Background: an optimization exercise with open tools, aiming at small area. Do not read the settings as production practice. At most, simulation tests tie the RTL to the original design; equivalence was not proved. Not every run is shown, and edits may drop behaviour that the tests do not exercise. Function not checked in runs 1 and 2: the RTL went through the layout flow alone.

`config.mk`:
```
export PLATFORM = sky130hd
export DESIGN_NAME = demodulate
export DESIGN_NICKNAME = demodulate
export VERILOG_FILES = /design/flow/design.v
export SDC_FILE = /design/flow/constraint.sdc
export NUM_CORES = 4
export LEC_CHECK = 0
export CAP_MARGIN = 20
export CORE_MARGIN = 2
export CORE_UTILIZATION = 40
export SLEW_MARGIN = 20
```
`constraint.sdc`:
```
create_clock -name core_clock -period 10.0 [get_ports {clk}]
set_input_delay 2.0000 -clock core_clock [delete_from_list [all_inputs] [get_ports {clk}]]
set_output_delay 2.0000 -clock core_clock [all_outputs]
set_load 0.01 [all_outputs]
```
`design.v`:
```
module demodulate (
    input  wire               clk,
    input  wire               rst_n,
    input  wire               valid_in,
    input  wire signed [31:0] real_in,
    input  wire signed [31:0] imag_in,
    output reg                valid_out,
    output wire signed [31:0] demod_out
);
    localparam [9:0] CUT = 10'b0100100100;
    reg signed [13:0] a, b;
    wire signed [13:0] c = real_in[13:0];
    wire signed [13:0] d = imag_in[13:0];
    always @(posedge clk or negedge rst_n)
        if (!rst_n) begin a <= 14'sd0; b <= 14'sd0; end
        else if (valid_in) begin a <= c; b <= d; end
    wire signed [27:0] p_ac = a * c;
    wire signed [27:0] p_bd = b * d;
    wire signed [27:0] p_ad = a * d;
    wire signed [27:0] p_bc = b * c;
    function signed [17:0] dq;
        input signed [27:0] x;
        dq = (x + (x[27] ? 28'sd1023 : 28'sd0)) >>> 10;
    endfunction
    wire signed [18:0] r_w = dq(p_ac) + dq(p_bd);
    wire signed [18:0] i_w = dq(p_ad) - dq(p_bc);
    reg signed [18:0] r1, i1;
    reg v1;
    always @(posedge clk) begin r1 <= r_w; i1 <= i_w; end
    wire        sr = r1[18];
    wire        si = i1[18];
    wire [17:0] R  = sr ? -r1[17:0] : r1[17:0];
    wire [17:0] Y  = (si ? -i1[17:0] : i1[17:0]) + 18'd1;
    wire [18:0] df = {1'b0, R} - {1'b0, Y};
    wire        t  = ~df[18];
    wire [17:0] An = t ? df[17:0] : -df[17:0];
    wire [17:0] D  = R + Y;
    wire        rz = (R == 18'd0);
    wire [17:0] rem [0:10];
    wire [17:0] den [0:10];
    wire [9:0]  qb  [0:10];
    wire [3:0]  fl  [0:10];    
    wire        vv  [0:10];
    assign rem[0] = An;
    assign den[0] = D;
    assign qb[0]  = 10'd0;
    assign fl[0]  = {rz, si, sr, t};
    assign vv[0]  = v1;
    genvar k;
    generate
        for (k = 0; k < 10; k = k + 1) begin : dv
            wire [18:0] r2 = {rem[k], 1'b0};
            wire [19:0] sb = {1'b0, r2} - {2'b0, den[k]};
            wire        ge = ~sb[19];
            wire [17:0] nr = ge ? sb[17:0] : r2[17:0];
            wire [9:0]  nq = {qb[k][8:0], ge};
            if (CUT[k]) begin : rg
                reg [17:0] rem_r, den_r;
                reg [9:0]  q_r;
                reg [3:0]  f_r;
                always @(posedge clk) begin
                    rem_r <= nr; den_r <= den[k]; q_r <= nq; f_r <= fl[k];
                end
                assign rem[k+1] = rem_r;
                assign den[k+1] = den_r;
                assign qb[k+1]  = q_r;
                assign fl[k+1]  = f_r;
            end else begin : cb
                assign rem[k+1] = nr;
                assign den[k+1] = den[k];
                assign qb[k+1]  = nq;
                assign fl[k+1]  = fl[k];
            end
        end
    endgenerate
    localparam integer NV = (CUT[0]+CUT[1]+CUT[2]+CUT[3]+CUT[4]+CUT[5]+CUT[6]+CUT[7]+CUT[8]+CUT[9]);
    reg [NV:0] vp;
    always @(posedge clk or negedge rst_n)
        if (!rst_n) begin v1 <= 1'b0; vp <= 0; valid_out <= 1'b0; end
        else begin v1 <= valid_in; vp <= {vp[NV-1:0], v1}; valid_out <= vp[NV-1]; end
    reg [10:0] qf;
    reg [2:0]  ff;   
    always @(posedge clk) begin
        qf <= fl[10][3] ? 11'd1024 : {1'b0, qb[10]};
        ff <= fl[10][2:0];
    end
    wire [17:0] m201  = {qf, 7'd0} + {qf, 6'd0} + {qf, 3'd0} + qf;
    wire [9:0]  m     = m201[17:8];
    wire [11:0] base  = ff[1] ? 12'd2412 : 12'd804;
    wire [11:0] angle = (ff[1] == ff[0]) ? base + m : base - m;
    wire [20:0] g379  = {angle, 8'd0} + {angle, 7'd0} - {angle, 2'd0} - angle;
    wire [11:0] mag   = g379[20:9];
    wire [12:0] smag  = ff[2] ? -{1'b0, mag} : {1'b0, mag};
    assign demod_out = {{19{smag[12]}}, smag};
endmodule
```
`run.sh`:
```
#!/bin/bash
# synth_recipe.tcl (not shown) runs the flow's synth.tcl, then flattens the netlist and writes it again
# the make line also repeats each setting of config.mk as NAME=value (left out here)
make -C /OpenROAD-flow-scripts/flow DESIGN_CONFIG=/design/flow/config.mk WORK_HOME=/design/flow/orfs CLKGATE_MAP_FILE= SYNTH_SCRIPT=/design/flow/synth_recipe.tcl finish
```
Run 1, wiring by layer:
Only two layers are drawn.
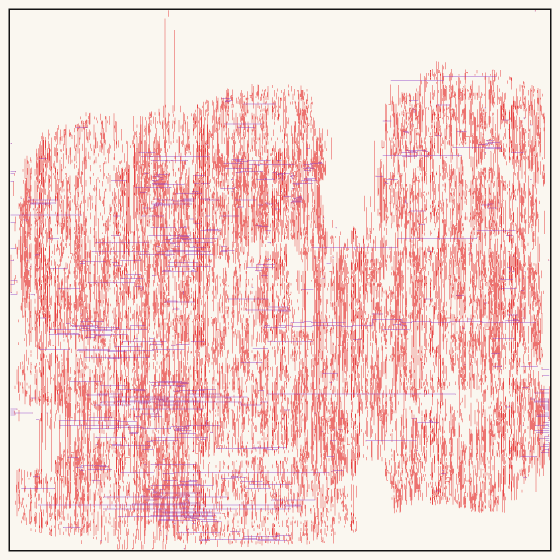
Key: red = metal 2 [wire length 79.6 mm]; purple = metal 3 [wire length 6140 µm]

Run 1, gate-type map:
The bar under the picture is 100 µm long.
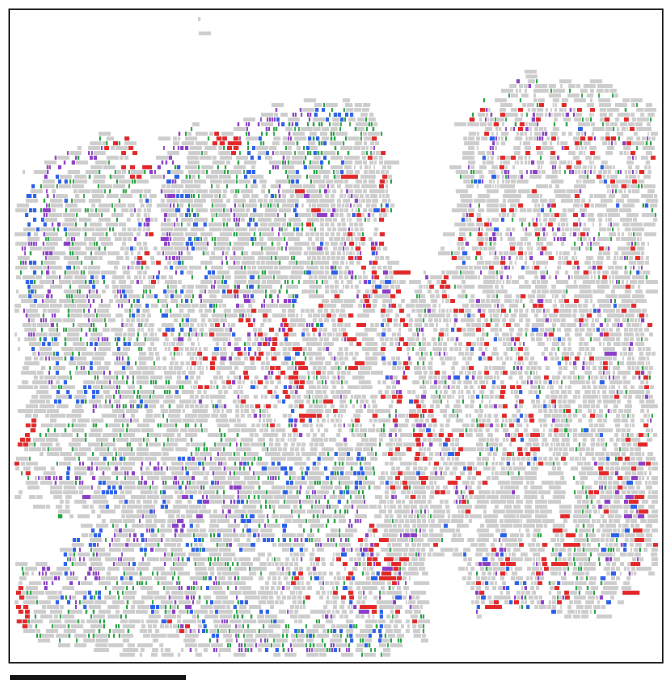
Key: purple = nand cells [cells 826, most used nand2_1, where widely spread]; red = xor and xnor cells [cells 463, most used xnor2_1, where widely spread]; green = inv cells [cells 1021, most used inv_1, where widely spread]; blue = and/or cells [cells 451, most used and2_1, where widely spread]

==> results.ini, run 1 <==
[run_status]
status = finished with violations
so_faults = negative setup slack

[critical_path]
worstSetupPathType = reg -> reg
cp_max_fo = 7
cp_common_cell = a21o_1
startpoint_type = flop
cp_data_required_time_ns = 10.48
worstSetupEndpointType = flop
arrival_ns = 12.06
slowest_delay_ns = 0.48
critPathTopFamily = compound AO/OA/AOI/OAI gates
cp_slowest_cell = a221o_2
critPathBufInv = 9

[logic_synthesis]
synthArstFlopShare_pct = 14.8
syn_nets = 7714
yosysTopAreaCell = fa_1
synth-simple-area-share_pct = 16.0
yosysMostFrequentCell = inv_1
yosys-top-cells-area = fa_1, ha_1, inv_1
synth_compound_area_share_pct = 12.0
synth_area_per_cell_um2 = 8.66
synth_top_family_by_area = adder cells
ys.flop_type = dfxtp_1
synthMuxAreaShare_pct = 2.45
synth_seq_area_share_pct = 8.59
synth_warnings = 1
syn_inst = 6221
synthAdderAreaFrac_pct = 44.4
synth-xor-area-share_pct = 7.55
synth_seq_cells = 223
synth_cell_types = 97
synth_edf_count = 0
synth_top_area_share_pct = 30.2
syn_area_um2 = 53900
synth_commonest_cells = inv_1, fa_1, ha_1, nand2_1, and2_1

[finish]
regArea_um2 = 4650
largest_class = multi-input gates
multi_input_gates = 4736
clock_buffers = 30
area_growth_pct = 35.0
multi_input_area_um2 = 47700
seq_share_pct = 6.39
multi_input_area_share_pct = 65.6
largest_registers = dv.rg.den_r (54), dv.rg.rem_r (54)
inverters = 1021
layout_common_cells = buf_4, inv_1, fa_1, nand2_1, ha_1
nFillCells = 11900
drive_above_1_share_pct = 30.0
signal_buffers = 1580
layout.nonclk_buf_share_pct = 18.3
seq_cells = 223
final_common_cell = buf_4
n_antenna_cell = 2
fin_nets = 9084
clk_share_pct = 1.41

[grt]
grt_overflow_total = 0
antenna_found_initial = 1
grt_usage_pct = 23.3
grt_pass1_vias = 49800
grt_max_degree = 34
grt_pass1_wl_um = 259000

[sta]
finalHoldViolCount = 0
fin_crit_ns = 11.58
whs_ns = 0.327
slew_violations = 0
finalWorstSetupSlack_ns = -1.58
slew_headroom_pct = 23.0
finClkSkew_ns = 0.0437
worstMarginPinSlew_ns = 1.15
setup_tns_ns = -66.39
fmax_mhz = 86.4
fin_crit_sh_pct = 116
setup_viol = 73
rsz0062_at_grt = true

[die]
start_util_pct = 40.3
placementRows = 134
ios = 100
dieWidth_um = 371
tap_cells = 1768
dieArea_um2 = 138000
die_h_um = 371
core_um2 = 134000

[route]
vias = 47400
drt_first_pass_iters = 5
drt-initial-drc-count = 2454
routed_via_density = 5.05
drtAntennaViolNets = 0
drc = 0
wl_per_cell_um = 17.2
wl_um = 161000

[clock_network]
clock_latency_ns = 0.63
ctsLongestPathBuffers = 3
clockRootBuffer = clkbuf_16
cts_buffers = 29
clkTransAtPathRegs_ns = 0.07
cts-htree-levels = 1
cts_tree = done
cts-hold-fix-buffers = 0
clock_sinks = 223
post_cts_buffers = 245
cts_resized = 589

[job]
maxCapViolations = 0

[placement]
pre_cts_ws_ns = -2.36
dp_hpwl_um = 130000
place_inst = 9052
port_buffers = 63
place_congestion = 0.917

[hold_path]
min_path_type = reg -> reg

Run 1, full-chip view from the flow's report step:
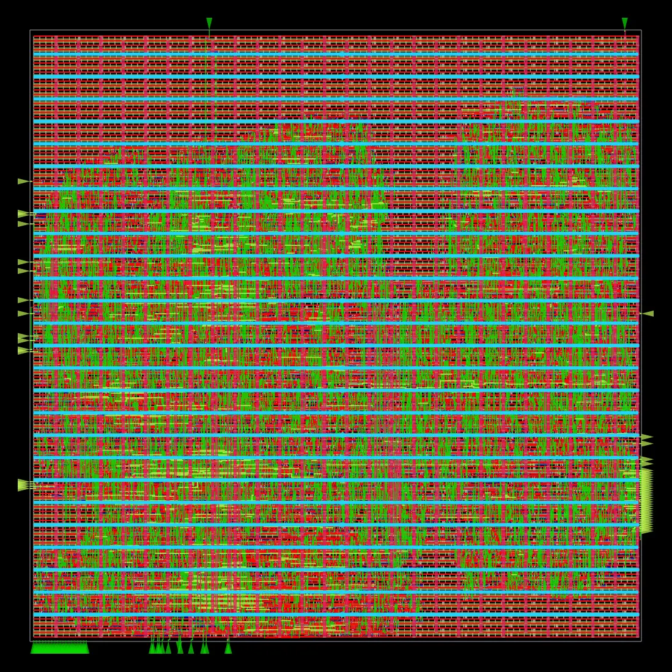
fin util: 54.4%
Non-Filler Instances: 9384

==> run 1: per-layer routing <==
metal,up-vias,wire (µm),GRT usage [%]
met5,-,0,0
met4,0,6400,8.12
met3,233,6140,2.15
met2,941,79600,41.4
met1,23500,69200,29.6
li1,22700,-,-
==> run 1: per-stage QoR <==
| step | area (µm²) |
|---|---|
| CTS | 71000 |
| global route | 72700 |
| detailed placement | 66500 |
| floorplan | 55000 |
| finish | 72700 |
| global placement | 66500 |
==> run 1: final timing paths <==
check / endpoint / from / slack (ns) / depth (start not counted)
worst max-delay path: dv[2].rg.rem_r[2] / i1[3] / -1.58 / 63
worst min-delay path: ff[2] / dv[8].rg.f_r[2] / 0.33 / 0
worst max register to register: dv[2].rg.rem_r[2] / i1[3] / -1.58 / 63
worst min register to register: ff[2] / dv[8].rg.f_r[2] / 0.33 / 0
max in group asynchronous: b[8] / rst_n / 7.85 / 1
min in group asynchronous: vp[2] / rst_n / 1.54 / 1
Run 1, signal wires on met2:
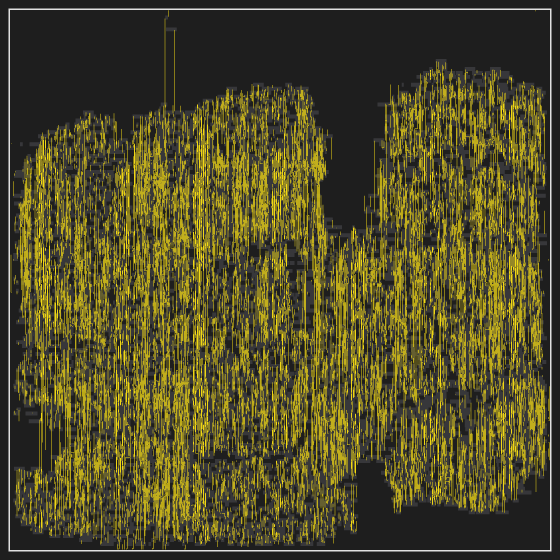

--- run 2 (changed files replaced; the others as in run 1) ---
==> design.v <==
module demodulate (
    input  wire               clk,
    input  wire               rst_n,
    input  wire               valid_in,
    input  wire signed [31:0] real_in,
    input  wire signed [31:0] imag_in,
    output reg                valid_out,
    output wire signed [31:0] demod_out
);
    localparam [9:0] CUT = 10'b0001001001;
    reg signed [13:0] c, d;
    reg signed [13:0] a, b;
    reg v0;
    always @(posedge clk) begin c <= real_in[13:0]; d <= imag_in[13:0]; end
    always @(posedge clk or negedge rst_n)
        if (!rst_n) begin a <= 14'sd0; b <= 14'sd0; end
        else if (v0) begin a <= c; b <= d; end
    reg ph_p, ph_n;
    always @(posedge clk or negedge rst_n)
        if (!rst_n) ph_p <= 1'b0; else ph_p <= ~ph_p;
    always @(negedge clk or negedge rst_n)
        if (!rst_n) ph_n <= 1'b0; else ph_n <= ph_p;
    wire h1 = ph_p ^ ph_n;
    wire nh = ~h1;
    wire [13:0] x1 = h1 ? c : d;
    wire [13:0] x2 = h1 ? d : c;
  wire eaone1 = a[0] ^ 1'b0;
  wire eatwo2 = (a[1] & ~a[0] & ~1'b0) | (~a[1] & a[0] & 1'b0);
  wire eaone3 = a[2] ^ a[1];
  wire eatwo4 = (a[3] & ~a[2] & ~a[1]) | (~a[3] & a[2] & a[1]);
  wire eaone5 = a[4] ^ a[3];
  wire eatwo6 = (a[5] & ~a[4] & ~a[3]) | (~a[5] & a[4] & a[3]);
  wire eaone7 = a[6] ^ a[5];
  wire eatwo8 = (a[7] & ~a[6] & ~a[5]) | (~a[7] & a[6] & a[5]);
  wire eaone9 = a[8] ^ a[7];
  wire eatwo10 = (a[9] & ~a[8] & ~a[7]) | (~a[9] & a[8] & a[7]);
  wire eaone11 = a[10] ^ a[9];
  wire eatwo12 = (a[11] & ~a[10] & ~a[9]) | (~a[11] & a[10] & a[9]);
  wire eaone13 = a[12] ^ a[11];
  wire eatwo14 = (a[13] & ~a[12] & ~a[11]) | (~a[13] & a[12] & a[11]);
  wire ebone15 = b[0] ^ 1'b0;
  wire ebtwo16 = (b[1] & ~b[0] & ~1'b0) | (~b[1] & b[0] & 1'b0);
  wire ebone17 = b[2] ^ b[1];
  wire ebtwo18 = (b[3] & ~b[2] & ~b[1]) | (~b[3] & b[2] & b[1]);
  wire ebone19 = b[4] ^ b[3];
  wire ebtwo20 = (b[5] & ~b[4] & ~b[3]) | (~b[5] & b[4] & b[3]);
  wire ebone21 = b[6] ^ b[5];
  wire ebtwo22 = (b[7] & ~b[6] & ~b[5]) | (~b[7] & b[6] & b[5]);
  wire ebone23 = b[8] ^ b[7];
  wire ebtwo24 = (b[9] & ~b[8] & ~b[7]) | (~b[9] & b[8] & b[7]);
  wire ebone25 = b[10] ^ b[9];
  wire ebtwo26 = (b[11] & ~b[10] & ~b[9]) | (~b[11] & b[10] & b[9]);
  wire ebone27 = b[12] ^ b[11];
  wire ebtwo28 = (b[13] & ~b[12] & ~b[11]) | (~b[13] & b[12] & b[11]);
  wire n1 = a[13] ^ x1[13];
  wire n2 = b[13] ^ x2[13] ^ nh;
  wire ng29 = a[1];
  wire pp30 = (eaone1 & x1[0]) ^ ng29;
  wire pp31 = ((eaone1 & x1[1]) | (eatwo2 & x1[0])) ^ ng29;
  wire pp32 = ((eaone1 & x1[2]) | (eatwo2 & x1[1])) ^ ng29;
  wire pp33 = ((eaone1 & x1[3]) | (eatwo2 & x1[2])) ^ ng29;
  wire pp34 = ((eaone1 & x1[4]) | (eatwo2 & x1[3])) ^ ng29;
  wire pp35 = ((eaone1 & x1[5]) | (eatwo2 & x1[4])) ^ ng29;
  wire pp36 = ((eaone1 & x1[6]) | (eatwo2 & x1[5])) ^ ng29;
  wire pp37 = ((eaone1 & x1[7]) | (eatwo2 & x1[6])) ^ ng29;
  wire pp38 = ((eaone1 & x1[8]) | (eatwo2 & x1[7])) ^ ng29;
  wire pp39 = ((eaone1 & x1[9]) | (eatwo2 & x1[8])) ^ ng29;
  wire pp40 = ((eaone1 & x1[10]) | (eatwo2 & x1[9])) ^ ng29;
  wire pp41 = ((eaone1 & x1[11]) | (eatwo2 & x1[10])) ^ ng29;
  wire pp42 = ((eaone1 & x1[12]) | (eatwo2 & x1[11])) ^ ng29;
  wire pp43 = ((eaone1 & x1[13]) | (eatwo2 & x1[12])) ^ ng29;
  wire pp44 = ((eaone1 & x1[13]) | (eatwo2 & x1[13])) ^ ng29;
  wire pp45 = ~(((eaone1 & x1[13]) | (eatwo2 & x1[13])) ^ ng29);
  wire ng46 = a[3];
  wire pp47 = (eaone3 & x1[0]) ^ ng46;
  wire pp48 = ((eaone3 & x1[1]) | (eatwo4 & x1[0])) ^ ng46;
  wire pp49 = ((eaone3 & x1[2]) | (eatwo4 & x1[1])) ^ ng46;
  wire pp50 = ((eaone3 & x1[3]) | (eatwo4 & x1[2])) ^ ng46;
  wire pp51 = ((eaone3 & x1[4]) | (eatwo4 & x1[3])) ^ ng46;
  wire pp52 = ((eaone3 & x1[5]) | (eatwo4 & x1[4])) ^ ng46;
  wire pp53 = ((eaone3 & x1[6]) | (eatwo4 & x1[5])) ^ ng46;
  wire pp54 = ((eaone3 & x1[7]) | (eatwo4 & x1[6])) ^ ng46;
  wire pp55 = ((eaone3 & x1[8]) | (eatwo4 & x1[7])) ^ ng46;
  wire pp56 = ((eaone3 & x1[9]) | (eatwo4 & x1[8])) ^ ng46;
  wire pp57 = ((eaone3 & x1[10]) | (eatwo4 & x1[9])) ^ ng46;
  wire pp58 = ((eaone3 & x1[11]) | (eatwo4 & x1[10])) ^ ng46;
  wire pp59 = ((eaone3 & x1[12]) | (eatwo4 & x1[11])) ^ ng46;
  wire pp60 = ((eaone3 & x1[13]) | (eatwo4 & x1[12])) ^ ng46;
  wire pp61 = ((eaone3 & x1[13]) | (eatwo4 & x1[13])) ^ ng46;
  wire pp62 = ~(((eaone3 & x1[13]) | (eatwo4 & x1[13])) ^ ng46);
  wire ng63 = a[5];
  wire pp64 = (eaone5 & x1[0]) ^ ng63;
  wire pp65 = ((eaone5 & x1[1]) | (eatwo6 & x1[0])) ^ ng63;
  wire pp66 = ((eaone5 & x1[2]) | (eatwo6 & x1[1])) ^ ng63;
  wire pp67 = ((eaone5 & x1[3]) | (eatwo6 & x1[2])) ^ ng63;
  wire pp68 = ((eaone5 & x1[4]) | (eatwo6 & x1[3])) ^ ng63;
  wire pp69 = ((eaone5 & x1[5]) | (eatwo6 & x1[4])) ^ ng63;
  wire pp70 = ((eaone5 & x1[6]) | (eatwo6 & x1[5])) ^ ng63;
  wire pp71 = ((eaone5 & x1[7]) | (eatwo6 & x1[6])) ^ ng63;
  wire pp72 = ((eaone5 & x1[8]) | (eatwo6 & x1[7])) ^ ng63;
  wire pp73 = ((eaone5 & x1[9]) | (eatwo6 & x1[8])) ^ ng63;
  wire pp74 = ((eaone5 & x1[10]) | (eatwo6 & x1[9])) ^ ng63;
  wire pp75 = ((eaone5 & x1[11]) | (eatwo6 & x1[10])) ^ ng63;
  wire pp76 = ((eaone5 & x1[12]) | (eatwo6 & x1[11])) ^ ng63;
  wire pp77 = ((eaone5 & x1[13]) | (eatwo6 & x1[12])) ^ ng63;
  wire pp78 = ((eaone5 & x1[13]) | (eatwo6 & x1[13])) ^ ng63;
  wire pp79 = ~(((eaone5 & x1[13]) | (eatwo6 & x1[13])) ^ ng63);
  wire ng80 = a[7];
  wire pp81 = (eaone7 & x1[0]) ^ ng80;
  wire pp82 = ((eaone7 & x1[1]) | (eatwo8 & x1[0])) ^ ng80;
  wire pp83 = ((eaone7 & x1[2]) | (eatwo8 & x1[1])) ^ ng80;
  wire pp84 = ((eaone7 & x1[3]) | (eatwo8 & x1[2])) ^ ng80;
  wire pp85 = ((eaone7 & x1[4]) | (eatwo8 & x1[3])) ^ ng80;
  wire pp86 = ((eaone7 & x1[5]) | (eatwo8 & x1[4])) ^ ng80;
  wire pp87 = ((eaone7 & x1[6]) | (eatwo8 & x1[5])) ^ ng80;
  wire pp88 = ((eaone7 & x1[7]) | (eatwo8 & x1[6])) ^ ng80;
  wire pp89 = ((eaone7 & x1[8]) | (eatwo8 & x1[7])) ^ ng80;
  wire pp90 = ((eaone7 & x1[9]) | (eatwo8 & x1[8])) ^ ng80;
  wire pp91 = ((eaone7 & x1[10]) | (eatwo8 & x1[9])) ^ ng80;
  wire pp92 = ((eaone7 & x1[11]) | (eatwo8 & x1[10])) ^ ng80;
  wire pp93 = ((eaone7 & x1[12]) | (eatwo8 & x1[11])) ^ ng80;
  wire pp94 = ((eaone7 & x1[13]) | (eatwo8 & x1[12])) ^ ng80;
  wire pp95 = ((eaone7 & x1[13]) | (eatwo8 & x1[13])) ^ ng80;
  wire pp96 = ~(((eaone7 & x1[13]) | (eatwo8 & x1[13])) ^ ng80);
  wire ng97 = a[9];
  wire pp98 = (eaone9 & x1[0]) ^ ng97;
  wire pp99 = ((eaone9 & x1[1]) | (eatwo10 & x1[0])) ^ ng97;
  wire pp100 = ((eaone9 & x1[2]) | (eatwo10 & x1[1])) ^ ng97;
  wire pp101 = ((eaone9 & x1[3]) | (eatwo10 & x1[2])) ^ ng97;
  wire pp102 = ((eaone9 & x1[4]) | (eatwo10 & x1[3])) ^ ng97;
  wire pp103 = ((eaone9 & x1[5]) | (eatwo10 & x1[4])) ^ ng97;
  wire pp104 = ((eaone9 & x1[6]) | (eatwo10 & x1[5])) ^ ng97;
  wire pp105 = ((eaone9 & x1[7]) | (eatwo10 & x1[6])) ^ ng97;
  wire pp106 = ((eaone9 & x1[8]) | (eatwo10 & x1[7])) ^ ng97;
  wire pp107 = ((eaone9 & x1[9]) | (eatwo10 & x1[8])) ^ ng97;
  wire pp108 = ((eaone9 & x1[10]) | (eatwo10 & x1[9])) ^ ng97;
  wire pp109 = ((eaone9 & x1[11]) | (eatwo10 & x1[10])) ^ ng97;
  wire pp110 = ((eaone9 & x1[12]) | (eatwo10 & x1[11])) ^ ng97;
  wire pp111 = ((eaone9 & x1[13]) | (eatwo10 & x1[12])) ^ ng97;
  wire pp112 = ((eaone9 & x1[13]) | (eatwo10 & x1[13])) ^ ng97;
  wire pp113 = ~(((eaone9 & x1[13]) | (eatwo10 & x1[13])) ^ ng97);
  wire ng114 = a[11];
  wire pp115 = (eaone11 & x1[0]) ^ ng114;
  wire pp116 = ((eaone11 & x1[1]) | (eatwo12 & x1[0])) ^ ng114;
  wire pp117 = ((eaone11 & x1[2]) | (eatwo12 & x1[1])) ^ ng114;
  wire pp118 = ((eaone11 & x1[3]) | (eatwo12 & x1[2])) ^ ng114;
  wire pp119 = ((eaone11 & x1[4]) | (eatwo12 & x1[3])) ^ ng114;
  wire pp120 = ((eaone11 & x1[5]) | (eatwo12 & x1[4])) ^ ng114;
  wire pp121 = ((eaone11 & x1[6]) | (eatwo12 & x1[5])) ^ ng114;
  wire pp122 = ((eaone11 & x1[7]) | (eatwo12 & x1[6])) ^ ng114;
  wire pp123 = ((eaone11 & x1[8]) | (eatwo12 & x1[7])) ^ ng114;
  wire pp124 = ((eaone11 & x1[9]) | (eatwo12 & x1[8])) ^ ng114;
  wire pp125 = ((eaone11 & x1[10]) | (eatwo12 & x1[9])) ^ ng114;
  wire pp126 = ((eaone11 & x1[11]) | (eatwo12 & x1[10])) ^ ng114;
  wire pp127 = ((eaone11 & x1[12]) | (eatwo12 & x1[11])) ^ ng114;
  wire pp128 = ((eaone11 & x1[13]) | (eatwo12 & x1[12])) ^ ng114;
  wire pp129 = ((eaone11 & x1[13]) | (eatwo12 & x1[13])) ^ ng114;
  wire pp130 = ~(((eaone11 & x1[13]) | (eatwo12 & x1[13])) ^ ng114);
  wire ng131 = a[13];
  wire pp132 = (eaone13 & x1[0]) ^ ng131;
  wire pp133 = ((eaone13 & x1[1]) | (eatwo14 & x1[0])) ^ ng131;
  wire pp134 = ((eaone13 & x1[2]) | (eatwo14 & x1[1])) ^ ng131;
  wire pp135 = ((eaone13 & x1[3]) | (eatwo14 & x1[2])) ^ ng131;
  wire pp136 = ((eaone13 & x1[4]) | (eatwo14 & x1[3])) ^ ng131;
  wire pp137 = ((eaone13 & x1[5]) | (eatwo14 & x1[4])) ^ ng131;
  wire pp138 = ((eaone13 & x1[6]) | (eatwo14 & x1[5])) ^ ng131;
  wire pp139 = ((eaone13 & x1[7]) | (eatwo14 & x1[6])) ^ ng131;
  wire pp140 = ((eaone13 & x1[8]) | (eatwo14 & x1[7])) ^ ng131;
  wire pp141 = ((eaone13 & x1[9]) | (eatwo14 & x1[8])) ^ ng131;
  wire pp142 = ((eaone13 & x1[10]) | (eatwo14 & x1[9])) ^ ng131;
  wire pp143 = ((eaone13 & x1[11]) | (eatwo14 & x1[10])) ^ ng131;
  wire pp144 = ((eaone13 & x1[12]) | (eatwo14 & x1[11])) ^ ng131;
  wire pp145 = ((eaone13 & x1[13]) | (eatwo14 & x1[12])) ^ ng131;
  wire pp146 = ((eaone13 & x1[13]) | (eatwo14 & x1[13])) ^ ng131;
  wire pp147 = ~(((eaone13 & x1[13]) | (eatwo14 & x1[13])) ^ ng131);
  wire s148 = ng29 ^ n1;
  wire c149 = ng29 & n1;
  wire s150 = n1 ^ pp31;
  wire c151 = n1 & pp31;
  wire s152 = ng46 ^ n1 ^ pp32;
  wire c153 = (ng46 & n1) | (ng46 & pp32) | (n1 & pp32);
  wire s154 = pp47 ^ c151;
  wire c155 = pp47 & c151;
  wire s156 = n1 ^ pp33 ^ pp48;
  wire c157 = (n1 & pp33) | (n1 & pp48) | (pp33 & pp48);
  wire s158 = c153 ^ s156;
  wire c159 = c153 & s156;
  wire s160 = ng63 ^ n1 ^ pp34;
  wire c161 = (ng63 & n1) | (ng63 & pp34) | (n1 & pp34);
  wire s162 = pp49 ^ pp64 ^ c157;
  wire c163 = (pp49 & pp64) | (pp49 & c157) | (pp64 & c157);
  wire s164 = s160 ^ c159;
  wire c165 = s160 & c159;
  wire s166 = n1 ^ pp35 ^ pp50;
  wire c167 = (n1 & pp35) | (n1 & pp50) | (pp35 & pp50);
  wire s168 = pp65 ^ c161 ^ s166;
  wire c169 = (pp65 & c161) | (pp65 & s166) | (c161 & s166);
  wire s170 = c163 ^ s168;
  wire c171 = c163 & s168;
  wire s172 = ng80 ^ n1 ^ pp36;
  wire c173 = (ng80 & n1) | (ng80 & pp36) | (n1 & pp36);
  wire s174 = pp51 ^ pp66 ^ pp81;
  wire c175 = (pp51 & pp66) | (pp51 & pp81) | (pp66 & pp81);
  wire s176 = c167 ^ s172 ^ s174;
  wire c177 = (c167 & s172) | (c167 & s174) | (s172 & s174);
  wire s178 = c169 ^ s176;
  wire c179 = c169 & s176;
  wire s180 = n1 ^ pp37 ^ pp52;
  wire c181 = (n1 & pp37) | (n1 & pp52) | (pp37 & pp52);
  wire s182 = pp67 ^ pp82 ^ c173;
  wire c183 = (pp67 & pp82) | (pp67 & c173) | (pp82 & c173);
  wire s184 = c175 ^ s180 ^ c177;
  wire c185 = (c175 & s180) | (c175 & c177) | (s180 & c177);
  wire s186 = s182 ^ c179;
  wire c187 = s182 & c179;
  wire s188 = ng97 ^ n1 ^ pp38;
  wire c189 = (ng97 & n1) | (ng97 & pp38) | (n1 & pp38);
  wire s190 = pp53 ^ pp68 ^ pp83;
  wire c191 = (pp53 & pp68) | (pp53 & pp83) | (pp68 & pp83);
  wire s192 = pp98 ^ c181 ^ s188;
  wire c193 = (pp98 & c181) | (pp98 & s188) | (c181 & s188);
  wire s194 = s190 ^ c183 ^ s192;
  wire c195 = (s190 & c183) | (s190 & s192) | (c183 & s192);
  wire s196 = c185 ^ s194;
  wire c197 = c185 & s194;
  wire s198 = n1 ^ pp39 ^ pp54;
  wire c199 = (n1 & pp39) | (n1 & pp54) | (pp39 & pp54);
  wire s200 = pp69 ^ pp84 ^ pp99;
  wire c201 = (pp69 & pp84) | (pp69 & pp99) | (pp84 & pp99);
  wire s202 = c189 ^ c191 ^ s198;
  wire c203 = (c189 & c191) | (c189 & s198) | (c191 & s198);
  wire s204 = s200 ^ c193 ^ s202;
  wire c205 = (s200 & c193) | (s200 & s202) | (c193 & s202);
  wire s206 = c195 ^ s204;
  wire c207 = c195 & s204;
  wire [10:0] lo208 = {1'b0, c197, c187, s184, c171, c165, s162, c155, s152, c149, pp30} + {1'b0, s206, s196, s186, s178, s170, s164, s158, s154, s150, s148};
  wire ng209 = b[1] ^ nh;
  wire pp210 = (ebone15 & x2[0]) ^ ng209;
  wire pp211 = ((ebone15 & x2[1]) | (ebtwo16 & x2[0])) ^ ng209;
  wire pp212 = ((ebone15 & x2[2]) | (ebtwo16 & x2[1])) ^ ng209;
  wire pp213 = ((ebone15 & x2[3]) | (ebtwo16 & x2[2])) ^ ng209;
  wire pp214 = ((ebone15 & x2[4]) | (ebtwo16 & x2[3])) ^ ng209;
  wire pp215 = ((ebone15 & x2[5]) | (ebtwo16 & x2[4])) ^ ng209;
  wire pp216 = ((ebone15 & x2[6]) | (ebtwo16 & x2[5])) ^ ng209;
  wire pp217 = ((ebone15 & x2[7]) | (ebtwo16 & x2[6])) ^ ng209;
  wire pp218 = ((ebone15 & x2[8]) | (ebtwo16 & x2[7])) ^ ng209;
  wire pp219 = ((ebone15 & x2[9]) | (ebtwo16 & x2[8])) ^ ng209;
  wire pp220 = ((ebone15 & x2[10]) | (ebtwo16 & x2[9])) ^ ng209;
  wire pp221 = ((ebone15 & x2[11]) | (ebtwo16 & x2[10])) ^ ng209;
  wire pp222 = ((ebone15 & x2[12]) | (ebtwo16 & x2[11])) ^ ng209;
  wire pp223 = ((ebone15 & x2[13]) | (ebtwo16 & x2[12])) ^ ng209;
  wire pp224 = ((ebone15 & x2[13]) | (ebtwo16 & x2[13])) ^ ng209;
  wire pp225 = ~(((ebone15 & x2[13]) | (ebtwo16 & x2[13])) ^ ng209);
  wire ng226 = b[3] ^ nh;
  wire pp227 = (ebone17 & x2[0]) ^ ng226;
  wire pp228 = ((ebone17 & x2[1]) | (ebtwo18 & x2[0])) ^ ng226;
  wire pp229 = ((ebone17 & x2[2]) | (ebtwo18 & x2[1])) ^ ng226;
  wire pp230 = ((ebone17 & x2[3]) | (ebtwo18 & x2[2])) ^ ng226;
  wire pp231 = ((ebone17 & x2[4]) | (ebtwo18 & x2[3])) ^ ng226;
  wire pp232 = ((ebone17 & x2[5]) | (ebtwo18 & x2[4])) ^ ng226;
  wire pp233 = ((ebone17 & x2[6]) | (ebtwo18 & x2[5])) ^ ng226;
  wire pp234 = ((ebone17 & x2[7]) | (ebtwo18 & x2[6])) ^ ng226;
  wire pp235 = ((ebone17 & x2[8]) | (ebtwo18 & x2[7])) ^ ng226;
  wire pp236 = ((ebone17 & x2[9]) | (ebtwo18 & x2[8])) ^ ng226;
  wire pp237 = ((ebone17 & x2[10]) | (ebtwo18 & x2[9])) ^ ng226;
  wire pp238 = ((ebone17 & x2[11]) | (ebtwo18 & x2[10])) ^ ng226;
  wire pp239 = ((ebone17 & x2[12]) | (ebtwo18 & x2[11])) ^ ng226;
  wire pp240 = ((ebone17 & x2[13]) | (ebtwo18 & x2[12])) ^ ng226;
  wire pp241 = ((ebone17 & x2[13]) | (ebtwo18 & x2[13])) ^ ng226;
  wire pp242 = ~(((ebone17 & x2[13]) | (ebtwo18 & x2[13])) ^ ng226);
  wire ng243 = b[5] ^ nh;
  wire pp244 = (ebone19 & x2[0]) ^ ng243;
  wire pp245 = ((ebone19 & x2[1]) | (ebtwo20 & x2[0])) ^ ng243;
  wire pp246 = ((ebone19 & x2[2]) | (ebtwo20 & x2[1])) ^ ng243;
  wire pp247 = ((ebone19 & x2[3]) | (ebtwo20 & x2[2])) ^ ng243;
  wire pp248 = ((ebone19 & x2[4]) | (ebtwo20 & x2[3])) ^ ng243;
  wire pp249 = ((ebone19 & x2[5]) | (ebtwo20 & x2[4])) ^ ng243;
  wire pp250 = ((ebone19 & x2[6]) | (ebtwo20 & x2[5])) ^ ng243;
  wire pp251 = ((ebone19 & x2[7]) | (ebtwo20 & x2[6])) ^ ng243;
  wire pp252 = ((ebone19 & x2[8]) | (ebtwo20 & x2[7])) ^ ng243;
  wire pp253 = ((ebone19 & x2[9]) | (ebtwo20 & x2[8])) ^ ng243;
  wire pp254 = ((ebone19 & x2[10]) | (ebtwo20 & x2[9])) ^ ng243;
  wire pp255 = ((ebone19 & x2[11]) | (ebtwo20 & x2[10])) ^ ng243;
  wire pp256 = ((ebone19 & x2[12]) | (ebtwo20 & x2[11])) ^ ng243;
  wire pp257 = ((ebone19 & x2[13]) | (ebtwo20 & x2[12])) ^ ng243;
  wire pp258 = ((ebone19 & x2[13]) | (ebtwo20 & x2[13])) ^ ng243;
  wire pp259 = ~(((ebone19 & x2[13]) | (ebtwo20 & x2[13])) ^ ng243);
  wire ng260 = b[7] ^ nh;
  wire pp261 = (ebone21 & x2[0]) ^ ng260;
  wire pp262 = ((ebone21 & x2[1]) | (ebtwo22 & x2[0])) ^ ng260;
  wire pp263 = ((ebone21 & x2[2]) | (ebtwo22 & x2[1])) ^ ng260;
  wire pp264 = ((ebone21 & x2[3]) | (ebtwo22 & x2[2])) ^ ng260;
  wire pp265 = ((ebone21 & x2[4]) | (ebtwo22 & x2[3])) ^ ng260;
  wire pp266 = ((ebone21 & x2[5]) | (ebtwo22 & x2[4])) ^ ng260;
  wire pp267 = ((ebone21 & x2[6]) | (ebtwo22 & x2[5])) ^ ng260;
  wire pp268 = ((ebone21 & x2[7]) | (ebtwo22 & x2[6])) ^ ng260;
  wire pp269 = ((ebone21 & x2[8]) | (ebtwo22 & x2[7])) ^ ng260;
  wire pp270 = ((ebone21 & x2[9]) | (ebtwo22 & x2[8])) ^ ng260;
  wire pp271 = ((ebone21 & x2[10]) | (ebtwo22 & x2[9])) ^ ng260;
  wire pp272 = ((ebone21 & x2[11]) | (ebtwo22 & x2[10])) ^ ng260;
  wire pp273 = ((ebone21 & x2[12]) | (ebtwo22 & x2[11])) ^ ng260;
  wire pp274 = ((ebone21 & x2[13]) | (ebtwo22 & x2[12])) ^ ng260;
  wire pp275 = ((ebone21 & x2[13]) | (ebtwo22 & x2[13])) ^ ng260;
  wire pp276 = ~(((ebone21 & x2[13]) | (ebtwo22 & x2[13])) ^ ng260);
  wire ng277 = b[9] ^ nh;
  wire pp278 = (ebone23 & x2[0]) ^ ng277;
  wire pp279 = ((ebone23 & x2[1]) | (ebtwo24 & x2[0])) ^ ng277;
  wire pp280 = ((ebone23 & x2[2]) | (ebtwo24 & x2[1])) ^ ng277;
  wire pp281 = ((ebone23 & x2[3]) | (ebtwo24 & x2[2])) ^ ng277;
  wire pp282 = ((ebone23 & x2[4]) | (ebtwo24 & x2[3])) ^ ng277;
  wire pp283 = ((ebone23 & x2[5]) | (ebtwo24 & x2[4])) ^ ng277;
  wire pp284 = ((ebone23 & x2[6]) | (ebtwo24 & x2[5])) ^ ng277;
  wire pp285 = ((ebone23 & x2[7]) | (ebtwo24 & x2[6])) ^ ng277;
  wire pp286 = ((ebone23 & x2[8]) | (ebtwo24 & x2[7])) ^ ng277;
  wire pp287 = ((ebone23 & x2[9]) | (ebtwo24 & x2[8])) ^ ng277;
  wire pp288 = ((ebone23 & x2[10]) | (ebtwo24 & x2[9])) ^ ng277;
  wire pp289 = ((ebone23 & x2[11]) | (ebtwo24 & x2[10])) ^ ng277;
  wire pp290 = ((ebone23 & x2[12]) | (ebtwo24 & x2[11])) ^ ng277;
  wire pp291 = ((ebone23 & x2[13]) | (ebtwo24 & x2[12])) ^ ng277;
  wire pp292 = ((ebone23 & x2[13]) | (ebtwo24 & x2[13])) ^ ng277;
  wire pp293 = ~(((ebone23 & x2[13]) | (ebtwo24 & x2[13])) ^ ng277);
  wire ng294 = b[11] ^ nh;
  wire pp295 = (ebone25 & x2[0]) ^ ng294;
  wire pp296 = ((ebone25 & x2[1]) | (ebtwo26 & x2[0])) ^ ng294;
  wire pp297 = ((ebone25 & x2[2]) | (ebtwo26 & x2[1])) ^ ng294;
  wire pp298 = ((ebone25 & x2[3]) | (ebtwo26 & x2[2])) ^ ng294;
  wire pp299 = ((ebone25 & x2[4]) | (ebtwo26 & x2[3])) ^ ng294;
  wire pp300 = ((ebone25 & x2[5]) | (ebtwo26 & x2[4])) ^ ng294;
  wire pp301 = ((ebone25 & x2[6]) | (ebtwo26 & x2[5])) ^ ng294;
  wire pp302 = ((ebone25 & x2[7]) | (ebtwo26 & x2[6])) ^ ng294;
  wire pp303 = ((ebone25 & x2[8]) | (ebtwo26 & x2[7])) ^ ng294;
  wire pp304 = ((ebone25 & x2[9]) | (ebtwo26 & x2[8])) ^ ng294;
  wire pp305 = ((ebone25 & x2[10]) | (ebtwo26 & x2[9])) ^ ng294;
  wire pp306 = ((ebone25 & x2[11]) | (ebtwo26 & x2[10])) ^ ng294;
  wire pp307 = ((ebone25 & x2[12]) | (ebtwo26 & x2[11])) ^ ng294;
  wire pp308 = ((ebone25 & x2[13]) | (ebtwo26 & x2[12])) ^ ng294;
  wire pp309 = ((ebone25 & x2[13]) | (ebtwo26 & x2[13])) ^ ng294;
  wire pp310 = ~(((ebone25 & x2[13]) | (ebtwo26 & x2[13])) ^ ng294);
  wire ng311 = b[13] ^ nh;
  wire pp312 = (ebone27 & x2[0]) ^ ng311;
  wire pp313 = ((ebone27 & x2[1]) | (ebtwo28 & x2[0])) ^ ng311;
  wire pp314 = ((ebone27 & x2[2]) | (ebtwo28 & x2[1])) ^ ng311;
  wire pp315 = ((ebone27 & x2[3]) | (ebtwo28 & x2[2])) ^ ng311;
  wire pp316 = ((ebone27 & x2[4]) | (ebtwo28 & x2[3])) ^ ng311;
  wire pp317 = ((ebone27 & x2[5]) | (ebtwo28 & x2[4])) ^ ng311;
  wire pp318 = ((ebone27 & x2[6]) | (ebtwo28 & x2[5])) ^ ng311;
  wire pp319 = ((ebone27 & x2[7]) | (ebtwo28 & x2[6])) ^ ng311;
  wire pp320 = ((ebone27 & x2[8]) | (ebtwo28 & x2[7])) ^ ng311;
  wire pp321 = ((ebone27 & x2[9]) | (ebtwo28 & x2[8])) ^ ng311;
  wire pp322 = ((ebone27 & x2[10]) | (ebtwo28 & x2[9])) ^ ng311;
  wire pp323 = ((ebone27 & x2[11]) | (ebtwo28 & x2[10])) ^ ng311;
  wire pp324 = ((ebone27 & x2[12]) | (ebtwo28 & x2[11])) ^ ng311;
  wire pp325 = ((ebone27 & x2[13]) | (ebtwo28 & x2[12])) ^ ng311;
  wire pp326 = ((ebone27 & x2[13]) | (ebtwo28 & x2[13])) ^ ng311;
  wire pp327 = ~(((ebone27 & x2[13]) | (ebtwo28 & x2[13])) ^ ng311);
  wire s328 = ng209 ^ n2;
  wire c329 = ng209 & n2;
  wire s330 = n2 ^ pp211;
  wire c331 = n2 & pp211;
  wire s332 = ng226 ^ n2 ^ pp212;
  wire c333 = (ng226 & n2) | (ng226 & pp212) | (n2 & pp212);
  wire s334 = pp227 ^ c331;
  wire c335 = pp227 & c331;
  wire s336 = n2 ^ pp213 ^ pp228;
  wire c337 = (n2 & pp213) | (n2 & pp228) | (pp213 & pp228);
  wire s338 = c333 ^ s336;
  wire c339 = c333 & s336;
  wire s340 = ng243 ^ n2 ^ pp214;
  wire c341 = (ng243 & n2) | (ng243 & pp214) | (n2 & pp214);
  wire s342 = pp229 ^ pp244 ^ c337;
  wire c343 = (pp229 & pp244) | (pp229 & c337) | (pp244 & c337);
  wire s344 = s340 ^ c339;
  wire c345 = s340 & c339;
  wire s346 = n2 ^ pp215 ^ pp230;
  wire c347 = (n2 & pp215) | (n2 & pp230) | (pp215 & pp230);
  wire s348 = pp245 ^ c341 ^ s346;
  wire c349 = (pp245 & c341) | (pp245 & s346) | (c341 & s346);
  wire s350 = c343 ^ s348;
  wire c351 = c343 & s348;
  wire s352 = ng260 ^ n2 ^ pp216;
  wire c353 = (ng260 & n2) | (ng260 & pp216) | (n2 & pp216);
  wire s354 = pp231 ^ pp246 ^ pp261;
  wire c355 = (pp231 & pp246) | (pp231 & pp261) | (pp246 & pp261);
  wire s356 = c347 ^ s352 ^ s354;
  wire c357 = (c347 & s352) | (c347 & s354) | (s352 & s354);
  wire s358 = c349 ^ s356;
  wire c359 = c349 & s356;
  wire s360 = n2 ^ pp217 ^ pp232;
  wire c361 = (n2 & pp217) | (n2 & pp232) | (pp217 & pp232);
  wire s362 = pp247 ^ pp262 ^ c353;
  wire c363 = (pp247 & pp262) | (pp247 & c353) | (pp262 & c353);
  wire s364 = c355 ^ s360 ^ c357;
  wire c365 = (c355 & s360) | (c355 & c357) | (s360 & c357);
  wire s366 = s362 ^ c359;
  wire c367 = s362 & c359;
  wire s368 = ng277 ^ n2 ^ pp218;
  wire c369 = (ng277 & n2) | (ng277 & pp218) | (n2 & pp218);
  wire s370 = pp233 ^ pp248 ^ pp263;
  wire c371 = (pp233 & pp248) | (pp233 & pp263) | (pp248 & pp263);
  wire s372 = pp278 ^ c361 ^ s368;
  wire c373 = (pp278 & c361) | (pp278 & s368) | (c361 & s368);
  wire s374 = s370 ^ c363 ^ s372;
  wire c375 = (s370 & c363) | (s370 & s372) | (c363 & s372);
  wire s376 = c365 ^ s374;
  wire c377 = c365 & s374;
  wire s378 = n2 ^ pp219 ^ pp234;
  wire c379 = (n2 & pp219) | (n2 & pp234) | (pp219 & pp234);
  wire s380 = pp249 ^ pp264 ^ pp279;
  wire c381 = (pp249 & pp264) | (pp249 & pp279) | (pp264 & pp279);
  wire s382 = c369 ^ c371 ^ s378;
  wire c383 = (c369 & c371) | (c369 & s378) | (c371 & s378);
  wire s384 = s380 ^ c373 ^ s382;
  wire c385 = (s380 & c373) | (s380 & s382) | (c373 & s382);
  wire s386 = c375 ^ s384;
  wire c387 = c375 & s384;
  wire [10:0] lo388 = {1'b0, c377, c367, s364, c351, c345, s342, c335, s332, c329, pp210} + {1'b0, s386, s376, s366, s358, s350, s344, s338, s334, s330, s328};
  wire s389 = ng114 ^ ng294 ^ pp40;
  wire c390 = (ng114 & ng294) | (ng114 & pp40) | (ng294 & pp40);
  wire s391 = pp55 ^ pp70 ^ pp85;
  wire c392 = (pp55 & pp70) | (pp55 & pp85) | (pp70 & pp85);
  wire s393 = pp100 ^ pp115 ^ pp220;
  wire c394 = (pp100 & pp115) | (pp100 & pp220) | (pp115 & pp220);
  wire s395 = pp235 ^ pp250 ^ pp265;
  wire c396 = (pp235 & pp250) | (pp235 & pp265) | (pp250 & pp265);
  wire s397 = pp280 ^ pp295 ^ c199;
  wire c398 = (pp280 & pp295) | (pp280 & c199) | (pp295 & c199);
  wire s399 = c201 ^ c379 ^ c381;
  wire c400 = (c201 & c379) | (c201 & c381) | (c379 & c381);
  wire s401 = s389 ^ s391 ^ s393;
  wire c402 = (s389 & s391) | (s389 & s393) | (s391 & s393);
  wire s403 = s395 ^ c203 ^ c383;
  wire c404 = (s395 & c203) | (s395 & c383) | (c203 & c383);
  wire s405 = s397 ^ s399 ^ s401;
  wire c406 = (s397 & s399) | (s397 & s401) | (s399 & s401);
  wire s407 = c205 ^ c385 ^ s403;
  wire c408 = (c205 & c385) | (c205 & s403) | (c385 & s403);
  wire s409 = s405 ^ c207 ^ c387;
  wire c410 = (s405 & c207) | (s405 & c387) | (c207 & c387);
  wire s411 = pp41 ^ pp56 ^ pp71;
  wire c412 = (pp41 & pp56) | (pp41 & pp71) | (pp56 & pp71);
  wire s413 = pp86 ^ pp101 ^ pp116;
  wire c414 = (pp86 & pp101) | (pp86 & pp116) | (pp101 & pp116);
  wire s415 = pp221 ^ pp236 ^ pp251;
  wire c416 = (pp221 & pp236) | (pp221 & pp251) | (pp236 & pp251);
  wire s417 = pp266 ^ pp281 ^ pp296;
  wire c418 = (pp266 & pp281) | (pp266 & pp296) | (pp281 & pp296);
  wire s419 = c390 ^ c392 ^ c394;
  wire c420 = (c390 & c392) | (c390 & c394) | (c392 & c394);
  wire s421 = c396 ^ s411 ^ s413;
  wire c422 = (c396 & s411) | (c396 & s413) | (s411 & s413);
  wire s423 = s415 ^ s417 ^ c398;
  wire c424 = (s415 & s417) | (s415 & c398) | (s417 & c398);
  wire s425 = c400 ^ c402 ^ s419;
  wire c426 = (c400 & c402) | (c400 & s419) | (c402 & s419);
  wire s427 = s421 ^ s423 ^ c404;
  wire c428 = (s421 & s423) | (s421 & c404) | (s423 & c404);
  wire s429 = c406 ^ s425 ^ c408;
  wire c430 = (c406 & s425) | (c406 & c408) | (s425 & c408);
  wire s431 = s427 ^ c410;
  wire c432 = s427 & c410;
  wire s433 = ng131 ^ ng311 ^ pp42;
  wire c434 = (ng131 & ng311) | (ng131 & pp42) | (ng311 & pp42);
  wire s435 = pp57 ^ pp72 ^ pp87;
  wire c436 = (pp57 & pp72) | (pp57 & pp87) | (pp72 & pp87);
  wire s437 = pp102 ^ pp117 ^ pp132;
  wire c438 = (pp102 & pp117) | (pp102 & pp132) | (pp117 & pp132);
  wire s439 = pp222 ^ pp237 ^ pp252;
  wire c440 = (pp222 & pp237) | (pp222 & pp252) | (pp237 & pp252);
  wire s441 = pp267 ^ pp282 ^ pp297;
  wire c442 = (pp267 & pp282) | (pp267 & pp297) | (pp282 & pp297);
  wire s443 = pp312 ^ c412 ^ c414;
  wire c444 = (pp312 & c412) | (pp312 & c414) | (c412 & c414);
  wire s445 = c416 ^ c418 ^ s433;
  wire c446 = (c416 & c418) | (c416 & s433) | (c418 & s433);
  wire s447 = s435 ^ s437 ^ s439;
  wire c448 = (s435 & s437) | (s435 & s439) | (s437 & s439);
  wire s449 = s441 ^ c420 ^ c422;
  wire c450 = (s441 & c420) | (s441 & c422) | (c420 & c422);
  wire s451 = s443 ^ s445 ^ s447;
  wire c452 = (s443 & s445) | (s443 & s447) | (s445 & s447);
  wire s453 = c424 ^ c426 ^ s449;
  wire c454 = (c424 & c426) | (c424 & s449) | (c426 & s449);
  wire s455 = s451 ^ c428 ^ s453;
  wire c456 = (s451 & c428) | (s451 & s453) | (c428 & s453);
  wire s457 = c430 ^ s455;
  wire c458 = c430 & s455;
  wire s459 = pp43 ^ pp58 ^ pp73;
  wire c460 = (pp43 & pp58) | (pp43 & pp73) | (pp58 & pp73);
  wire s461 = pp88 ^ pp103 ^ pp118;
  wire c462 = (pp88 & pp103) | (pp88 & pp118) | (pp103 & pp118);
  wire s463 = pp133 ^ pp223 ^ pp238;
  wire c464 = (pp133 & pp223) | (pp133 & pp238) | (pp223 & pp238);
  wire s465 = pp253 ^ pp268 ^ pp283;
  wire c466 = (pp253 & pp268) | (pp253 & pp283) | (pp268 & pp283);
  wire s467 = pp298 ^ pp313 ^ c434;
  wire c468 = (pp298 & pp313) | (pp298 & c434) | (pp313 & c434);
  wire s469 = c436 ^ c438 ^ c440;
  wire c470 = (c436 & c438) | (c436 & c440) | (c438 & c440);
  wire s471 = c442 ^ s459 ^ s461;
  wire c472 = (c442 & s459) | (c442 & s461) | (s459 & s461);
  wire s473 = s463 ^ s465 ^ c444;
  wire c474 = (s463 & s465) | (s463 & c444) | (s465 & c444);
  wire s475 = c446 ^ c448 ^ s467;
  wire c476 = (c446 & c448) | (c446 & s467) | (c448 & s467);
  wire s477 = s469 ^ s471 ^ s473;
  wire c478 = (s469 & s471) | (s469 & s473) | (s471 & s473);
  wire s479 = c450 ^ c452 ^ s475;
  wire c480 = (c450 & c452) | (c450 & s475) | (c452 & s475);
  wire s481 = s477 ^ c454 ^ s479;
  wire c482 = (s477 & c454) | (s477 & s479) | (c454 & s479);
  wire s483 = c456 ^ s481;
  wire c484 = c456 & s481;
  wire s485 = pp44 ^ pp59 ^ pp74;
  wire c486 = (pp44 & pp59) | (pp44 & pp74) | (pp59 & pp74);
  wire s487 = pp89 ^ pp104 ^ pp119;
  wire c488 = (pp89 & pp104) | (pp89 & pp119) | (pp104 & pp119);
  wire s489 = pp134 ^ pp224 ^ pp239;
  wire c490 = (pp134 & pp224) | (pp134 & pp239) | (pp224 & pp239);
  wire s491 = pp254 ^ pp269 ^ pp284;
  wire c492 = (pp254 & pp269) | (pp254 & pp284) | (pp269 & pp284);
  wire s493 = pp299 ^ pp314 ^ c460;
  wire c494 = (pp299 & pp314) | (pp299 & c460) | (pp314 & c460);
  wire s495 = c462 ^ c464 ^ c466;
  wire c496 = (c462 & c464) | (c462 & c466) | (c464 & c466);
  wire s497 = s485 ^ s487 ^ s489;
  wire c498 = (s485 & s487) | (s485 & s489) | (s487 & s489);
  wire s499 = s491 ^ c468 ^ c470;
  wire c500 = (s491 & c468) | (s491 & c470) | (c468 & c470);
  wire s501 = c472 ^ s493 ^ s495;
  wire c502 = (c472 & s493) | (c472 & s495) | (s493 & s495);
  wire s503 = s497 ^ c474 ^ s499;
  wire c504 = (s497 & c474) | (s497 & s499) | (c474 & s499);
  wire s505 = c476 ^ s501 ^ c478;
  wire c506 = (c476 & s501) | (c476 & c478) | (s501 & c478);
  wire s507 = s503 ^ c480 ^ s505;
  wire c508 = (s503 & c480) | (s503 & s505) | (c480 & s505);
  wire s509 = c482 ^ c484;
  wire c510 = c482 & c484;
  wire s511 = pp45 ^ pp60 ^ pp75;
  wire c512 = (pp45 & pp60) | (pp45 & pp75) | (pp60 & pp75);
  wire s513 = pp90 ^ pp105 ^ pp120;
  wire c514 = (pp90 & pp105) | (pp90 & pp120) | (pp105 & pp120);
  wire s515 = pp135 ^ pp225 ^ pp240;
  wire c516 = (pp135 & pp225) | (pp135 & pp240) | (pp225 & pp240);
  wire s517 = pp255 ^ pp270 ^ pp285;
  wire c518 = (pp255 & pp270) | (pp255 & pp285) | (pp270 & pp285);
  wire s519 = pp300 ^ pp315 ^ c486;
  wire c520 = (pp300 & pp315) | (pp300 & c486) | (pp315 & c486);
  wire s521 = c488 ^ c490 ^ c492;
  wire c522 = (c488 & c490) | (c488 & c492) | (c490 & c492);
  wire s523 = s511 ^ s513 ^ s515;
  wire c524 = (s511 & s513) | (s511 & s515) | (s513 & s515);
  wire s525 = s517 ^ c494 ^ c496;
  wire c526 = (s517 & c494) | (s517 & c496) | (c494 & c496);
  wire s527 = c498 ^ s519 ^ s521;
  wire c528 = (c498 & s519) | (c498 & s521) | (s519 & s521);
  wire s529 = s523 ^ c500 ^ s525;
  wire c530 = (s523 & c500) | (s523 & s525) | (c500 & s525);
  wire s531 = c502 ^ s527 ^ c504;
  wire c532 = (c502 & s527) | (c502 & c504) | (s527 & c504);
  wire s533 = s529 ^ c506 ^ s531;
  wire c534 = (s529 & c506) | (s529 & s531) | (c506 & s531);
  wire s535 = c508 ^ s533;
  wire c536 = c508 & s533;
  wire s537 = 1'b1 ^ pp61 ^ pp76;
  wire c538 = (1'b1 & pp61) | (1'b1 & pp76) | (pp61 & pp76);
  wire s539 = pp91 ^ pp106 ^ pp121;
  wire c540 = (pp91 & pp106) | (pp91 & pp121) | (pp106 & pp121);
  wire s541 = pp136 ^ pp241 ^ pp256;
  wire c542 = (pp136 & pp241) | (pp136 & pp256) | (pp241 & pp256);
  wire s543 = pp271 ^ pp286 ^ pp301;
  wire c544 = (pp271 & pp286) | (pp271 & pp301) | (pp286 & pp301);
  wire s545 = pp316 ^ c512 ^ c514;
  wire c546 = (pp316 & c512) | (pp316 & c514) | (c512 & c514);
  wire s547 = c516 ^ c518 ^ s537;
  wire c548 = (c516 & c518) | (c516 & s537) | (c518 & s537);
  wire s549 = s539 ^ s541 ^ s543;
  wire c550 = (s539 & s541) | (s539 & s543) | (s541 & s543);
  wire s551 = c520 ^ c522 ^ c524;
  wire c552 = (c520 & c522) | (c520 & c524) | (c522 & c524);
  wire s553 = s545 ^ s547 ^ s549;
  wire c554 = (s545 & s547) | (s545 & s549) | (s547 & s549);
  wire s555 = c526 ^ c528 ^ s551;
  wire c556 = (c526 & c528) | (c526 & s551) | (c528 & s551);
  wire s557 = s553 ^ c530 ^ s555;
  wire c558 = (s553 & c530) | (s553 & s555) | (c530 & s555);
  wire s559 = c532 ^ s557 ^ c534;
  wire c560 = (c532 & s557) | (c532 & c534) | (s557 & c534);
  wire s561 = 1'b1 ^ pp62 ^ pp77;
  wire c562 = (1'b1 & pp62) | (1'b1 & pp77) | (pp62 & pp77);
  wire s563 = pp92 ^ pp107 ^ pp122;
  wire c564 = (pp92 & pp107) | (pp92 & pp122) | (pp107 & pp122);
  wire s565 = pp137 ^ pp242 ^ pp257;
  wire c566 = (pp137 & pp242) | (pp137 & pp257) | (pp242 & pp257);
  wire s567 = pp272 ^ pp287 ^ pp302;
  wire c568 = (pp272 & pp287) | (pp272 & pp302) | (pp287 & pp302);
  wire s569 = pp317 ^ c538 ^ c540;
  wire c570 = (pp317 & c538) | (pp317 & c540) | (c538 & c540);
  wire s571 = c542 ^ c544 ^ s561;
  wire c572 = (c542 & c544) | (c542 & s561) | (c544 & s561);
  wire s573 = s563 ^ s565 ^ s567;
  wire c574 = (s563 & s565) | (s563 & s567) | (s565 & s567);
  wire s575 = c546 ^ c548 ^ c550;
  wire c576 = (c546 & c548) | (c546 & c550) | (c548 & c550);
  wire s577 = s569 ^ s571 ^ s573;
  wire c578 = (s569 & s571) | (s569 & s573) | (s571 & s573);
  wire s579 = c552 ^ c554 ^ s575;
  wire c580 = (c552 & c554) | (c552 & s575) | (c554 & s575);
  wire s581 = s577 ^ c556 ^ s579;
  wire c582 = (s577 & c556) | (s577 & s579) | (c556 & s579);
  wire s583 = c558 ^ s581;
  wire c584 = c558 & s581;
  wire s585 = pp78 ^ pp93 ^ pp108;
  wire c586 = (pp78 & pp93) | (pp78 & pp108) | (pp93 & pp108);
  wire s587 = pp123 ^ pp138 ^ pp258;
  wire c588 = (pp123 & pp138) | (pp123 & pp258) | (pp138 & pp258);
  wire s589 = pp273 ^ pp288 ^ pp303;
  wire c590 = (pp273 & pp288) | (pp273 & pp303) | (pp288 & pp303);
  wire s591 = pp318 ^ c562 ^ c564;
  wire c592 = (pp318 & c562) | (pp318 & c564) | (c562 & c564);
  wire s593 = c566 ^ c568 ^ s585;
  wire c594 = (c566 & c568) | (c566 & s585) | (c568 & s585);
  wire s595 = s587 ^ s589 ^ c570;
  wire c596 = (s587 & s589) | (s587 & c570) | (s589 & c570);
  wire s597 = c572 ^ c574 ^ s591;
  wire c598 = (c572 & c574) | (c572 & s591) | (c574 & s591);
  wire s599 = s593 ^ s595 ^ c576;
  wire c600 = (s593 & s595) | (s593 & c576) | (s595 & c576);
  wire s601 = c578 ^ s597 ^ c580;
  wire c602 = (c578 & s597) | (c578 & c580) | (s597 & c580);
  wire s603 = s599 ^ c582 ^ s601;
  wire c604 = (s599 & c582) | (s599 & s601) | (c582 & s601);
  wire s605 = 1'b1 ^ pp79 ^ pp94;
  wire c606 = (1'b1 & pp79) | (1'b1 & pp94) | (pp79 & pp94);
  wire s607 = pp109 ^ pp124 ^ pp139;
  wire c608 = (pp109 & pp124) | (pp109 & pp139) | (pp124 & pp139);
  wire s609 = pp259 ^ pp274 ^ pp289;
  wire c610 = (pp259 & pp274) | (pp259 & pp289) | (pp274 & pp289);
  wire s611 = pp304 ^ pp319 ^ c586;
  wire c612 = (pp304 & pp319) | (pp304 & c586) | (pp319 & c586);
  wire s613 = c588 ^ c590 ^ s605;
  wire c614 = (c588 & c590) | (c588 & s605) | (c590 & s605);
  wire s615 = s607 ^ s609 ^ c592;
  wire c616 = (s607 & s609) | (s607 & c592) | (s609 & c592);
  wire s617 = c594 ^ s611 ^ s613;
  wire c618 = (c594 & s611) | (c594 & s613) | (s611 & s613);
  wire s619 = c596 ^ s615 ^ c598;
  wire c620 = (c596 & s615) | (c596 & c598) | (s615 & c598);
  wire s621 = s617 ^ c600 ^ s619;
  wire c622 = (s617 & c600) | (s617 & s619) | (c600 & s619);
  wire s623 = c602 ^ s621;
  wire c624 = c602 & s621;
  wire s625 = pp95 ^ pp110 ^ pp125;
  wire c626 = (pp95 & pp110) | (pp95 & pp125) | (pp110 & pp125);
  wire s627 = pp140 ^ pp275 ^ pp290;
  wire c628 = (pp140 & pp275) | (pp140 & pp290) | (pp275 & pp290);
  wire s629 = pp305 ^ pp320 ^ c606;
  wire c630 = (pp305 & pp320) | (pp305 & c606) | (pp320 & c606);
  wire s631 = c608 ^ c610 ^ s625;
  wire c632 = (c608 & c610) | (c608 & s625) | (c610 & s625);
  wire s633 = s627 ^ c612 ^ c614;
  wire c634 = (s627 & c612) | (s627 & c614) | (c612 & c614);
  wire s635 = s629 ^ s631 ^ c616;
  wire c636 = (s629 & s631) | (s629 & c616) | (s631 & c616);
  wire s637 = c618 ^ s633 ^ s635;
  wire c638 = (c618 & s633) | (c618 & s635) | (s633 & s635);
  wire s639 = c620 ^ s637 ^ c622;
  wire c640 = (c620 & s637) | (c620 & c622) | (s637 & c622);
  wire s641 = 1'b1 ^ pp96 ^ pp111;
  wire c642 = (1'b1 & pp96) | (1'b1 & pp111) | (pp96 & pp111);
  wire s643 = pp126 ^ pp141 ^ pp276;
  wire c644 = (pp126 & pp141) | (pp126 & pp276) | (pp141 & pp276);
  wire s645 = pp291 ^ pp306 ^ pp321;
  wire c646 = (pp291 & pp306) | (pp291 & pp321) | (pp306 & pp321);
  wire s647 = c626 ^ c628 ^ s641;
  wire c648 = (c626 & c628) | (c626 & s641) | (c628 & s641);
  wire s649 = s643 ^ s645 ^ c630;
  wire c650 = (s643 & s645) | (s643 & c630) | (s645 & c630);
  wire s651 = c632 ^ s647 ^ s649;
  wire c652 = (c632 & s647) | (c632 & s649) | (s647 & s649);
  wire s653 = c634 ^ c636 ^ s651;
  wire c654 = (c634 & c636) | (c634 & s651) | (c636 & s651);
  wire s655 = c638 ^ s653;
  wire c656 = c638 & s653;
  wire s657 = pp112 ^ pp127 ^ pp142;
  wire c658 = (pp112 & pp127) | (pp112 & pp142) | (pp127 & pp142);
  wire s659 = pp292 ^ pp307 ^ pp322;
  wire c660 = (pp292 & pp307) | (pp292 & pp322) | (pp307 & pp322);
  wire s661 = c642 ^ c644 ^ c646;
  wire c662 = (c642 & c644) | (c642 & c646) | (c644 & c646);
  wire s663 = s657 ^ s659 ^ c648;
  wire c664 = (s657 & s659) | (s657 & c648) | (s659 & c648);
  wire s665 = s661 ^ c650 ^ s663;
  wire c666 = (s661 & c650) | (s661 & s663) | (c650 & s663);
  wire s667 = c652 ^ s665 ^ c654;
  wire c668 = (c652 & s665) | (c652 & c654) | (s665 & c654);
  wire s669 = 1'b1 ^ pp113 ^ pp128;
  wire c670 = (1'b1 & pp113) | (1'b1 & pp128) | (pp113 & pp128);
  wire s671 = pp143 ^ pp293 ^ pp308;
  wire c672 = (pp143 & pp293) | (pp143 & pp308) | (pp293 & pp308);
  wire s673 = pp323 ^ c658 ^ c660;
  wire c674 = (pp323 & c658) | (pp323 & c660) | (c658 & c660);
  wire s675 = s669 ^ s671 ^ c662;
  wire c676 = (s669 & s671) | (s669 & c662) | (s671 & c662);
  wire s677 = s673 ^ s675 ^ c664;
  wire c678 = (s673 & s675) | (s673 & c664) | (s675 & c664);
  wire s679 = c666 ^ s677;
  wire c680 = c666 & s677;
  wire s681 = pp129 ^ pp144 ^ pp309;
  wire c682 = (pp129 & pp144) | (pp129 & pp309) | (pp144 & pp309);
  wire s683 = pp324 ^ c670 ^ c672;
  wire c684 = (pp324 & c670) | (pp324 & c672) | (c670 & c672);
  wire s685 = s681 ^ c674 ^ s683;
  wire c686 = (s681 & c674) | (s681 & s683) | (c674 & s683);
  wire s687 = c676 ^ s685 ^ c678;
  wire c688 = (c676 & s685) | (c676 & c678) | (s685 & c678);
  wire s689 = 1'b1 ^ pp130 ^ pp145;
  wire c690 = (1'b1 & pp130) | (1'b1 & pp145) | (pp130 & pp145);
  wire s691 = pp310 ^ pp325 ^ c682;
  wire c692 = (pp310 & pp325) | (pp310 & c682) | (pp325 & c682);
  wire s693 = s689 ^ c684 ^ s691;
  wire c694 = (s689 & c684) | (s689 & s691) | (c684 & s691);
  wire s695 = c686 ^ s693;
  wire c696 = c686 & s693;
  wire s697 = pp146 ^ pp326 ^ c690;
  wire c698 = (pp146 & pp326) | (pp146 & c690) | (pp326 & c690);
  wire s699 = c692 ^ s697 ^ c694;
  wire c700 = (c692 & s697) | (c692 & c694) | (s697 & c694);
  wire s701 = 1'b1 ^ pp147 ^ pp327;
  wire c702 = (1'b1 & pp147) | (1'b1 & pp327) | (pp147 & pp327);
  wire s703 = s701 ^ c698;
  wire c704 = s701 & c698;
  wire [18:0] csA = {c702, s703, c696, s695, c680, s679, c656, s655, c624, s623, c584, s583, c536, c510, s507, c458, c432, s429, s407};
  wire [18:0] csB = {c704, c700, s699, c688, s687, c668, s667, c640, s639, c604, s603, c560, s559, s535, s509, s483, s457, s431, s409};
  wire lc0 = lo208[10];
  wire lc1 = lo388[10];
    reg [18:0] rsA, rsB;
    reg        rc0, rc1;
    always @(negedge clk or negedge rst_n)
        if (!rst_n) begin rsA <= 19'd0; rsB <= 19'd0; rc0 <= 1'b0; rc1 <= 1'b0; end
        else begin rsA <= csA; rsB <= csB; rc0 <= lc0; rc1 <= lc1; end
    reg signed [18:0] r1;
    reg [18:0] isA, isB;
    reg        ic0, ic1;
    reg v1;
    always @(posedge clk) begin
        r1 <= rsA + rsB + rc0 + rc1;
        isA <= csA; isB <= csB; ic0 <= lc0; ic1 <= lc1;
    end
    wire signed [18:0] i1 = isA + isB + ic0 + ic1;
    wire        sr = r1[18];
    wire        si = i1[18];
    wire [17:0] R  = sr ? -r1[17:0] : r1[17:0];
    wire [17:0] Y  = (si ? -i1[17:0] : i1[17:0]) + 18'd1;
    wire [18:0] df = {1'b0, R} - {1'b0, Y};
    wire        t  = ~df[18];
    wire [17:0] An = t ? df[17:0] : -df[17:0];
    wire [17:0] D  = R + Y;
    wire        rz = (R == 18'd0);
    wire [17:0] rem [0:10];
    wire [17:0] den [0:10];
    wire [9:0]  qb  [0:10];
    wire [3:0]  fl  [0:10];    
    wire        vv  [0:10];
    assign rem[0] = An;
    assign den[0] = D;
    assign qb[0]  = 10'd0;
    assign fl[0]  = {rz, si, sr, t};
    assign vv[0]  = v1;
    genvar k;
    generate
        for (k = 0; k < 10; k = k + 1) begin : dv
            wire [18:0] r2 = {rem[k], 1'b0};
            wire [19:0] sb = {1'b0, r2} - {2'b0, den[k]};
            wire        ge = ~sb[19];
            wire [17:0] nr = ge ? sb[17:0] : r2[17:0];
            wire [9:0]  nq = {qb[k][8:0], ge};
            if (CUT[k]) begin : rg
                reg [17:0] rem_r, den_r;
                reg [9:0]  q_r;
                reg [3:0]  f_r;
                always @(posedge clk) begin
                    rem_r <= nr; den_r <= den[k]; q_r <= nq; f_r <= fl[k];
                end
                assign rem[k+1] = rem_r;
                assign den[k+1] = den_r;
                assign qb[k+1]  = q_r;
                assign fl[k+1]  = f_r;
            end else begin : cb
                assign rem[k+1] = nr;
                assign den[k+1] = den[k];
                assign qb[k+1]  = nq;
                assign fl[k+1]  = fl[k];
            end
        end
    endgenerate
    localparam integer NV = (CUT[0]+CUT[1]+CUT[2]+CUT[3]+CUT[4]+CUT[5]+CUT[6]+CUT[7]+CUT[8]+CUT[9]);
    reg [NV:0] vp;
    always @(posedge clk or negedge rst_n)
        if (!rst_n) begin v0 <= 1'b0; v1 <= 1'b0; vp <= 0; valid_out <= 1'b0; end
        else begin v0 <= valid_in; v1 <= v0; vp <= {vp[NV-1:0], v1}; valid_out <= vp[NV-1]; end
    reg [10:0] qf;
    reg [2:0]  ff;   
    always @(posedge clk) begin
        qf <= fl[10][3] ? 11'd1024 : {1'b0, qb[10]};
        ff <= fl[10][2:0];
    end
    wire [17:0] m201  = {qf, 7'd0} + {qf, 6'd0} + {qf, 3'd0} + qf;
    wire [9:0]  m     = m201[17:8];
    wire [11:0] base  = ff[1] ? 12'd2412 : 12'd804;
    wire [11:0] angle = (ff[1] == ff[0]) ? base + m : base - m;
    wire [20:0] g379  = {angle, 8'd0} + {angle, 7'd0} - {angle, 2'd0} - angle;
    wire [11:0] mag   = g379[20:9];
    wire [12:0] smag  = ff[2] ? -{1'b0, mag} : {1'b0, mag};
    assign demod_out = {{19{smag[12]}}, smag};
endmodule
==> config.mk <==
export PLATFORM = sky130hd
export DESIGN_NAME = demodulate
export DESIGN_NICKNAME = demodulate
export VERILOG_FILES = /design/flow/design.v
export SDC_FILE = /design/flow/constraint.sdc
export NUM_CORES = 4
export LEC_CHECK = 0
export ABC_AREA = 1
export CAP_MARGIN = 20
export CORE_MARGIN = 2
export CORE_UTILIZATION = 40
export SLEW_MARGIN = 20
Run 2, signal wires on met2:
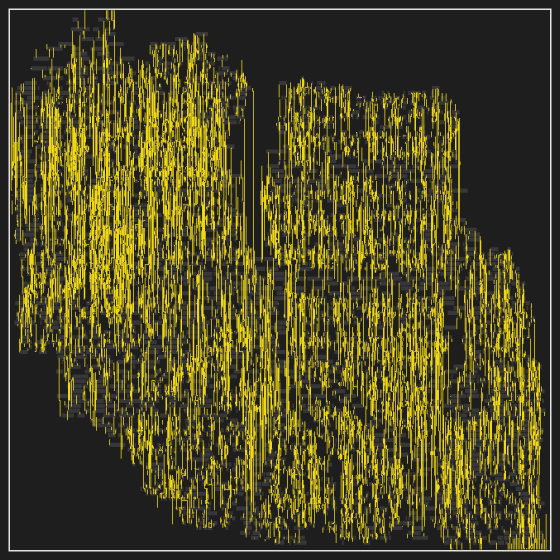
4487 nets have wire on it. The layer holds 49% of the routed length.

Run 2, wiring by layer:
Only two layers are drawn.
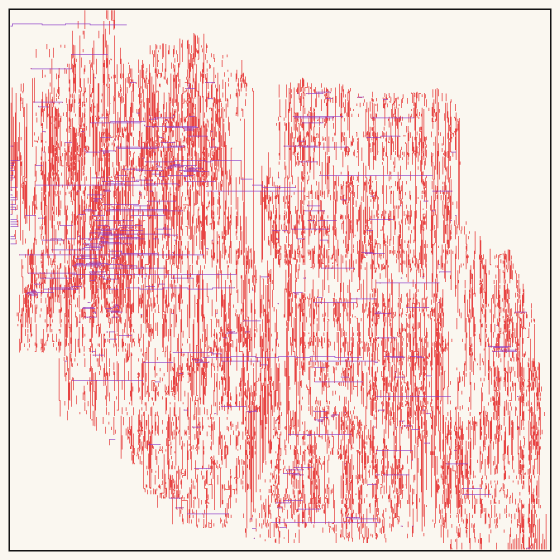
Key: red = metal 2 [wire length 46.2 mm]; purple = metal 3 [wire length 3450 µm]

==> run 2 against run 1 <==
Now clean on timing, DRC and antenna; die area shrank 34%; global-route usage shrank 2.8 points; clock-buffer cell count grew 20; final cell count shrank 35%; synthesized cell count shrank 25%; setup slack gained 1.6 ns; register-to-register slack gained 1.6 ns; clock skew shrank 0.0047 ns; critical path depth shrank 44; critical path type unchanged.
==> results.ini, run 2 <==
[die]
dieArea_um2 = 90200  ; was 138000 µm²
die_h_um = 300  ; was 371 µm
ios = 100  ; unchanged
start_util_pct = 40.4  ; was 40.3%
dieWidth_um = 300  ; was 371 µm
core_um2 = 86900  ; was 134000 µm²
placementRows = 108  ; was 134

[critical_path]
cp_max_fo = 7  ; unchanged
startpoint_type = flop  ; unchanged
worstSetupEndpointType = flop  ; unchanged
cp_slowest_cell = fa_1  ; was a221o_2
regToRegSetupSlack_ns = 0.07  ; was -1.58 ns
critPathTopFamily = adder cells  ; was compound AO/OA/AOI/OAI gates
cp_common_cell = fa_2  ; was a21o_1
worstSetupPathType = reg -> reg  ; unchanged
cp_data_required_time_ns = 5.36  ; was 10.48 ns
critPathBufInv = 6  ; was 9
cp_cell_sequence = or2_4, nand2_4, buf_12, buf_6, clkbuf_16, nand2_2, o21ai_2, o22ai_2, xor2_2, fa_2, fa_2, fa_1, inv_2, fa_2, fa_1, inv_2, fa_2, inv_1, ha_1
arrival_ns = 5.29  ; was 12.06 ns
slowest_delay_ns = 0.54  ; was 0.48 ns

[logic_synthesis]
synthArstFlopShare_pct = 24.6  ; was 14.8%
synth_edf_count = 0  ; unchanged
synth_warnings = 1  ; unchanged
yosys-top-cells-area = ha_1, dfxtp_1, fa_1  ; was fa_1, ha_1, inv_1
synth_compound_area_share_pct = 14.8  ; was 12.0%
synth_top_family_by_area = adder cells  ; unchanged
synth_seq_cells = 309  ; was 223
synth_commonest_cells = nand2_1, inv_1, ha_1, xor2_1, o21ai_0  ; was inv_1, fa_1, ha_1, nand2_1, and2_1
synth-xor-area-share_pct = 12.0  ; was 7.55%
synth_seq_area_share_pct = 18.7  ; was 8.59%
synth-simple-area-share_pct = 18.4  ; was 16.0%
synthMuxAreaShare_pct = 0.221  ; was 2.45%
synthAdderAreaFrac_pct = 26.3  ; was 44.4%
syn_nets = 5358  ; was 7714
ys.flop_type = dfxtp_1  ; unchanged
synth_area_per_cell_um2 = 7.51  ; was 8.66 µm²
syn_inst = 4679  ; was 6221
synth_top_area_share_pct = 14.2  ; was 30.2%
yosysMostFrequentCell = nand2_1  ; was inv_1
yosysTopAreaCell = ha_1  ; was fa_1
synth_cell_types = 69  ; was 97
syn_area_um2 = 35100  ; was 53900 µm²

[sta]
setup_viol = 0  ; was 73
finalHoldViolCount = 0  ; unchanged
rsz0062_at_grt = true  ; unchanged
finalWorstSetupSlack_ns = 0.0683  ; was -1.58 ns
finClkSkew_ns = 0.0390  ; was 0.0437 ns
setup_tns_ns = 0  ; was -66.39 ns
slew_violations = 0  ; unchanged
whs_ns = 0.325  ; was 0.327 ns
slew_headroom_pct = 33.0  ; was 23.0%
worstMarginPinSlew_ns = 0.994  ; was 1.15 ns

[grt]
grt_max_degree = 52  ; was 34
grt_pass1_wl_um = 151000  ; was 259000 µm
grt_usage_pct = 20.5  ; was 23.3%
grt_overflow_total = 0  ; unchanged
antenna_found_initial = 0  ; was 1
grt_pass1_vias = 29700  ; was 49800

[finish]
largest_registers = dv.rg.den_r (54), dv.rg.rem_r (54)  ; unchanged
drive_above_1_share_pct = 13.3  ; was 30.0%
final_common_cell = nand2_1  ; was buf_4
fin_nets = 5560  ; was 9084
area_growth_pct = 15.8  ; was 35.0%
finalNonFillerCells = 6064  ; was 9384
layout_common_cells = nand2_1, inv_1, ha_1, xor2_1, o21ai_0  ; was buf_4, inv_1, fa_1, nand2_1, ha_1
utilization_pct = 46.8  ; was 54.4%
fin_area_um2 = 40700  ; was 72700 µm²

[job]
maxCapViolations = 0  ; unchanged

[clock_network]
clock_sinks = 309  ; was 223
clock_latency_ns = 0.56  ; was 0.63 ns
cts-htree-levels = 2  ; was 1
clkTransAtPathRegs_ns = 0.06  ; was 0.07 ns
cts_buffers = 36  ; was 29
clockRootBuffer = clkbuf_16  ; unchanged
cts_tree = done  ; unchanged
ctsLongestPathBuffers = 3  ; unchanged

[placement]
post_dp_cell_area_um2 = 38200  ; was 66500 µm²
place_congestion = 0.913  ; was 0.917
place_inst = 5958  ; was 9052
dp_hpwl_um = 77200  ; was 130000 µm
port_buffers = 63  ; unchanged
pre_cts_ws_ns = -0.155  ; was -2.36 ns

[route]
wl_per_cell_um = 15.4  ; was 17.2 µm
routed_via_density = 5.06  ; was 5.05
drt-initial-drc-count = 1783  ; was 2454
vias = 30700  ; was 47400
drt_first_pass_iters = 5  ; unchanged
wl_um = 93700  ; was 161000 µm
drtAntennaViolNets = 0  ; unchanged
drc = 0  ; unchanged

[hold_path]
min_path_type = reg -> reg  ; unchanged

[run_status]
status = timing/DRC/antenna clean  ; was finished with violations

Run 2, gate-type map:
The bar under the picture is 100 µm long.
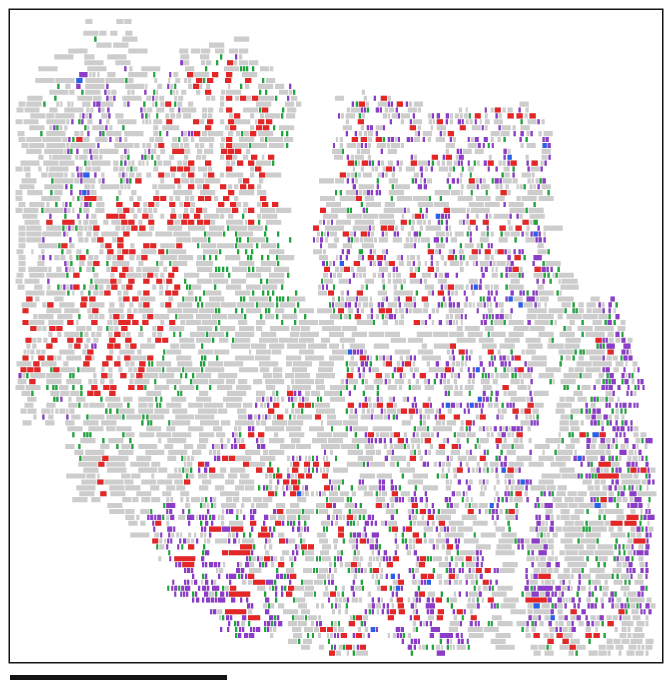
Key: purple = nand cells [cells 1142, most used nand2_1, where widely spread]; red = xor and xnor cells [cells 467, most used xor2_1, where widely spread]; blue = and/or cells [cells 29, most used or2_2]; green = inv cells [cells 707, most used inv_1, where widely spread]

-- run 2: final cells by class --
class	instances	area, µm²
inverters	707	2660
well taps	1155	1450
clock inverters	15	121
diodes	1	2.50
clock buffers	50	1010
multi-input cells	3518	26200
fillers	8553	46200
flip-flops and latches	309	6580
repair buffers	309	2690
-- run 2: timing repair --
| action | in CTS | in global routing |
|---|---|---|
| hold buffers | 0 | 0 |
| setup buffers | 8 | 29 |
| gates cloned | 2 | 2 |
| gates resized for setup | 79 | 273 |
| setup endpoints to repair | 34 | 54 |
| pin swaps | 24 | 91 |
-- run 2: path summary, 6_finish.rpt --
path,endpoint,cells after the start,startpoint
min reg2reg,dv[6].rg.q_r[5],0,dv[3].rg.q_r[2]
min in group asynchronous,v0,1,rst_n
max in group asynchronous,rsB[3],1,rst_n
max reg2reg,rsB[5],19,ph_p
min,dv[6].rg.q_r[5],0,dv[3].rg.q_r[2]
max,rsB[5],19,ph_p
-- run 2: layer usage --
metal | global-route usage (%) | routed length, µm | part of all wire [%]
met2 | 36.7 | 46200 | 49
met5 | 0 | 0 | 0
met1 | 25.6 | 40400 | 43
met3 | 1.97 | 3450 | 3.7
met4 | 7.45 | 3590 | 3.8
Run 2, sequential cells grouped by signal name:
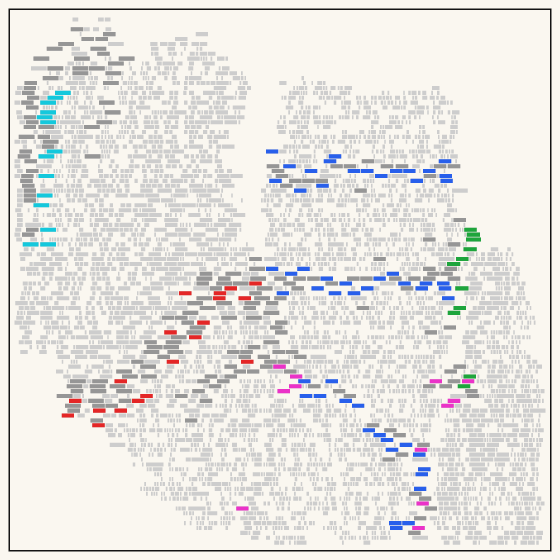

==> run 3: too many edits to list; what changed since run 2 <==
design.v: 816 -> 1993 lines; modules unchanged: 0
  demodulate: edited, 816 -> 1993 lines
==> flow/run.sh (new file) <==
#!/bin/bash
# Own flow: the standard synthesis, then flow/invopt.py removes inverters around
# full adders and xor gates (a full adder is self-dual), then the standard layout
# of the modified netlist. Registers, their names and cell types are unchanged.
set -euo pipefail
W=$(pwd)
R=$W/orfs/results/$FLOW_PLATFORM/demodulate/base
bash standard.sh synth > "$W/flow_synth.log" 2>&1
cp "$R/1_2_yosys.v" "$W/1_2_yosys.standard.v"
python3 "$W/flow/invopt.py" "$W/1_2_yosys.standard.v" "$W/1_2_yosys.invopt.v" > "$W/flow_invopt.log" 2>&1
cp "$W/1_2_yosys.invopt.v" "$R/1_2_yosys.v"
rm -f "$R/1_synth.odb" "$R/1_synth.sdc"
bash standard.sh > "$W/flow_layout.log" 2>&1
==> flow/invopt.py (new file) <==
#!/usr/bin/env python3
"""Remove inverters around full adders and xor gates in a Yosys-written sky130 netlist.

A full adder is self-dual: FA(~a,~b,~c) = (~sum, ~cout), so each full adder may be
'flipped' (fed complemented inputs; its outputs then carry complemented values).
An xor2/xnor2 gate takes its inputs in whichever polarity is at hand and picks
xor2 or xnor2 (same area) to give its output the polarity wanted. Flips are chosen
with greedy moves and simulated annealing (fixed seed) to minimise inverters; then every inverter not driving a port is rebuilt:
at most one inv_1 per signal that some load needs complemented. Registers and all
other cells keep their names, types and connections.
usage: invopt.py in.v out.v [report]
"""
import re, sys, collections

OUT_PINS = {'X', 'Y', 'Q', 'Q_N', 'SUM', 'COUT', 'HI', 'LO'}
src = open(sys.argv[1]).read()
m = re.search(r'^module\s+(\S+)\s*\((.*?)\);', src, re.M | re.S)
body_start = m.end()
endm = src.rindex('endmodule')
body = src[body_start:endm]
cell_re = re.compile(r'^\s*(sky130_fd_sc_hd__\w+)\s+(\S+)\s*\((.*?)\);', re.M | re.S)
pin_re = re.compile(r'\.(\w+)\(([^()]*)\)')
cells = []
first_cell = None
for cm in cell_re.finditer(body):
    if first_cell is None:
        first_cell = cm.start()
    typ, name, conns = cm.group(1), cm.group(2), cm.group(3)
    pins = [[p, n.strip()] for p, n in pin_re.findall(conns)]
    cells.append([typ, name, pins])
decls = body[:first_cell]
rest = body[first_cell:]
if cell_re.sub('', rest).strip():
    sys.stderr.write("unexpected non-cell statements\n")
    sys.exit(2)
ports = set()
for pm in re.finditer(r'^\s*(input|output)\s+(\[\d+:\d+\]\s+)?(\S+);', decls, re.M):
    rng, nm = pm.group(2), pm.group(3)
    if rng:
        hi, lo = map(int, re.findall(r'\d+', rng))
        for k in range(min(hi, lo), max(hi, lo) + 1):
            ports.add(f"{nm}[{k}]")
    ports.add(nm)

def is_inv(t): return re.match(r'sky130_fd_sc_hd__(clk)?inv_\d+$', t) is not None
def is_fa(t): return re.match(r'sky130_fd_sc_hd__fa_\d+$', t) is not None
XT = {'sky130_fd_sc_hd__xor2_1': ('sky130_fd_sc_hd__xnor2_1', 'X', 'Y'),
      'sky130_fd_sc_hd__xnor2_1': ('sky130_fd_sc_hd__xor2_1', 'Y', 'X')}
def is_x(t): return t in XT

driver = {}
for ci, (t, n, pins) in enumerate(cells):
    for p, net in pins:
        if p in OUT_PINS and net:
            driver[net] = (ci, p)
removable = set()
for ci, (t, n, pins) in enumerate(cells):
    if is_inv(t) and dict(pins)['Y'] not in ports:
        removable.add(ci)
memo = {}
def resolve(net):
    if net in memo:
        return memo[net]
    d = driver.get(net)
    if d is not None and d[0] in removable:
        b, par = resolve(dict(cells[d[0]][2])['A'])
        r = (b, par ^ 1)
    else:
        r = (net, 0)
    memo[net] = r
    return r

flex = {}          # cell index -> kind ('fa' or 'x')
for ci, (t, n, pins) in enumerate(cells):
    if is_fa(t): flex[ci] = 'fa'
    elif is_x(t): flex[ci] = 'x'
fixed0 = set()
out_of = {}        # base net -> flexible cell driving it
for ci in flex:
    for p, net in cells[ci][2]:
        if p in OUT_PINS and net:
            out_of[net] = ci
            if net in ports:
                fixed0.add(ci)
loads = []         # [cell, pin index, base, parity]
base_loads = collections.defaultdict(list)
in_bases = collections.defaultdict(list)
for ci, (t, n, pins) in enumerate(cells):
    if ci in removable:
        continue
    for pi, (p, net) in enumerate(pins):
        if p in OUT_PINS or not net or net.startswith("1'b") or net == 'clk':
            continue
        b, par = resolve(net)
        li = len(loads)
        loads.append((ci, pi, b, par))
        base_loads[b].append(li)
        in_bases[ci].append(b)
flip = collections.defaultdict(int)

def phi(b):
    return flip[out_of[b]] if b in out_of else 0
def req(li):
    ci, pi, b, par = loads[li]
    k = flex.get(ci)
    if k == 'x':
        return None
    return par ^ (flip[ci] if k == 'fa' else 0)
def need_inv(b):
    ph = phi(b)
    for li in base_loads[b]:
        r = req(li)
        if r is not None and r != ph:
            return 1
    return 0
def affected(ci):
    s = set(in_bases[ci]) if flex[ci] == 'fa' else set()
    for p, net in cells[ci][2]:
        if p in OUT_PINS and net:
            s.add(net)
    return s
before = sum(need_inv(b) for b in base_loads)
order = [ci for ci in flex if ci not in fixed0]
import random
rng = random.Random(1)
def greedy():
    for it in range(30):
        changed = 0
        for ci in order:
            aff = affected(ci)
            c0 = sum(need_inv(b) for b in aff)
            flip[ci] ^= 1
            c1 = sum(need_inv(b) for b in aff)
            if c1 < c0:
                changed += 1
            else:
                flip[ci] ^= 1
        if not changed:
            break
greedy()
cur = sum(need_inv(b) for b in base_loads)
best = cur
best_flip = dict(flip)
T = 1.0
for step in range(2000000):
    ci = order[rng.randrange(len(order))]
    aff = affected(ci)
    c0 = sum(need_inv(b) for b in aff)
    flip[ci] ^= 1
    c1 = sum(need_inv(b) for b in aff)
    dlt = c1 - c0
    if dlt <= 0 or rng.random() < pow(2.718, -dlt / T):
        cur += dlt
        if cur < best:
            best = cur
            best_flip = dict(flip)
    else:
        flip[ci] ^= 1
    if step % 100000 == 99999:
        T *= 0.8
flip.clear()
flip.update(best_flip)
greedy()
after = sum(need_inv(b) for b in base_loads)
sys.stderr.write(f"inverters: {sum(1 for c in cells if is_inv(c[0]))} in netlist, {len(removable)} removable; "
                 f"needed before {before}, after {after}; flipped {sum(flip[c] for c in flex)} of {len(flex)}\n")
# rebuild
newwires, newcells, inv_of = [], [], {}
k = 0
for b in sorted(base_loads):
    if need_inv(b):
        k += 1
        nn = f"_invopt_n{k}_"
        inv_of[b] = nn
        newwires.append(nn)
        newcells.append(["sky130_fd_sc_hd__inv_1", f"_invopt_c{k}_", [["A", b], ["Y", nn]]])
xdelta = collections.defaultdict(int)
for li, (ci, pi, b, par) in enumerate(loads):
    r = req(li)
    if r is None:          # xor input: take the base as it physically is
        net = b
        xdelta[ci] ^= phi(b) ^ par
    else:
        net = b if r == phi(b) else inv_of[b]
    cells[ci][2][pi][1] = net
for ci, kind in flex.items():
    if kind == 'x' and (xdelta[ci] ^ flip[ci]):
        t = cells[ci][0]
        nt, op, np_ = XT[t]
        cells[ci][0] = nt
        for pin in cells[ci][2]:
            if pin[0] == op:
                pin[0] = np_
def fmt(net):
    return net + ' ' if net.startswith('\\') else net
out = [src[:body_start], decls]
for nn in newwires:
    out.append(f"  wire {nn};\n")
for ci, (t, n, pins) in enumerate(cells):
    if ci in removable:
        continue
    out.append(f"  {t} {n} (\n" + ",\n".join(f"    .{p}({fmt(net)})" for p, net in pins) + "\n  );\n")
for t, n, pins in newcells:
    out.append(f"  {t} {n} (\n" + ",\n".join(f"    .{p}({fmt(net)})" for p, net in pins) + "\n  );\n")
out.append("endmodule\n")
open(sys.argv[2], 'w').write("".join(out))
==> standard.sh (new file) <==
#!/bin/bash
# synth_recipe.tcl (not shown) runs the flow's synth.tcl, then flattens the netlist and writes it again
# the make line also repeats each setting of config.mk as NAME=value (left out here)
make -C /OpenROAD-flow-scripts/flow DESIGN_CONFIG=/design/flow/config.mk WORK_HOME=/design/flow/orfs CLKGATE_MAP_FILE= SYNTH_SCRIPT=/design/flow/synth_recipe.tcl "${@:-finish}"
--- a/config.mk
+++ b/config.mk
@@ -10,3 +10,5 @@
 export CORE_MARGIN = 2
 export CORE_UTILIZATION = 40
+export CTS_CLUSTER_DIAMETER = 100
+export CTS_CLUSTER_SIZE = 24
 export SLEW_MARGIN = 20
removed: run.sh
Run 3, sequential cells grouped by signal name:
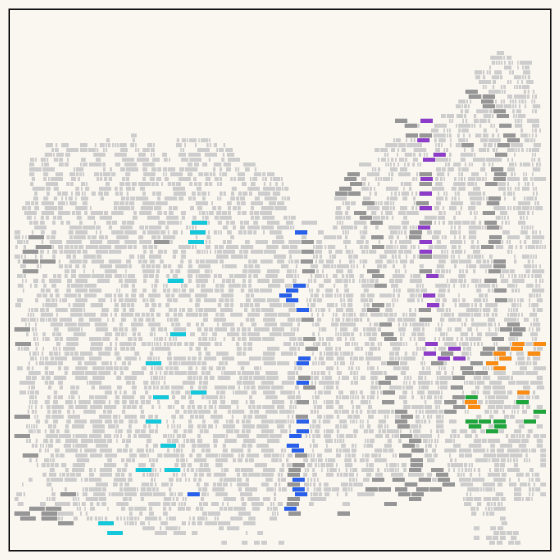
Key: orange = `qf` [flops 11]; cyan = `b` [flops 14]; blue = `r1` [flops 19]; purple = `rem4` [flops 18]; green = `mm` [flops 10, where lower right]

Run 3, signal wires on met2:
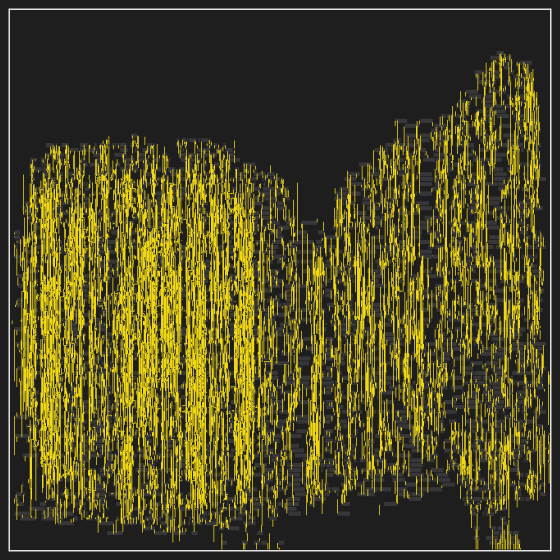
The layer holds 48% of the routed length. The wires run mostly vertical. The layer carries 48.1 mm of wire. The longest straight run is 95.5 µm.

Run 3, full-chip view from the flow's report step:
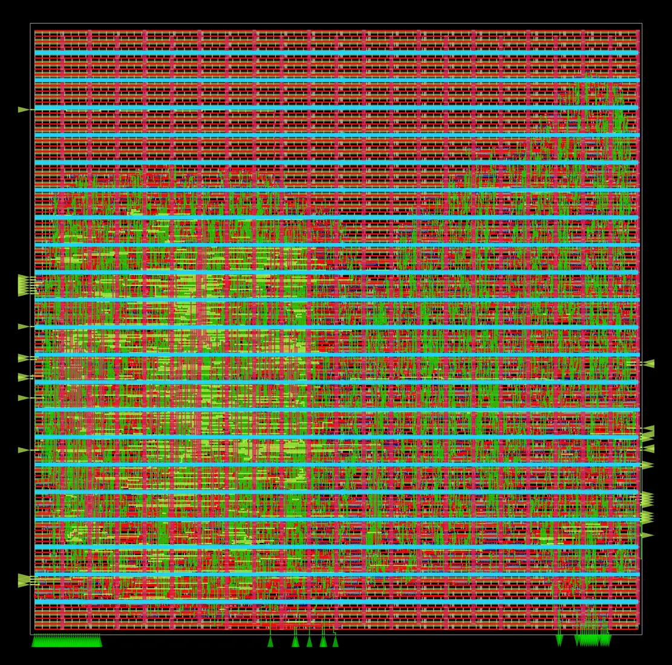
FP Rows: 109
routed wire length: 100000 µm
Non-Filler Instances: 5168
io pins: 100
Die H: 303 µm

==> run 3 against run 2 <==
Final cell count is 15% lower; still clean on timing, DRC and antenna; hold slack better by 0.0063 ns; largest cell class unchanged.
==> results.ini, run 3 <==
[sta]
finalHoldViolCount = 0  ; unchanged
slew_violations = 0  ; unchanged
whs_ns = 0.331  ; was 0.325 ns
finalWorstSetupSlack_ns = 1.10  ; was 0.0683 ns
fin_crit_sh_pct = 89.0
setup_tns_ns = 0  ; unchanged
worstMarginPinSlew_ns = 1.15  ; was 0.994 ns
slew_headroom_pct = 23.1  ; was 33.0%
rsz0062_at_grt = false  ; was true
fin_crit_ns = 8.90
finClkSkew_ns = 0.0303  ; was 0.0390 ns
setup_viol = 0  ; unchanged
fmax_mhz = 112

[logic_synthesis]
synth_area_per_cell_um2 = 8.87  ; was 7.51 µm²
synth_warnings = 1  ; unchanged
syn_nets = 4947  ; was 5358
syn_inst = 4030  ; was 4679
syn_area_um2 = 35700  ; was 35100 µm²

[critical_path]
reg2reg_from = a[3]  ; was ph_p
cp_common_cell = fa_1  ; was fa_2
cp_data_required_time_ns = 10.44  ; was 5.36 ns
r2r_cells = 28  ; was 19
cp_max_fo = 13  ; was 7
startpoint = imag_in[1]  ; was ph_p
slowest_delay_ns = 0.59  ; was 0.54 ns
worstSetupPathType = in -> reg  ; was reg -> reg
startpoint_type = input pin  ; was flop
arrival_ns = 9.34  ; was 5.29 ns
cp_slowest_cell = clkdlybuf4s50_1  ; was fa_1
worstSetupEndpointType = flop  ; unchanged

[grt]
top_usage_layer = met2  ; unchanged
grt_use_met1_pct = 26.7  ; was 25.6%
grt_pass1_wl_um = 158000  ; was 151000 µm
grt_usage_pct = 21.9  ; was 20.5%
grt_overflow_total = 0  ; unchanged
antenna_found_initial = 2  ; was 0
grt_max_degree = 58  ; was 52
met3_usage_pct = 3.92  ; was 1.97%
grt_pass1_vias = 29000  ; was 29700
use_met2_pct = 37.9  ; was 36.7%

[route]
drt_first_pass_iters = 23  ; was 5
routed_via_density = 5.48  ; was 5.06
route.met3.wl_um = 8000  ; was 3450 µm
drc = 0  ; unchanged
highest_layer = met4  ; unchanged
vias = 28300  ; was 30700
wirelength_met1_um = 39600  ; was 40400 µm
wl_met2_um = 48100  ; was 46200 µm
wl_per_cell_um = 19.4  ; was 15.4 µm
drt-initial-drc-count = 1684  ; was 1783
drtAntennaViolNets = 0  ; unchanged

[job]
maxCapViolations = 0  ; unchanged

[placement]
place_congestion = 0.932  ; was 0.913
place_inst = 5139  ; was 5958
pre_cts_ws_ns = 0.642  ; was -0.155 ns
post_dp_cell_area_um2 = 37700  ; was 38200 µm²
dp_hpwl_um = 79300  ; was 77200 µm
port_buffers = 63  ; unchanged

[clock_network]
cts-hold-fix-buffers = 0  ; unchanged
cts_buffers = 18  ; was 36
clock_latency_ns = 0.56  ; about the same
cts_resized = 0  ; was 79
clkTransAtPathRegs_ns = 0.09  ; was 0.06 ns
post_cts_buffers = 0  ; was 8
cts_tree = done  ; unchanged
cts-htree-levels = 1  ; was 2
clock_sinks = 231  ; was 309
ctsLongestPathBuffers = 3  ; unchanged
clockRootBuffer = clkbuf_16  ; unchanged

[finish]
fin_area_um2 = 38300  ; was 40700 µm²
drive_above_1_share_pct = 6.22  ; was 13.3%
fin_nets = 4911  ; was 5560
nFillCells = 8786  ; was 8553
final_common_cell = nand2_1  ; unchanged
multi_input_area_um2 = 28400  ; was 26200 µm²
largest_registers = i1 (19), r1 (19)  ; was dv.rg.den_r (54), dv.rg.rem_r (54)
area_growth_pct = 7.20  ; was 15.8%
utilization_pct = 43.3  ; was 46.8%
n_antenna_cell = 0  ; was 1
layout_common_cells = nand2_1, fa_1, inv_1, ha_1, o22ai_1  ; was nand2_1, inv_1, ha_1, xor2_1, o21ai_0
regArea_um2 = 4790  ; was 6580 µm²

[die]
start_util_pct = 40.4  ; about the same
core_um2 = 88500  ; was 86900 µm²
dieArea_um2 = 91800  ; was 90200 µm²
dieWidth_um = 303  ; was 300 µm

[hold_path]
min_path_cells = 0  ; unchanged
min_path_type = reg -> reg  ; unchanged
hold_start = fl1[3]  ; was dv[3].rg.q_r[2]

[run_status]
status = timing/DRC/antenna clean  ; unchanged

## run 3: worst paths after layout
| kind | slack (ns) | to |
|---|---|---|
| min | 0.33 | fl4[3] |
| min reg2reg | 0.33 | fl4[3] |
| max | 1.10 | r1[18] |
| min in group asynchronous | 1.60 | b[1] |
| max in group asynchronous | 7.77 | a[8] |
| max reg2reg | 1.33 | r1[18] |
## run 3: critical path: cells and delay by family
| kind | cells | cell delay [ns] |
|---|---|---|
| AOI/OAI and AO/OA | 10 | 1.97 |
| xor gates and xnor gates | 1 | 0.22 |
| adders and majority gates | 8 | 3.44 |
| buffers and inverters | 3 | 1.21 |
| and+or+nand+nor | 7 | 0.48 |
## run 3: layout make-up
class                   count  share of cell area, %
well taps                1165                   3.80
clock inverters             9                  0.261
multi-input cells        3146                   74.1
inverters                 415                   4.07
clock buffers              20                   1.25
repair buffers            182                   4.02
flip-flops and latches    231                   12.5
Run 3, gate-type map:
The bar under the picture is 100 µm long.
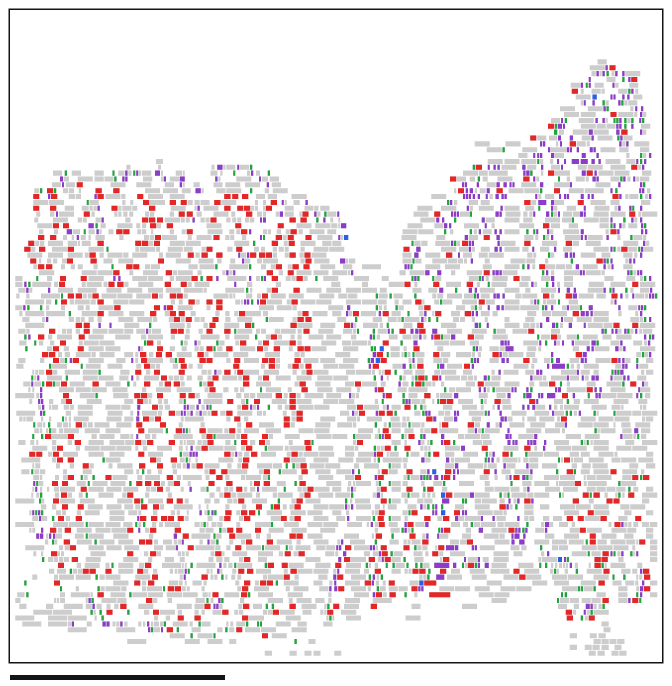

==> run 4: too many edits to list; what changed since run 3 <==
design.v: 1993 -> 2038 lines; modules unchanged: 0
  demodulate: edited, 1993 -> 2038 lines
Run 4, gate-type map:
The bar under the picture is 100 µm long.
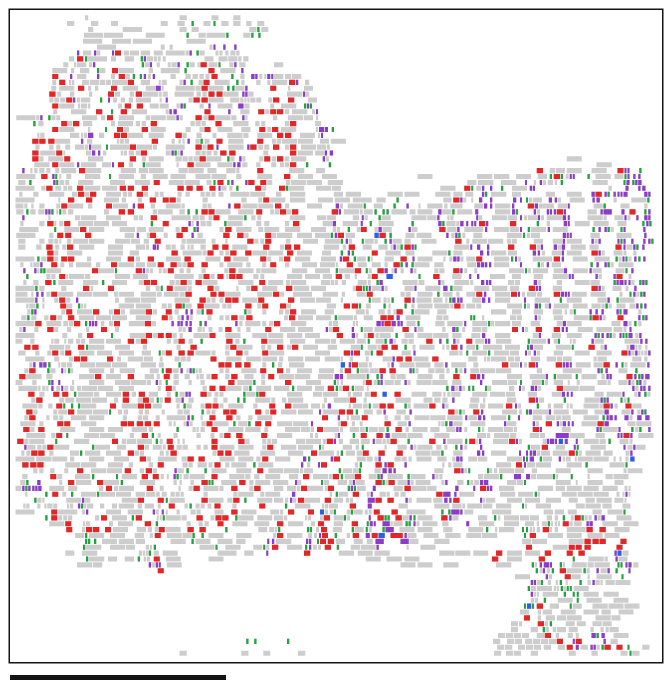
Key: green = inv cells [cells 418, most used inv_1]; red = xor and xnor cells [cells 599, most used xnor2_1]; purple = nand cells [cells 600, most used nand2_1]; blue = and/or cells [cells 10, most used or2_2]

Run 4, full-chip view from the flow's report step:
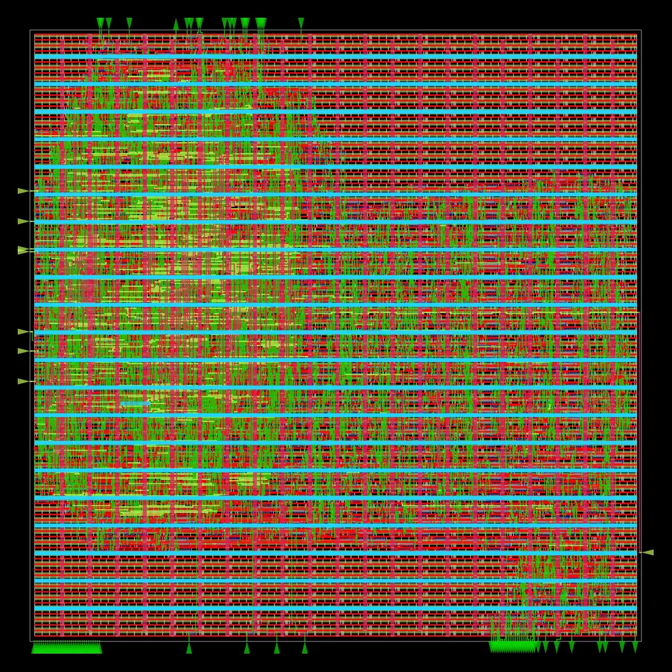
routed wire length: 97800 µm
final instance area: 38000 µm²

==> run 4 against run 3 <==
Design area decreased by 0.69%; critical path depth unchanged; still clean; synthesized cell count down 0.55%; largest cell class unchanged; setup slack got worse by 0.13 ns; clock skew decreased by 0.0079 ns; routed wire length down 2.7%; register-to-register slack got worse by 0.15 ns.
==> results.ini, run 4 <==
[critical_path]
startpoint = imag_in[13]  ; was imag_in[1]
cp_max_fo = 9  ; was 13
critPathTopFamily = adder cells  ; unchanged
r2r_cells = 53  ; was 28
cp_slowest_cell = clkdlybuf4s50_1  ; unchanged
critPathBufInv = 3  ; unchanged
startpoint_type = input pin  ; unchanged
worstSetupPathType = in -> reg  ; unchanged
endpoint = r1[17]  ; was r1[18]
arrival_ns = 9.47  ; was 9.34 ns
path_depth = 29  ; unchanged
cp_data_required_time_ns = 10.44  ; about the same
timing.rr.end = rem4[8]  ; was r1[18]
reg2reg_from = nd1[0]  ; was a[3]
slowest_delay_ns = 0.93  ; was 0.59 ns
regToRegSetupSlack_ns = 1.18  ; was 1.33 ns
cp_common_cell = fa_1  ; unchanged
worstSetupEndpointType = flop  ; unchanged

[hold_path]
min_path_type = reg -> reg  ; unchanged
min_path_cells = 0  ; unchanged
hold_start = fl4[0]  ; was fl1[3]
holdPathEnd = fl7[0]  ; was fl4[3]

[finish]
drive_above_1_share_pct = 6.56  ; was 6.22%
final_common_cell = fa_1  ; was nand2_1
nFillCells = 8789  ; was 8786
fin_nets = 4875  ; was 4911
area_growth_pct = 7.56  ; was 7.20%
largest_registers = i1 (19), r1 (19)  ; unchanged
n_antenna_cell = 0  ; unchanged
layout_common_cells = fa_1, nand2_1, inv_1, o22ai_1, ha_1  ; was nand2_1, fa_1, inv_1, ha_1, o22ai_1

[logic_synthesis]
syn_nets = 4899  ; was 4947
syn_area_um2 = 35400  ; was 35700 µm²
syn_inst = 4008  ; was 4030
synth_warnings = 1  ; unchanged
synth_area_per_cell_um2 = 8.83  ; was 8.87 µm²

[die]
placementRows = 109  ; unchanged
dieWidth_um = 301  ; was 303 µm
dieArea_um2 = 90800  ; was 91800 µm²
die_h_um = 301  ; was 303 µm
start_util_pct = 40.2  ; was 40.4%
ios = 100  ; unchanged
core_um2 = 88000  ; was 88500 µm²

[placement]
place_congestion = 0.953  ; was 0.932
port_buffers = 63  ; unchanged
dp_hpwl_um = 78200  ; was 79300 µm

[grt]
grt_pass1_vias = 28700  ; was 29000
grt_pass1_wl_um = 156000  ; was 158000 µm
grt_usage_pct = 21.7  ; was 21.9%
grt_overflow_total = 0  ; unchanged
antenna_found_initial = 2  ; unchanged
grt_max_degree = 58  ; unchanged

[route]
routed_via_density = 5.41  ; was 5.48
drtAntennaViolNets = 0  ; unchanged
highest_layer = met5  ; was met4
wl_per_cell_um = 19.0  ; was 19.4 µm
wl_met2_um = 47400  ; was 48100 µm
drc = 0  ; unchanged
route.met3.wl_um = 6490  ; was 8000 µm
wirelength_met1_um = 38000  ; was 39600 µm
drt_first_pass_iters = 5  ; was 23
drt-initial-drc-count = 1578  ; was 1684
vias = 27900  ; was 28300

[sta]
whs_ns = 0.327  ; was 0.331 ns
slew_violations = 0  ; unchanged
worstMarginPinSlew_ns = 1.10  ; was 1.15 ns
rsz0062_at_grt = false  ; unchanged
setup_viol = 0  ; unchanged
fmax_mhz = 111  ; was 112 MHz
slew_headroom_pct = 26.5  ; was 23.1%
finalHoldViolCount = 0  ; unchanged
fin_crit_sh_pct = 90.3  ; was 89.0%
finClkSkew_ns = 0.0224  ; was 0.0303 ns
setup_tns_ns = 0  ; unchanged
fin_crit_ns = 9.03  ; was 8.90 ns

[clock_network]
post_cts_buffers = 0  ; unchanged
clock_sinks = 231  ; unchanged
cts_resized = 0  ; unchanged
cts-hold-fix-buffers = 0  ; unchanged
cts-htree-levels = 1  ; unchanged
cts_buffers = 19  ; was 18
clkTransAtPathRegs_ns = 0.09  ; about the same
cts_tree = done  ; unchanged
clock_latency_ns = 0.56  ; about the same
clockRootBuffer = clkbuf_16  ; unchanged
ctsLongestPathBuffers = 3  ; unchanged

[run_status]
status = timing/DRC/antenna clean  ; unchanged

[job]
maxCapViolations = 0  ; unchanged

Run 4, wiring by layer:
Only two layers are drawn.
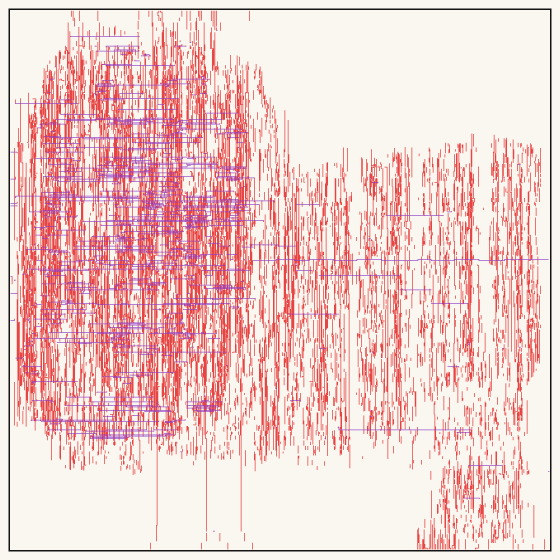
Key: purple = metal 3 [wire length 6490 µm]; red = metal 2 [wire length 47.4 mm]

[run 4: metal layers]
metal	GRT usage [%]	vias up
met5	0	-
met4	11.3	2
met3	3.22	325
met2	37.9	988
met1	25.8	13400
li1	-	13200
[run 4: metrics by stage]
stage               std cells  area, µm²  utilization (%)  setup slack [ns]
floorplan                4008      35400                -              1.58
global route             5158      38000             43.3             0.107
finish                   5158      38000             43.3             0.971
detailed placement       5128      37400             42.6             0.441
global placement         5127      37400             42.6             0.414
CTS                      5158      38000             43.3              1.01
[run 4: final cells by class]
| cell class | instances | area, µm² | area share, % |
|---|---|---|---|
| Timing Repair Buffer | 197 | 1630 | 4.27 |
| Sequential cell | 231 | 4790 | 12.6 |
| Multi-Input combinational cell | 3117 | 28000 | 73.6 |
| Clock inverter | 11 | 123 | 0.322 |
| Tap cell | 1165 | 1460 | 3.83 |
| Clock buffer | 19 | 475 | 1.25 |
| Inverter | 418 | 1570 | 4.12 |
[run 4: worst reg2reg max path: cells and delay by family (launching register included)]
kind	cells	cell delay, ns
AND/OR/NAND/NOR	29	3.56
AO/OA/AOI/OAI	14	2.63
adder cells (fa/ha/maj)	3	0.90
buffers and inverters	6	0.68
flip-flops	1	0.51
multiplexers	1	0.45

==> afterwards: timing with drivers on the ports <==
No port has a modelled driver above. Below, the same layouts with a new extraction and two added sets of constraints.
Step 1 sets driving cells, clkbuf_16 on the clock port and buf_2 on the other inputs (assumed; they add their load-dependent delay and slew).
Step 2, shift: input delay + t, output delay - t, t = (earliest + latest rising clock arrival at the registers) / 2. This alone moves slack from input paths to output paths.
Slacks: ideal ports / drivers / drivers and shift; pairs: ideal ports / drivers.
run	t, ns	slack for setup (ns)	clock arrival spread, ns
run 1	0.698	-1.580 / -1.580 / -1.767	0.044 / 0.044
run 3	0.611	1.099 / 1.045 / 0.435	0.033 / 0.033
run 4	0.611	0.971 / 1.012 / 0.401	0.024 / 0.023
For run 3, which loses most, drivers alone change the setup slack by -0.054 ns; drivers and shift together by -0.664 ns.
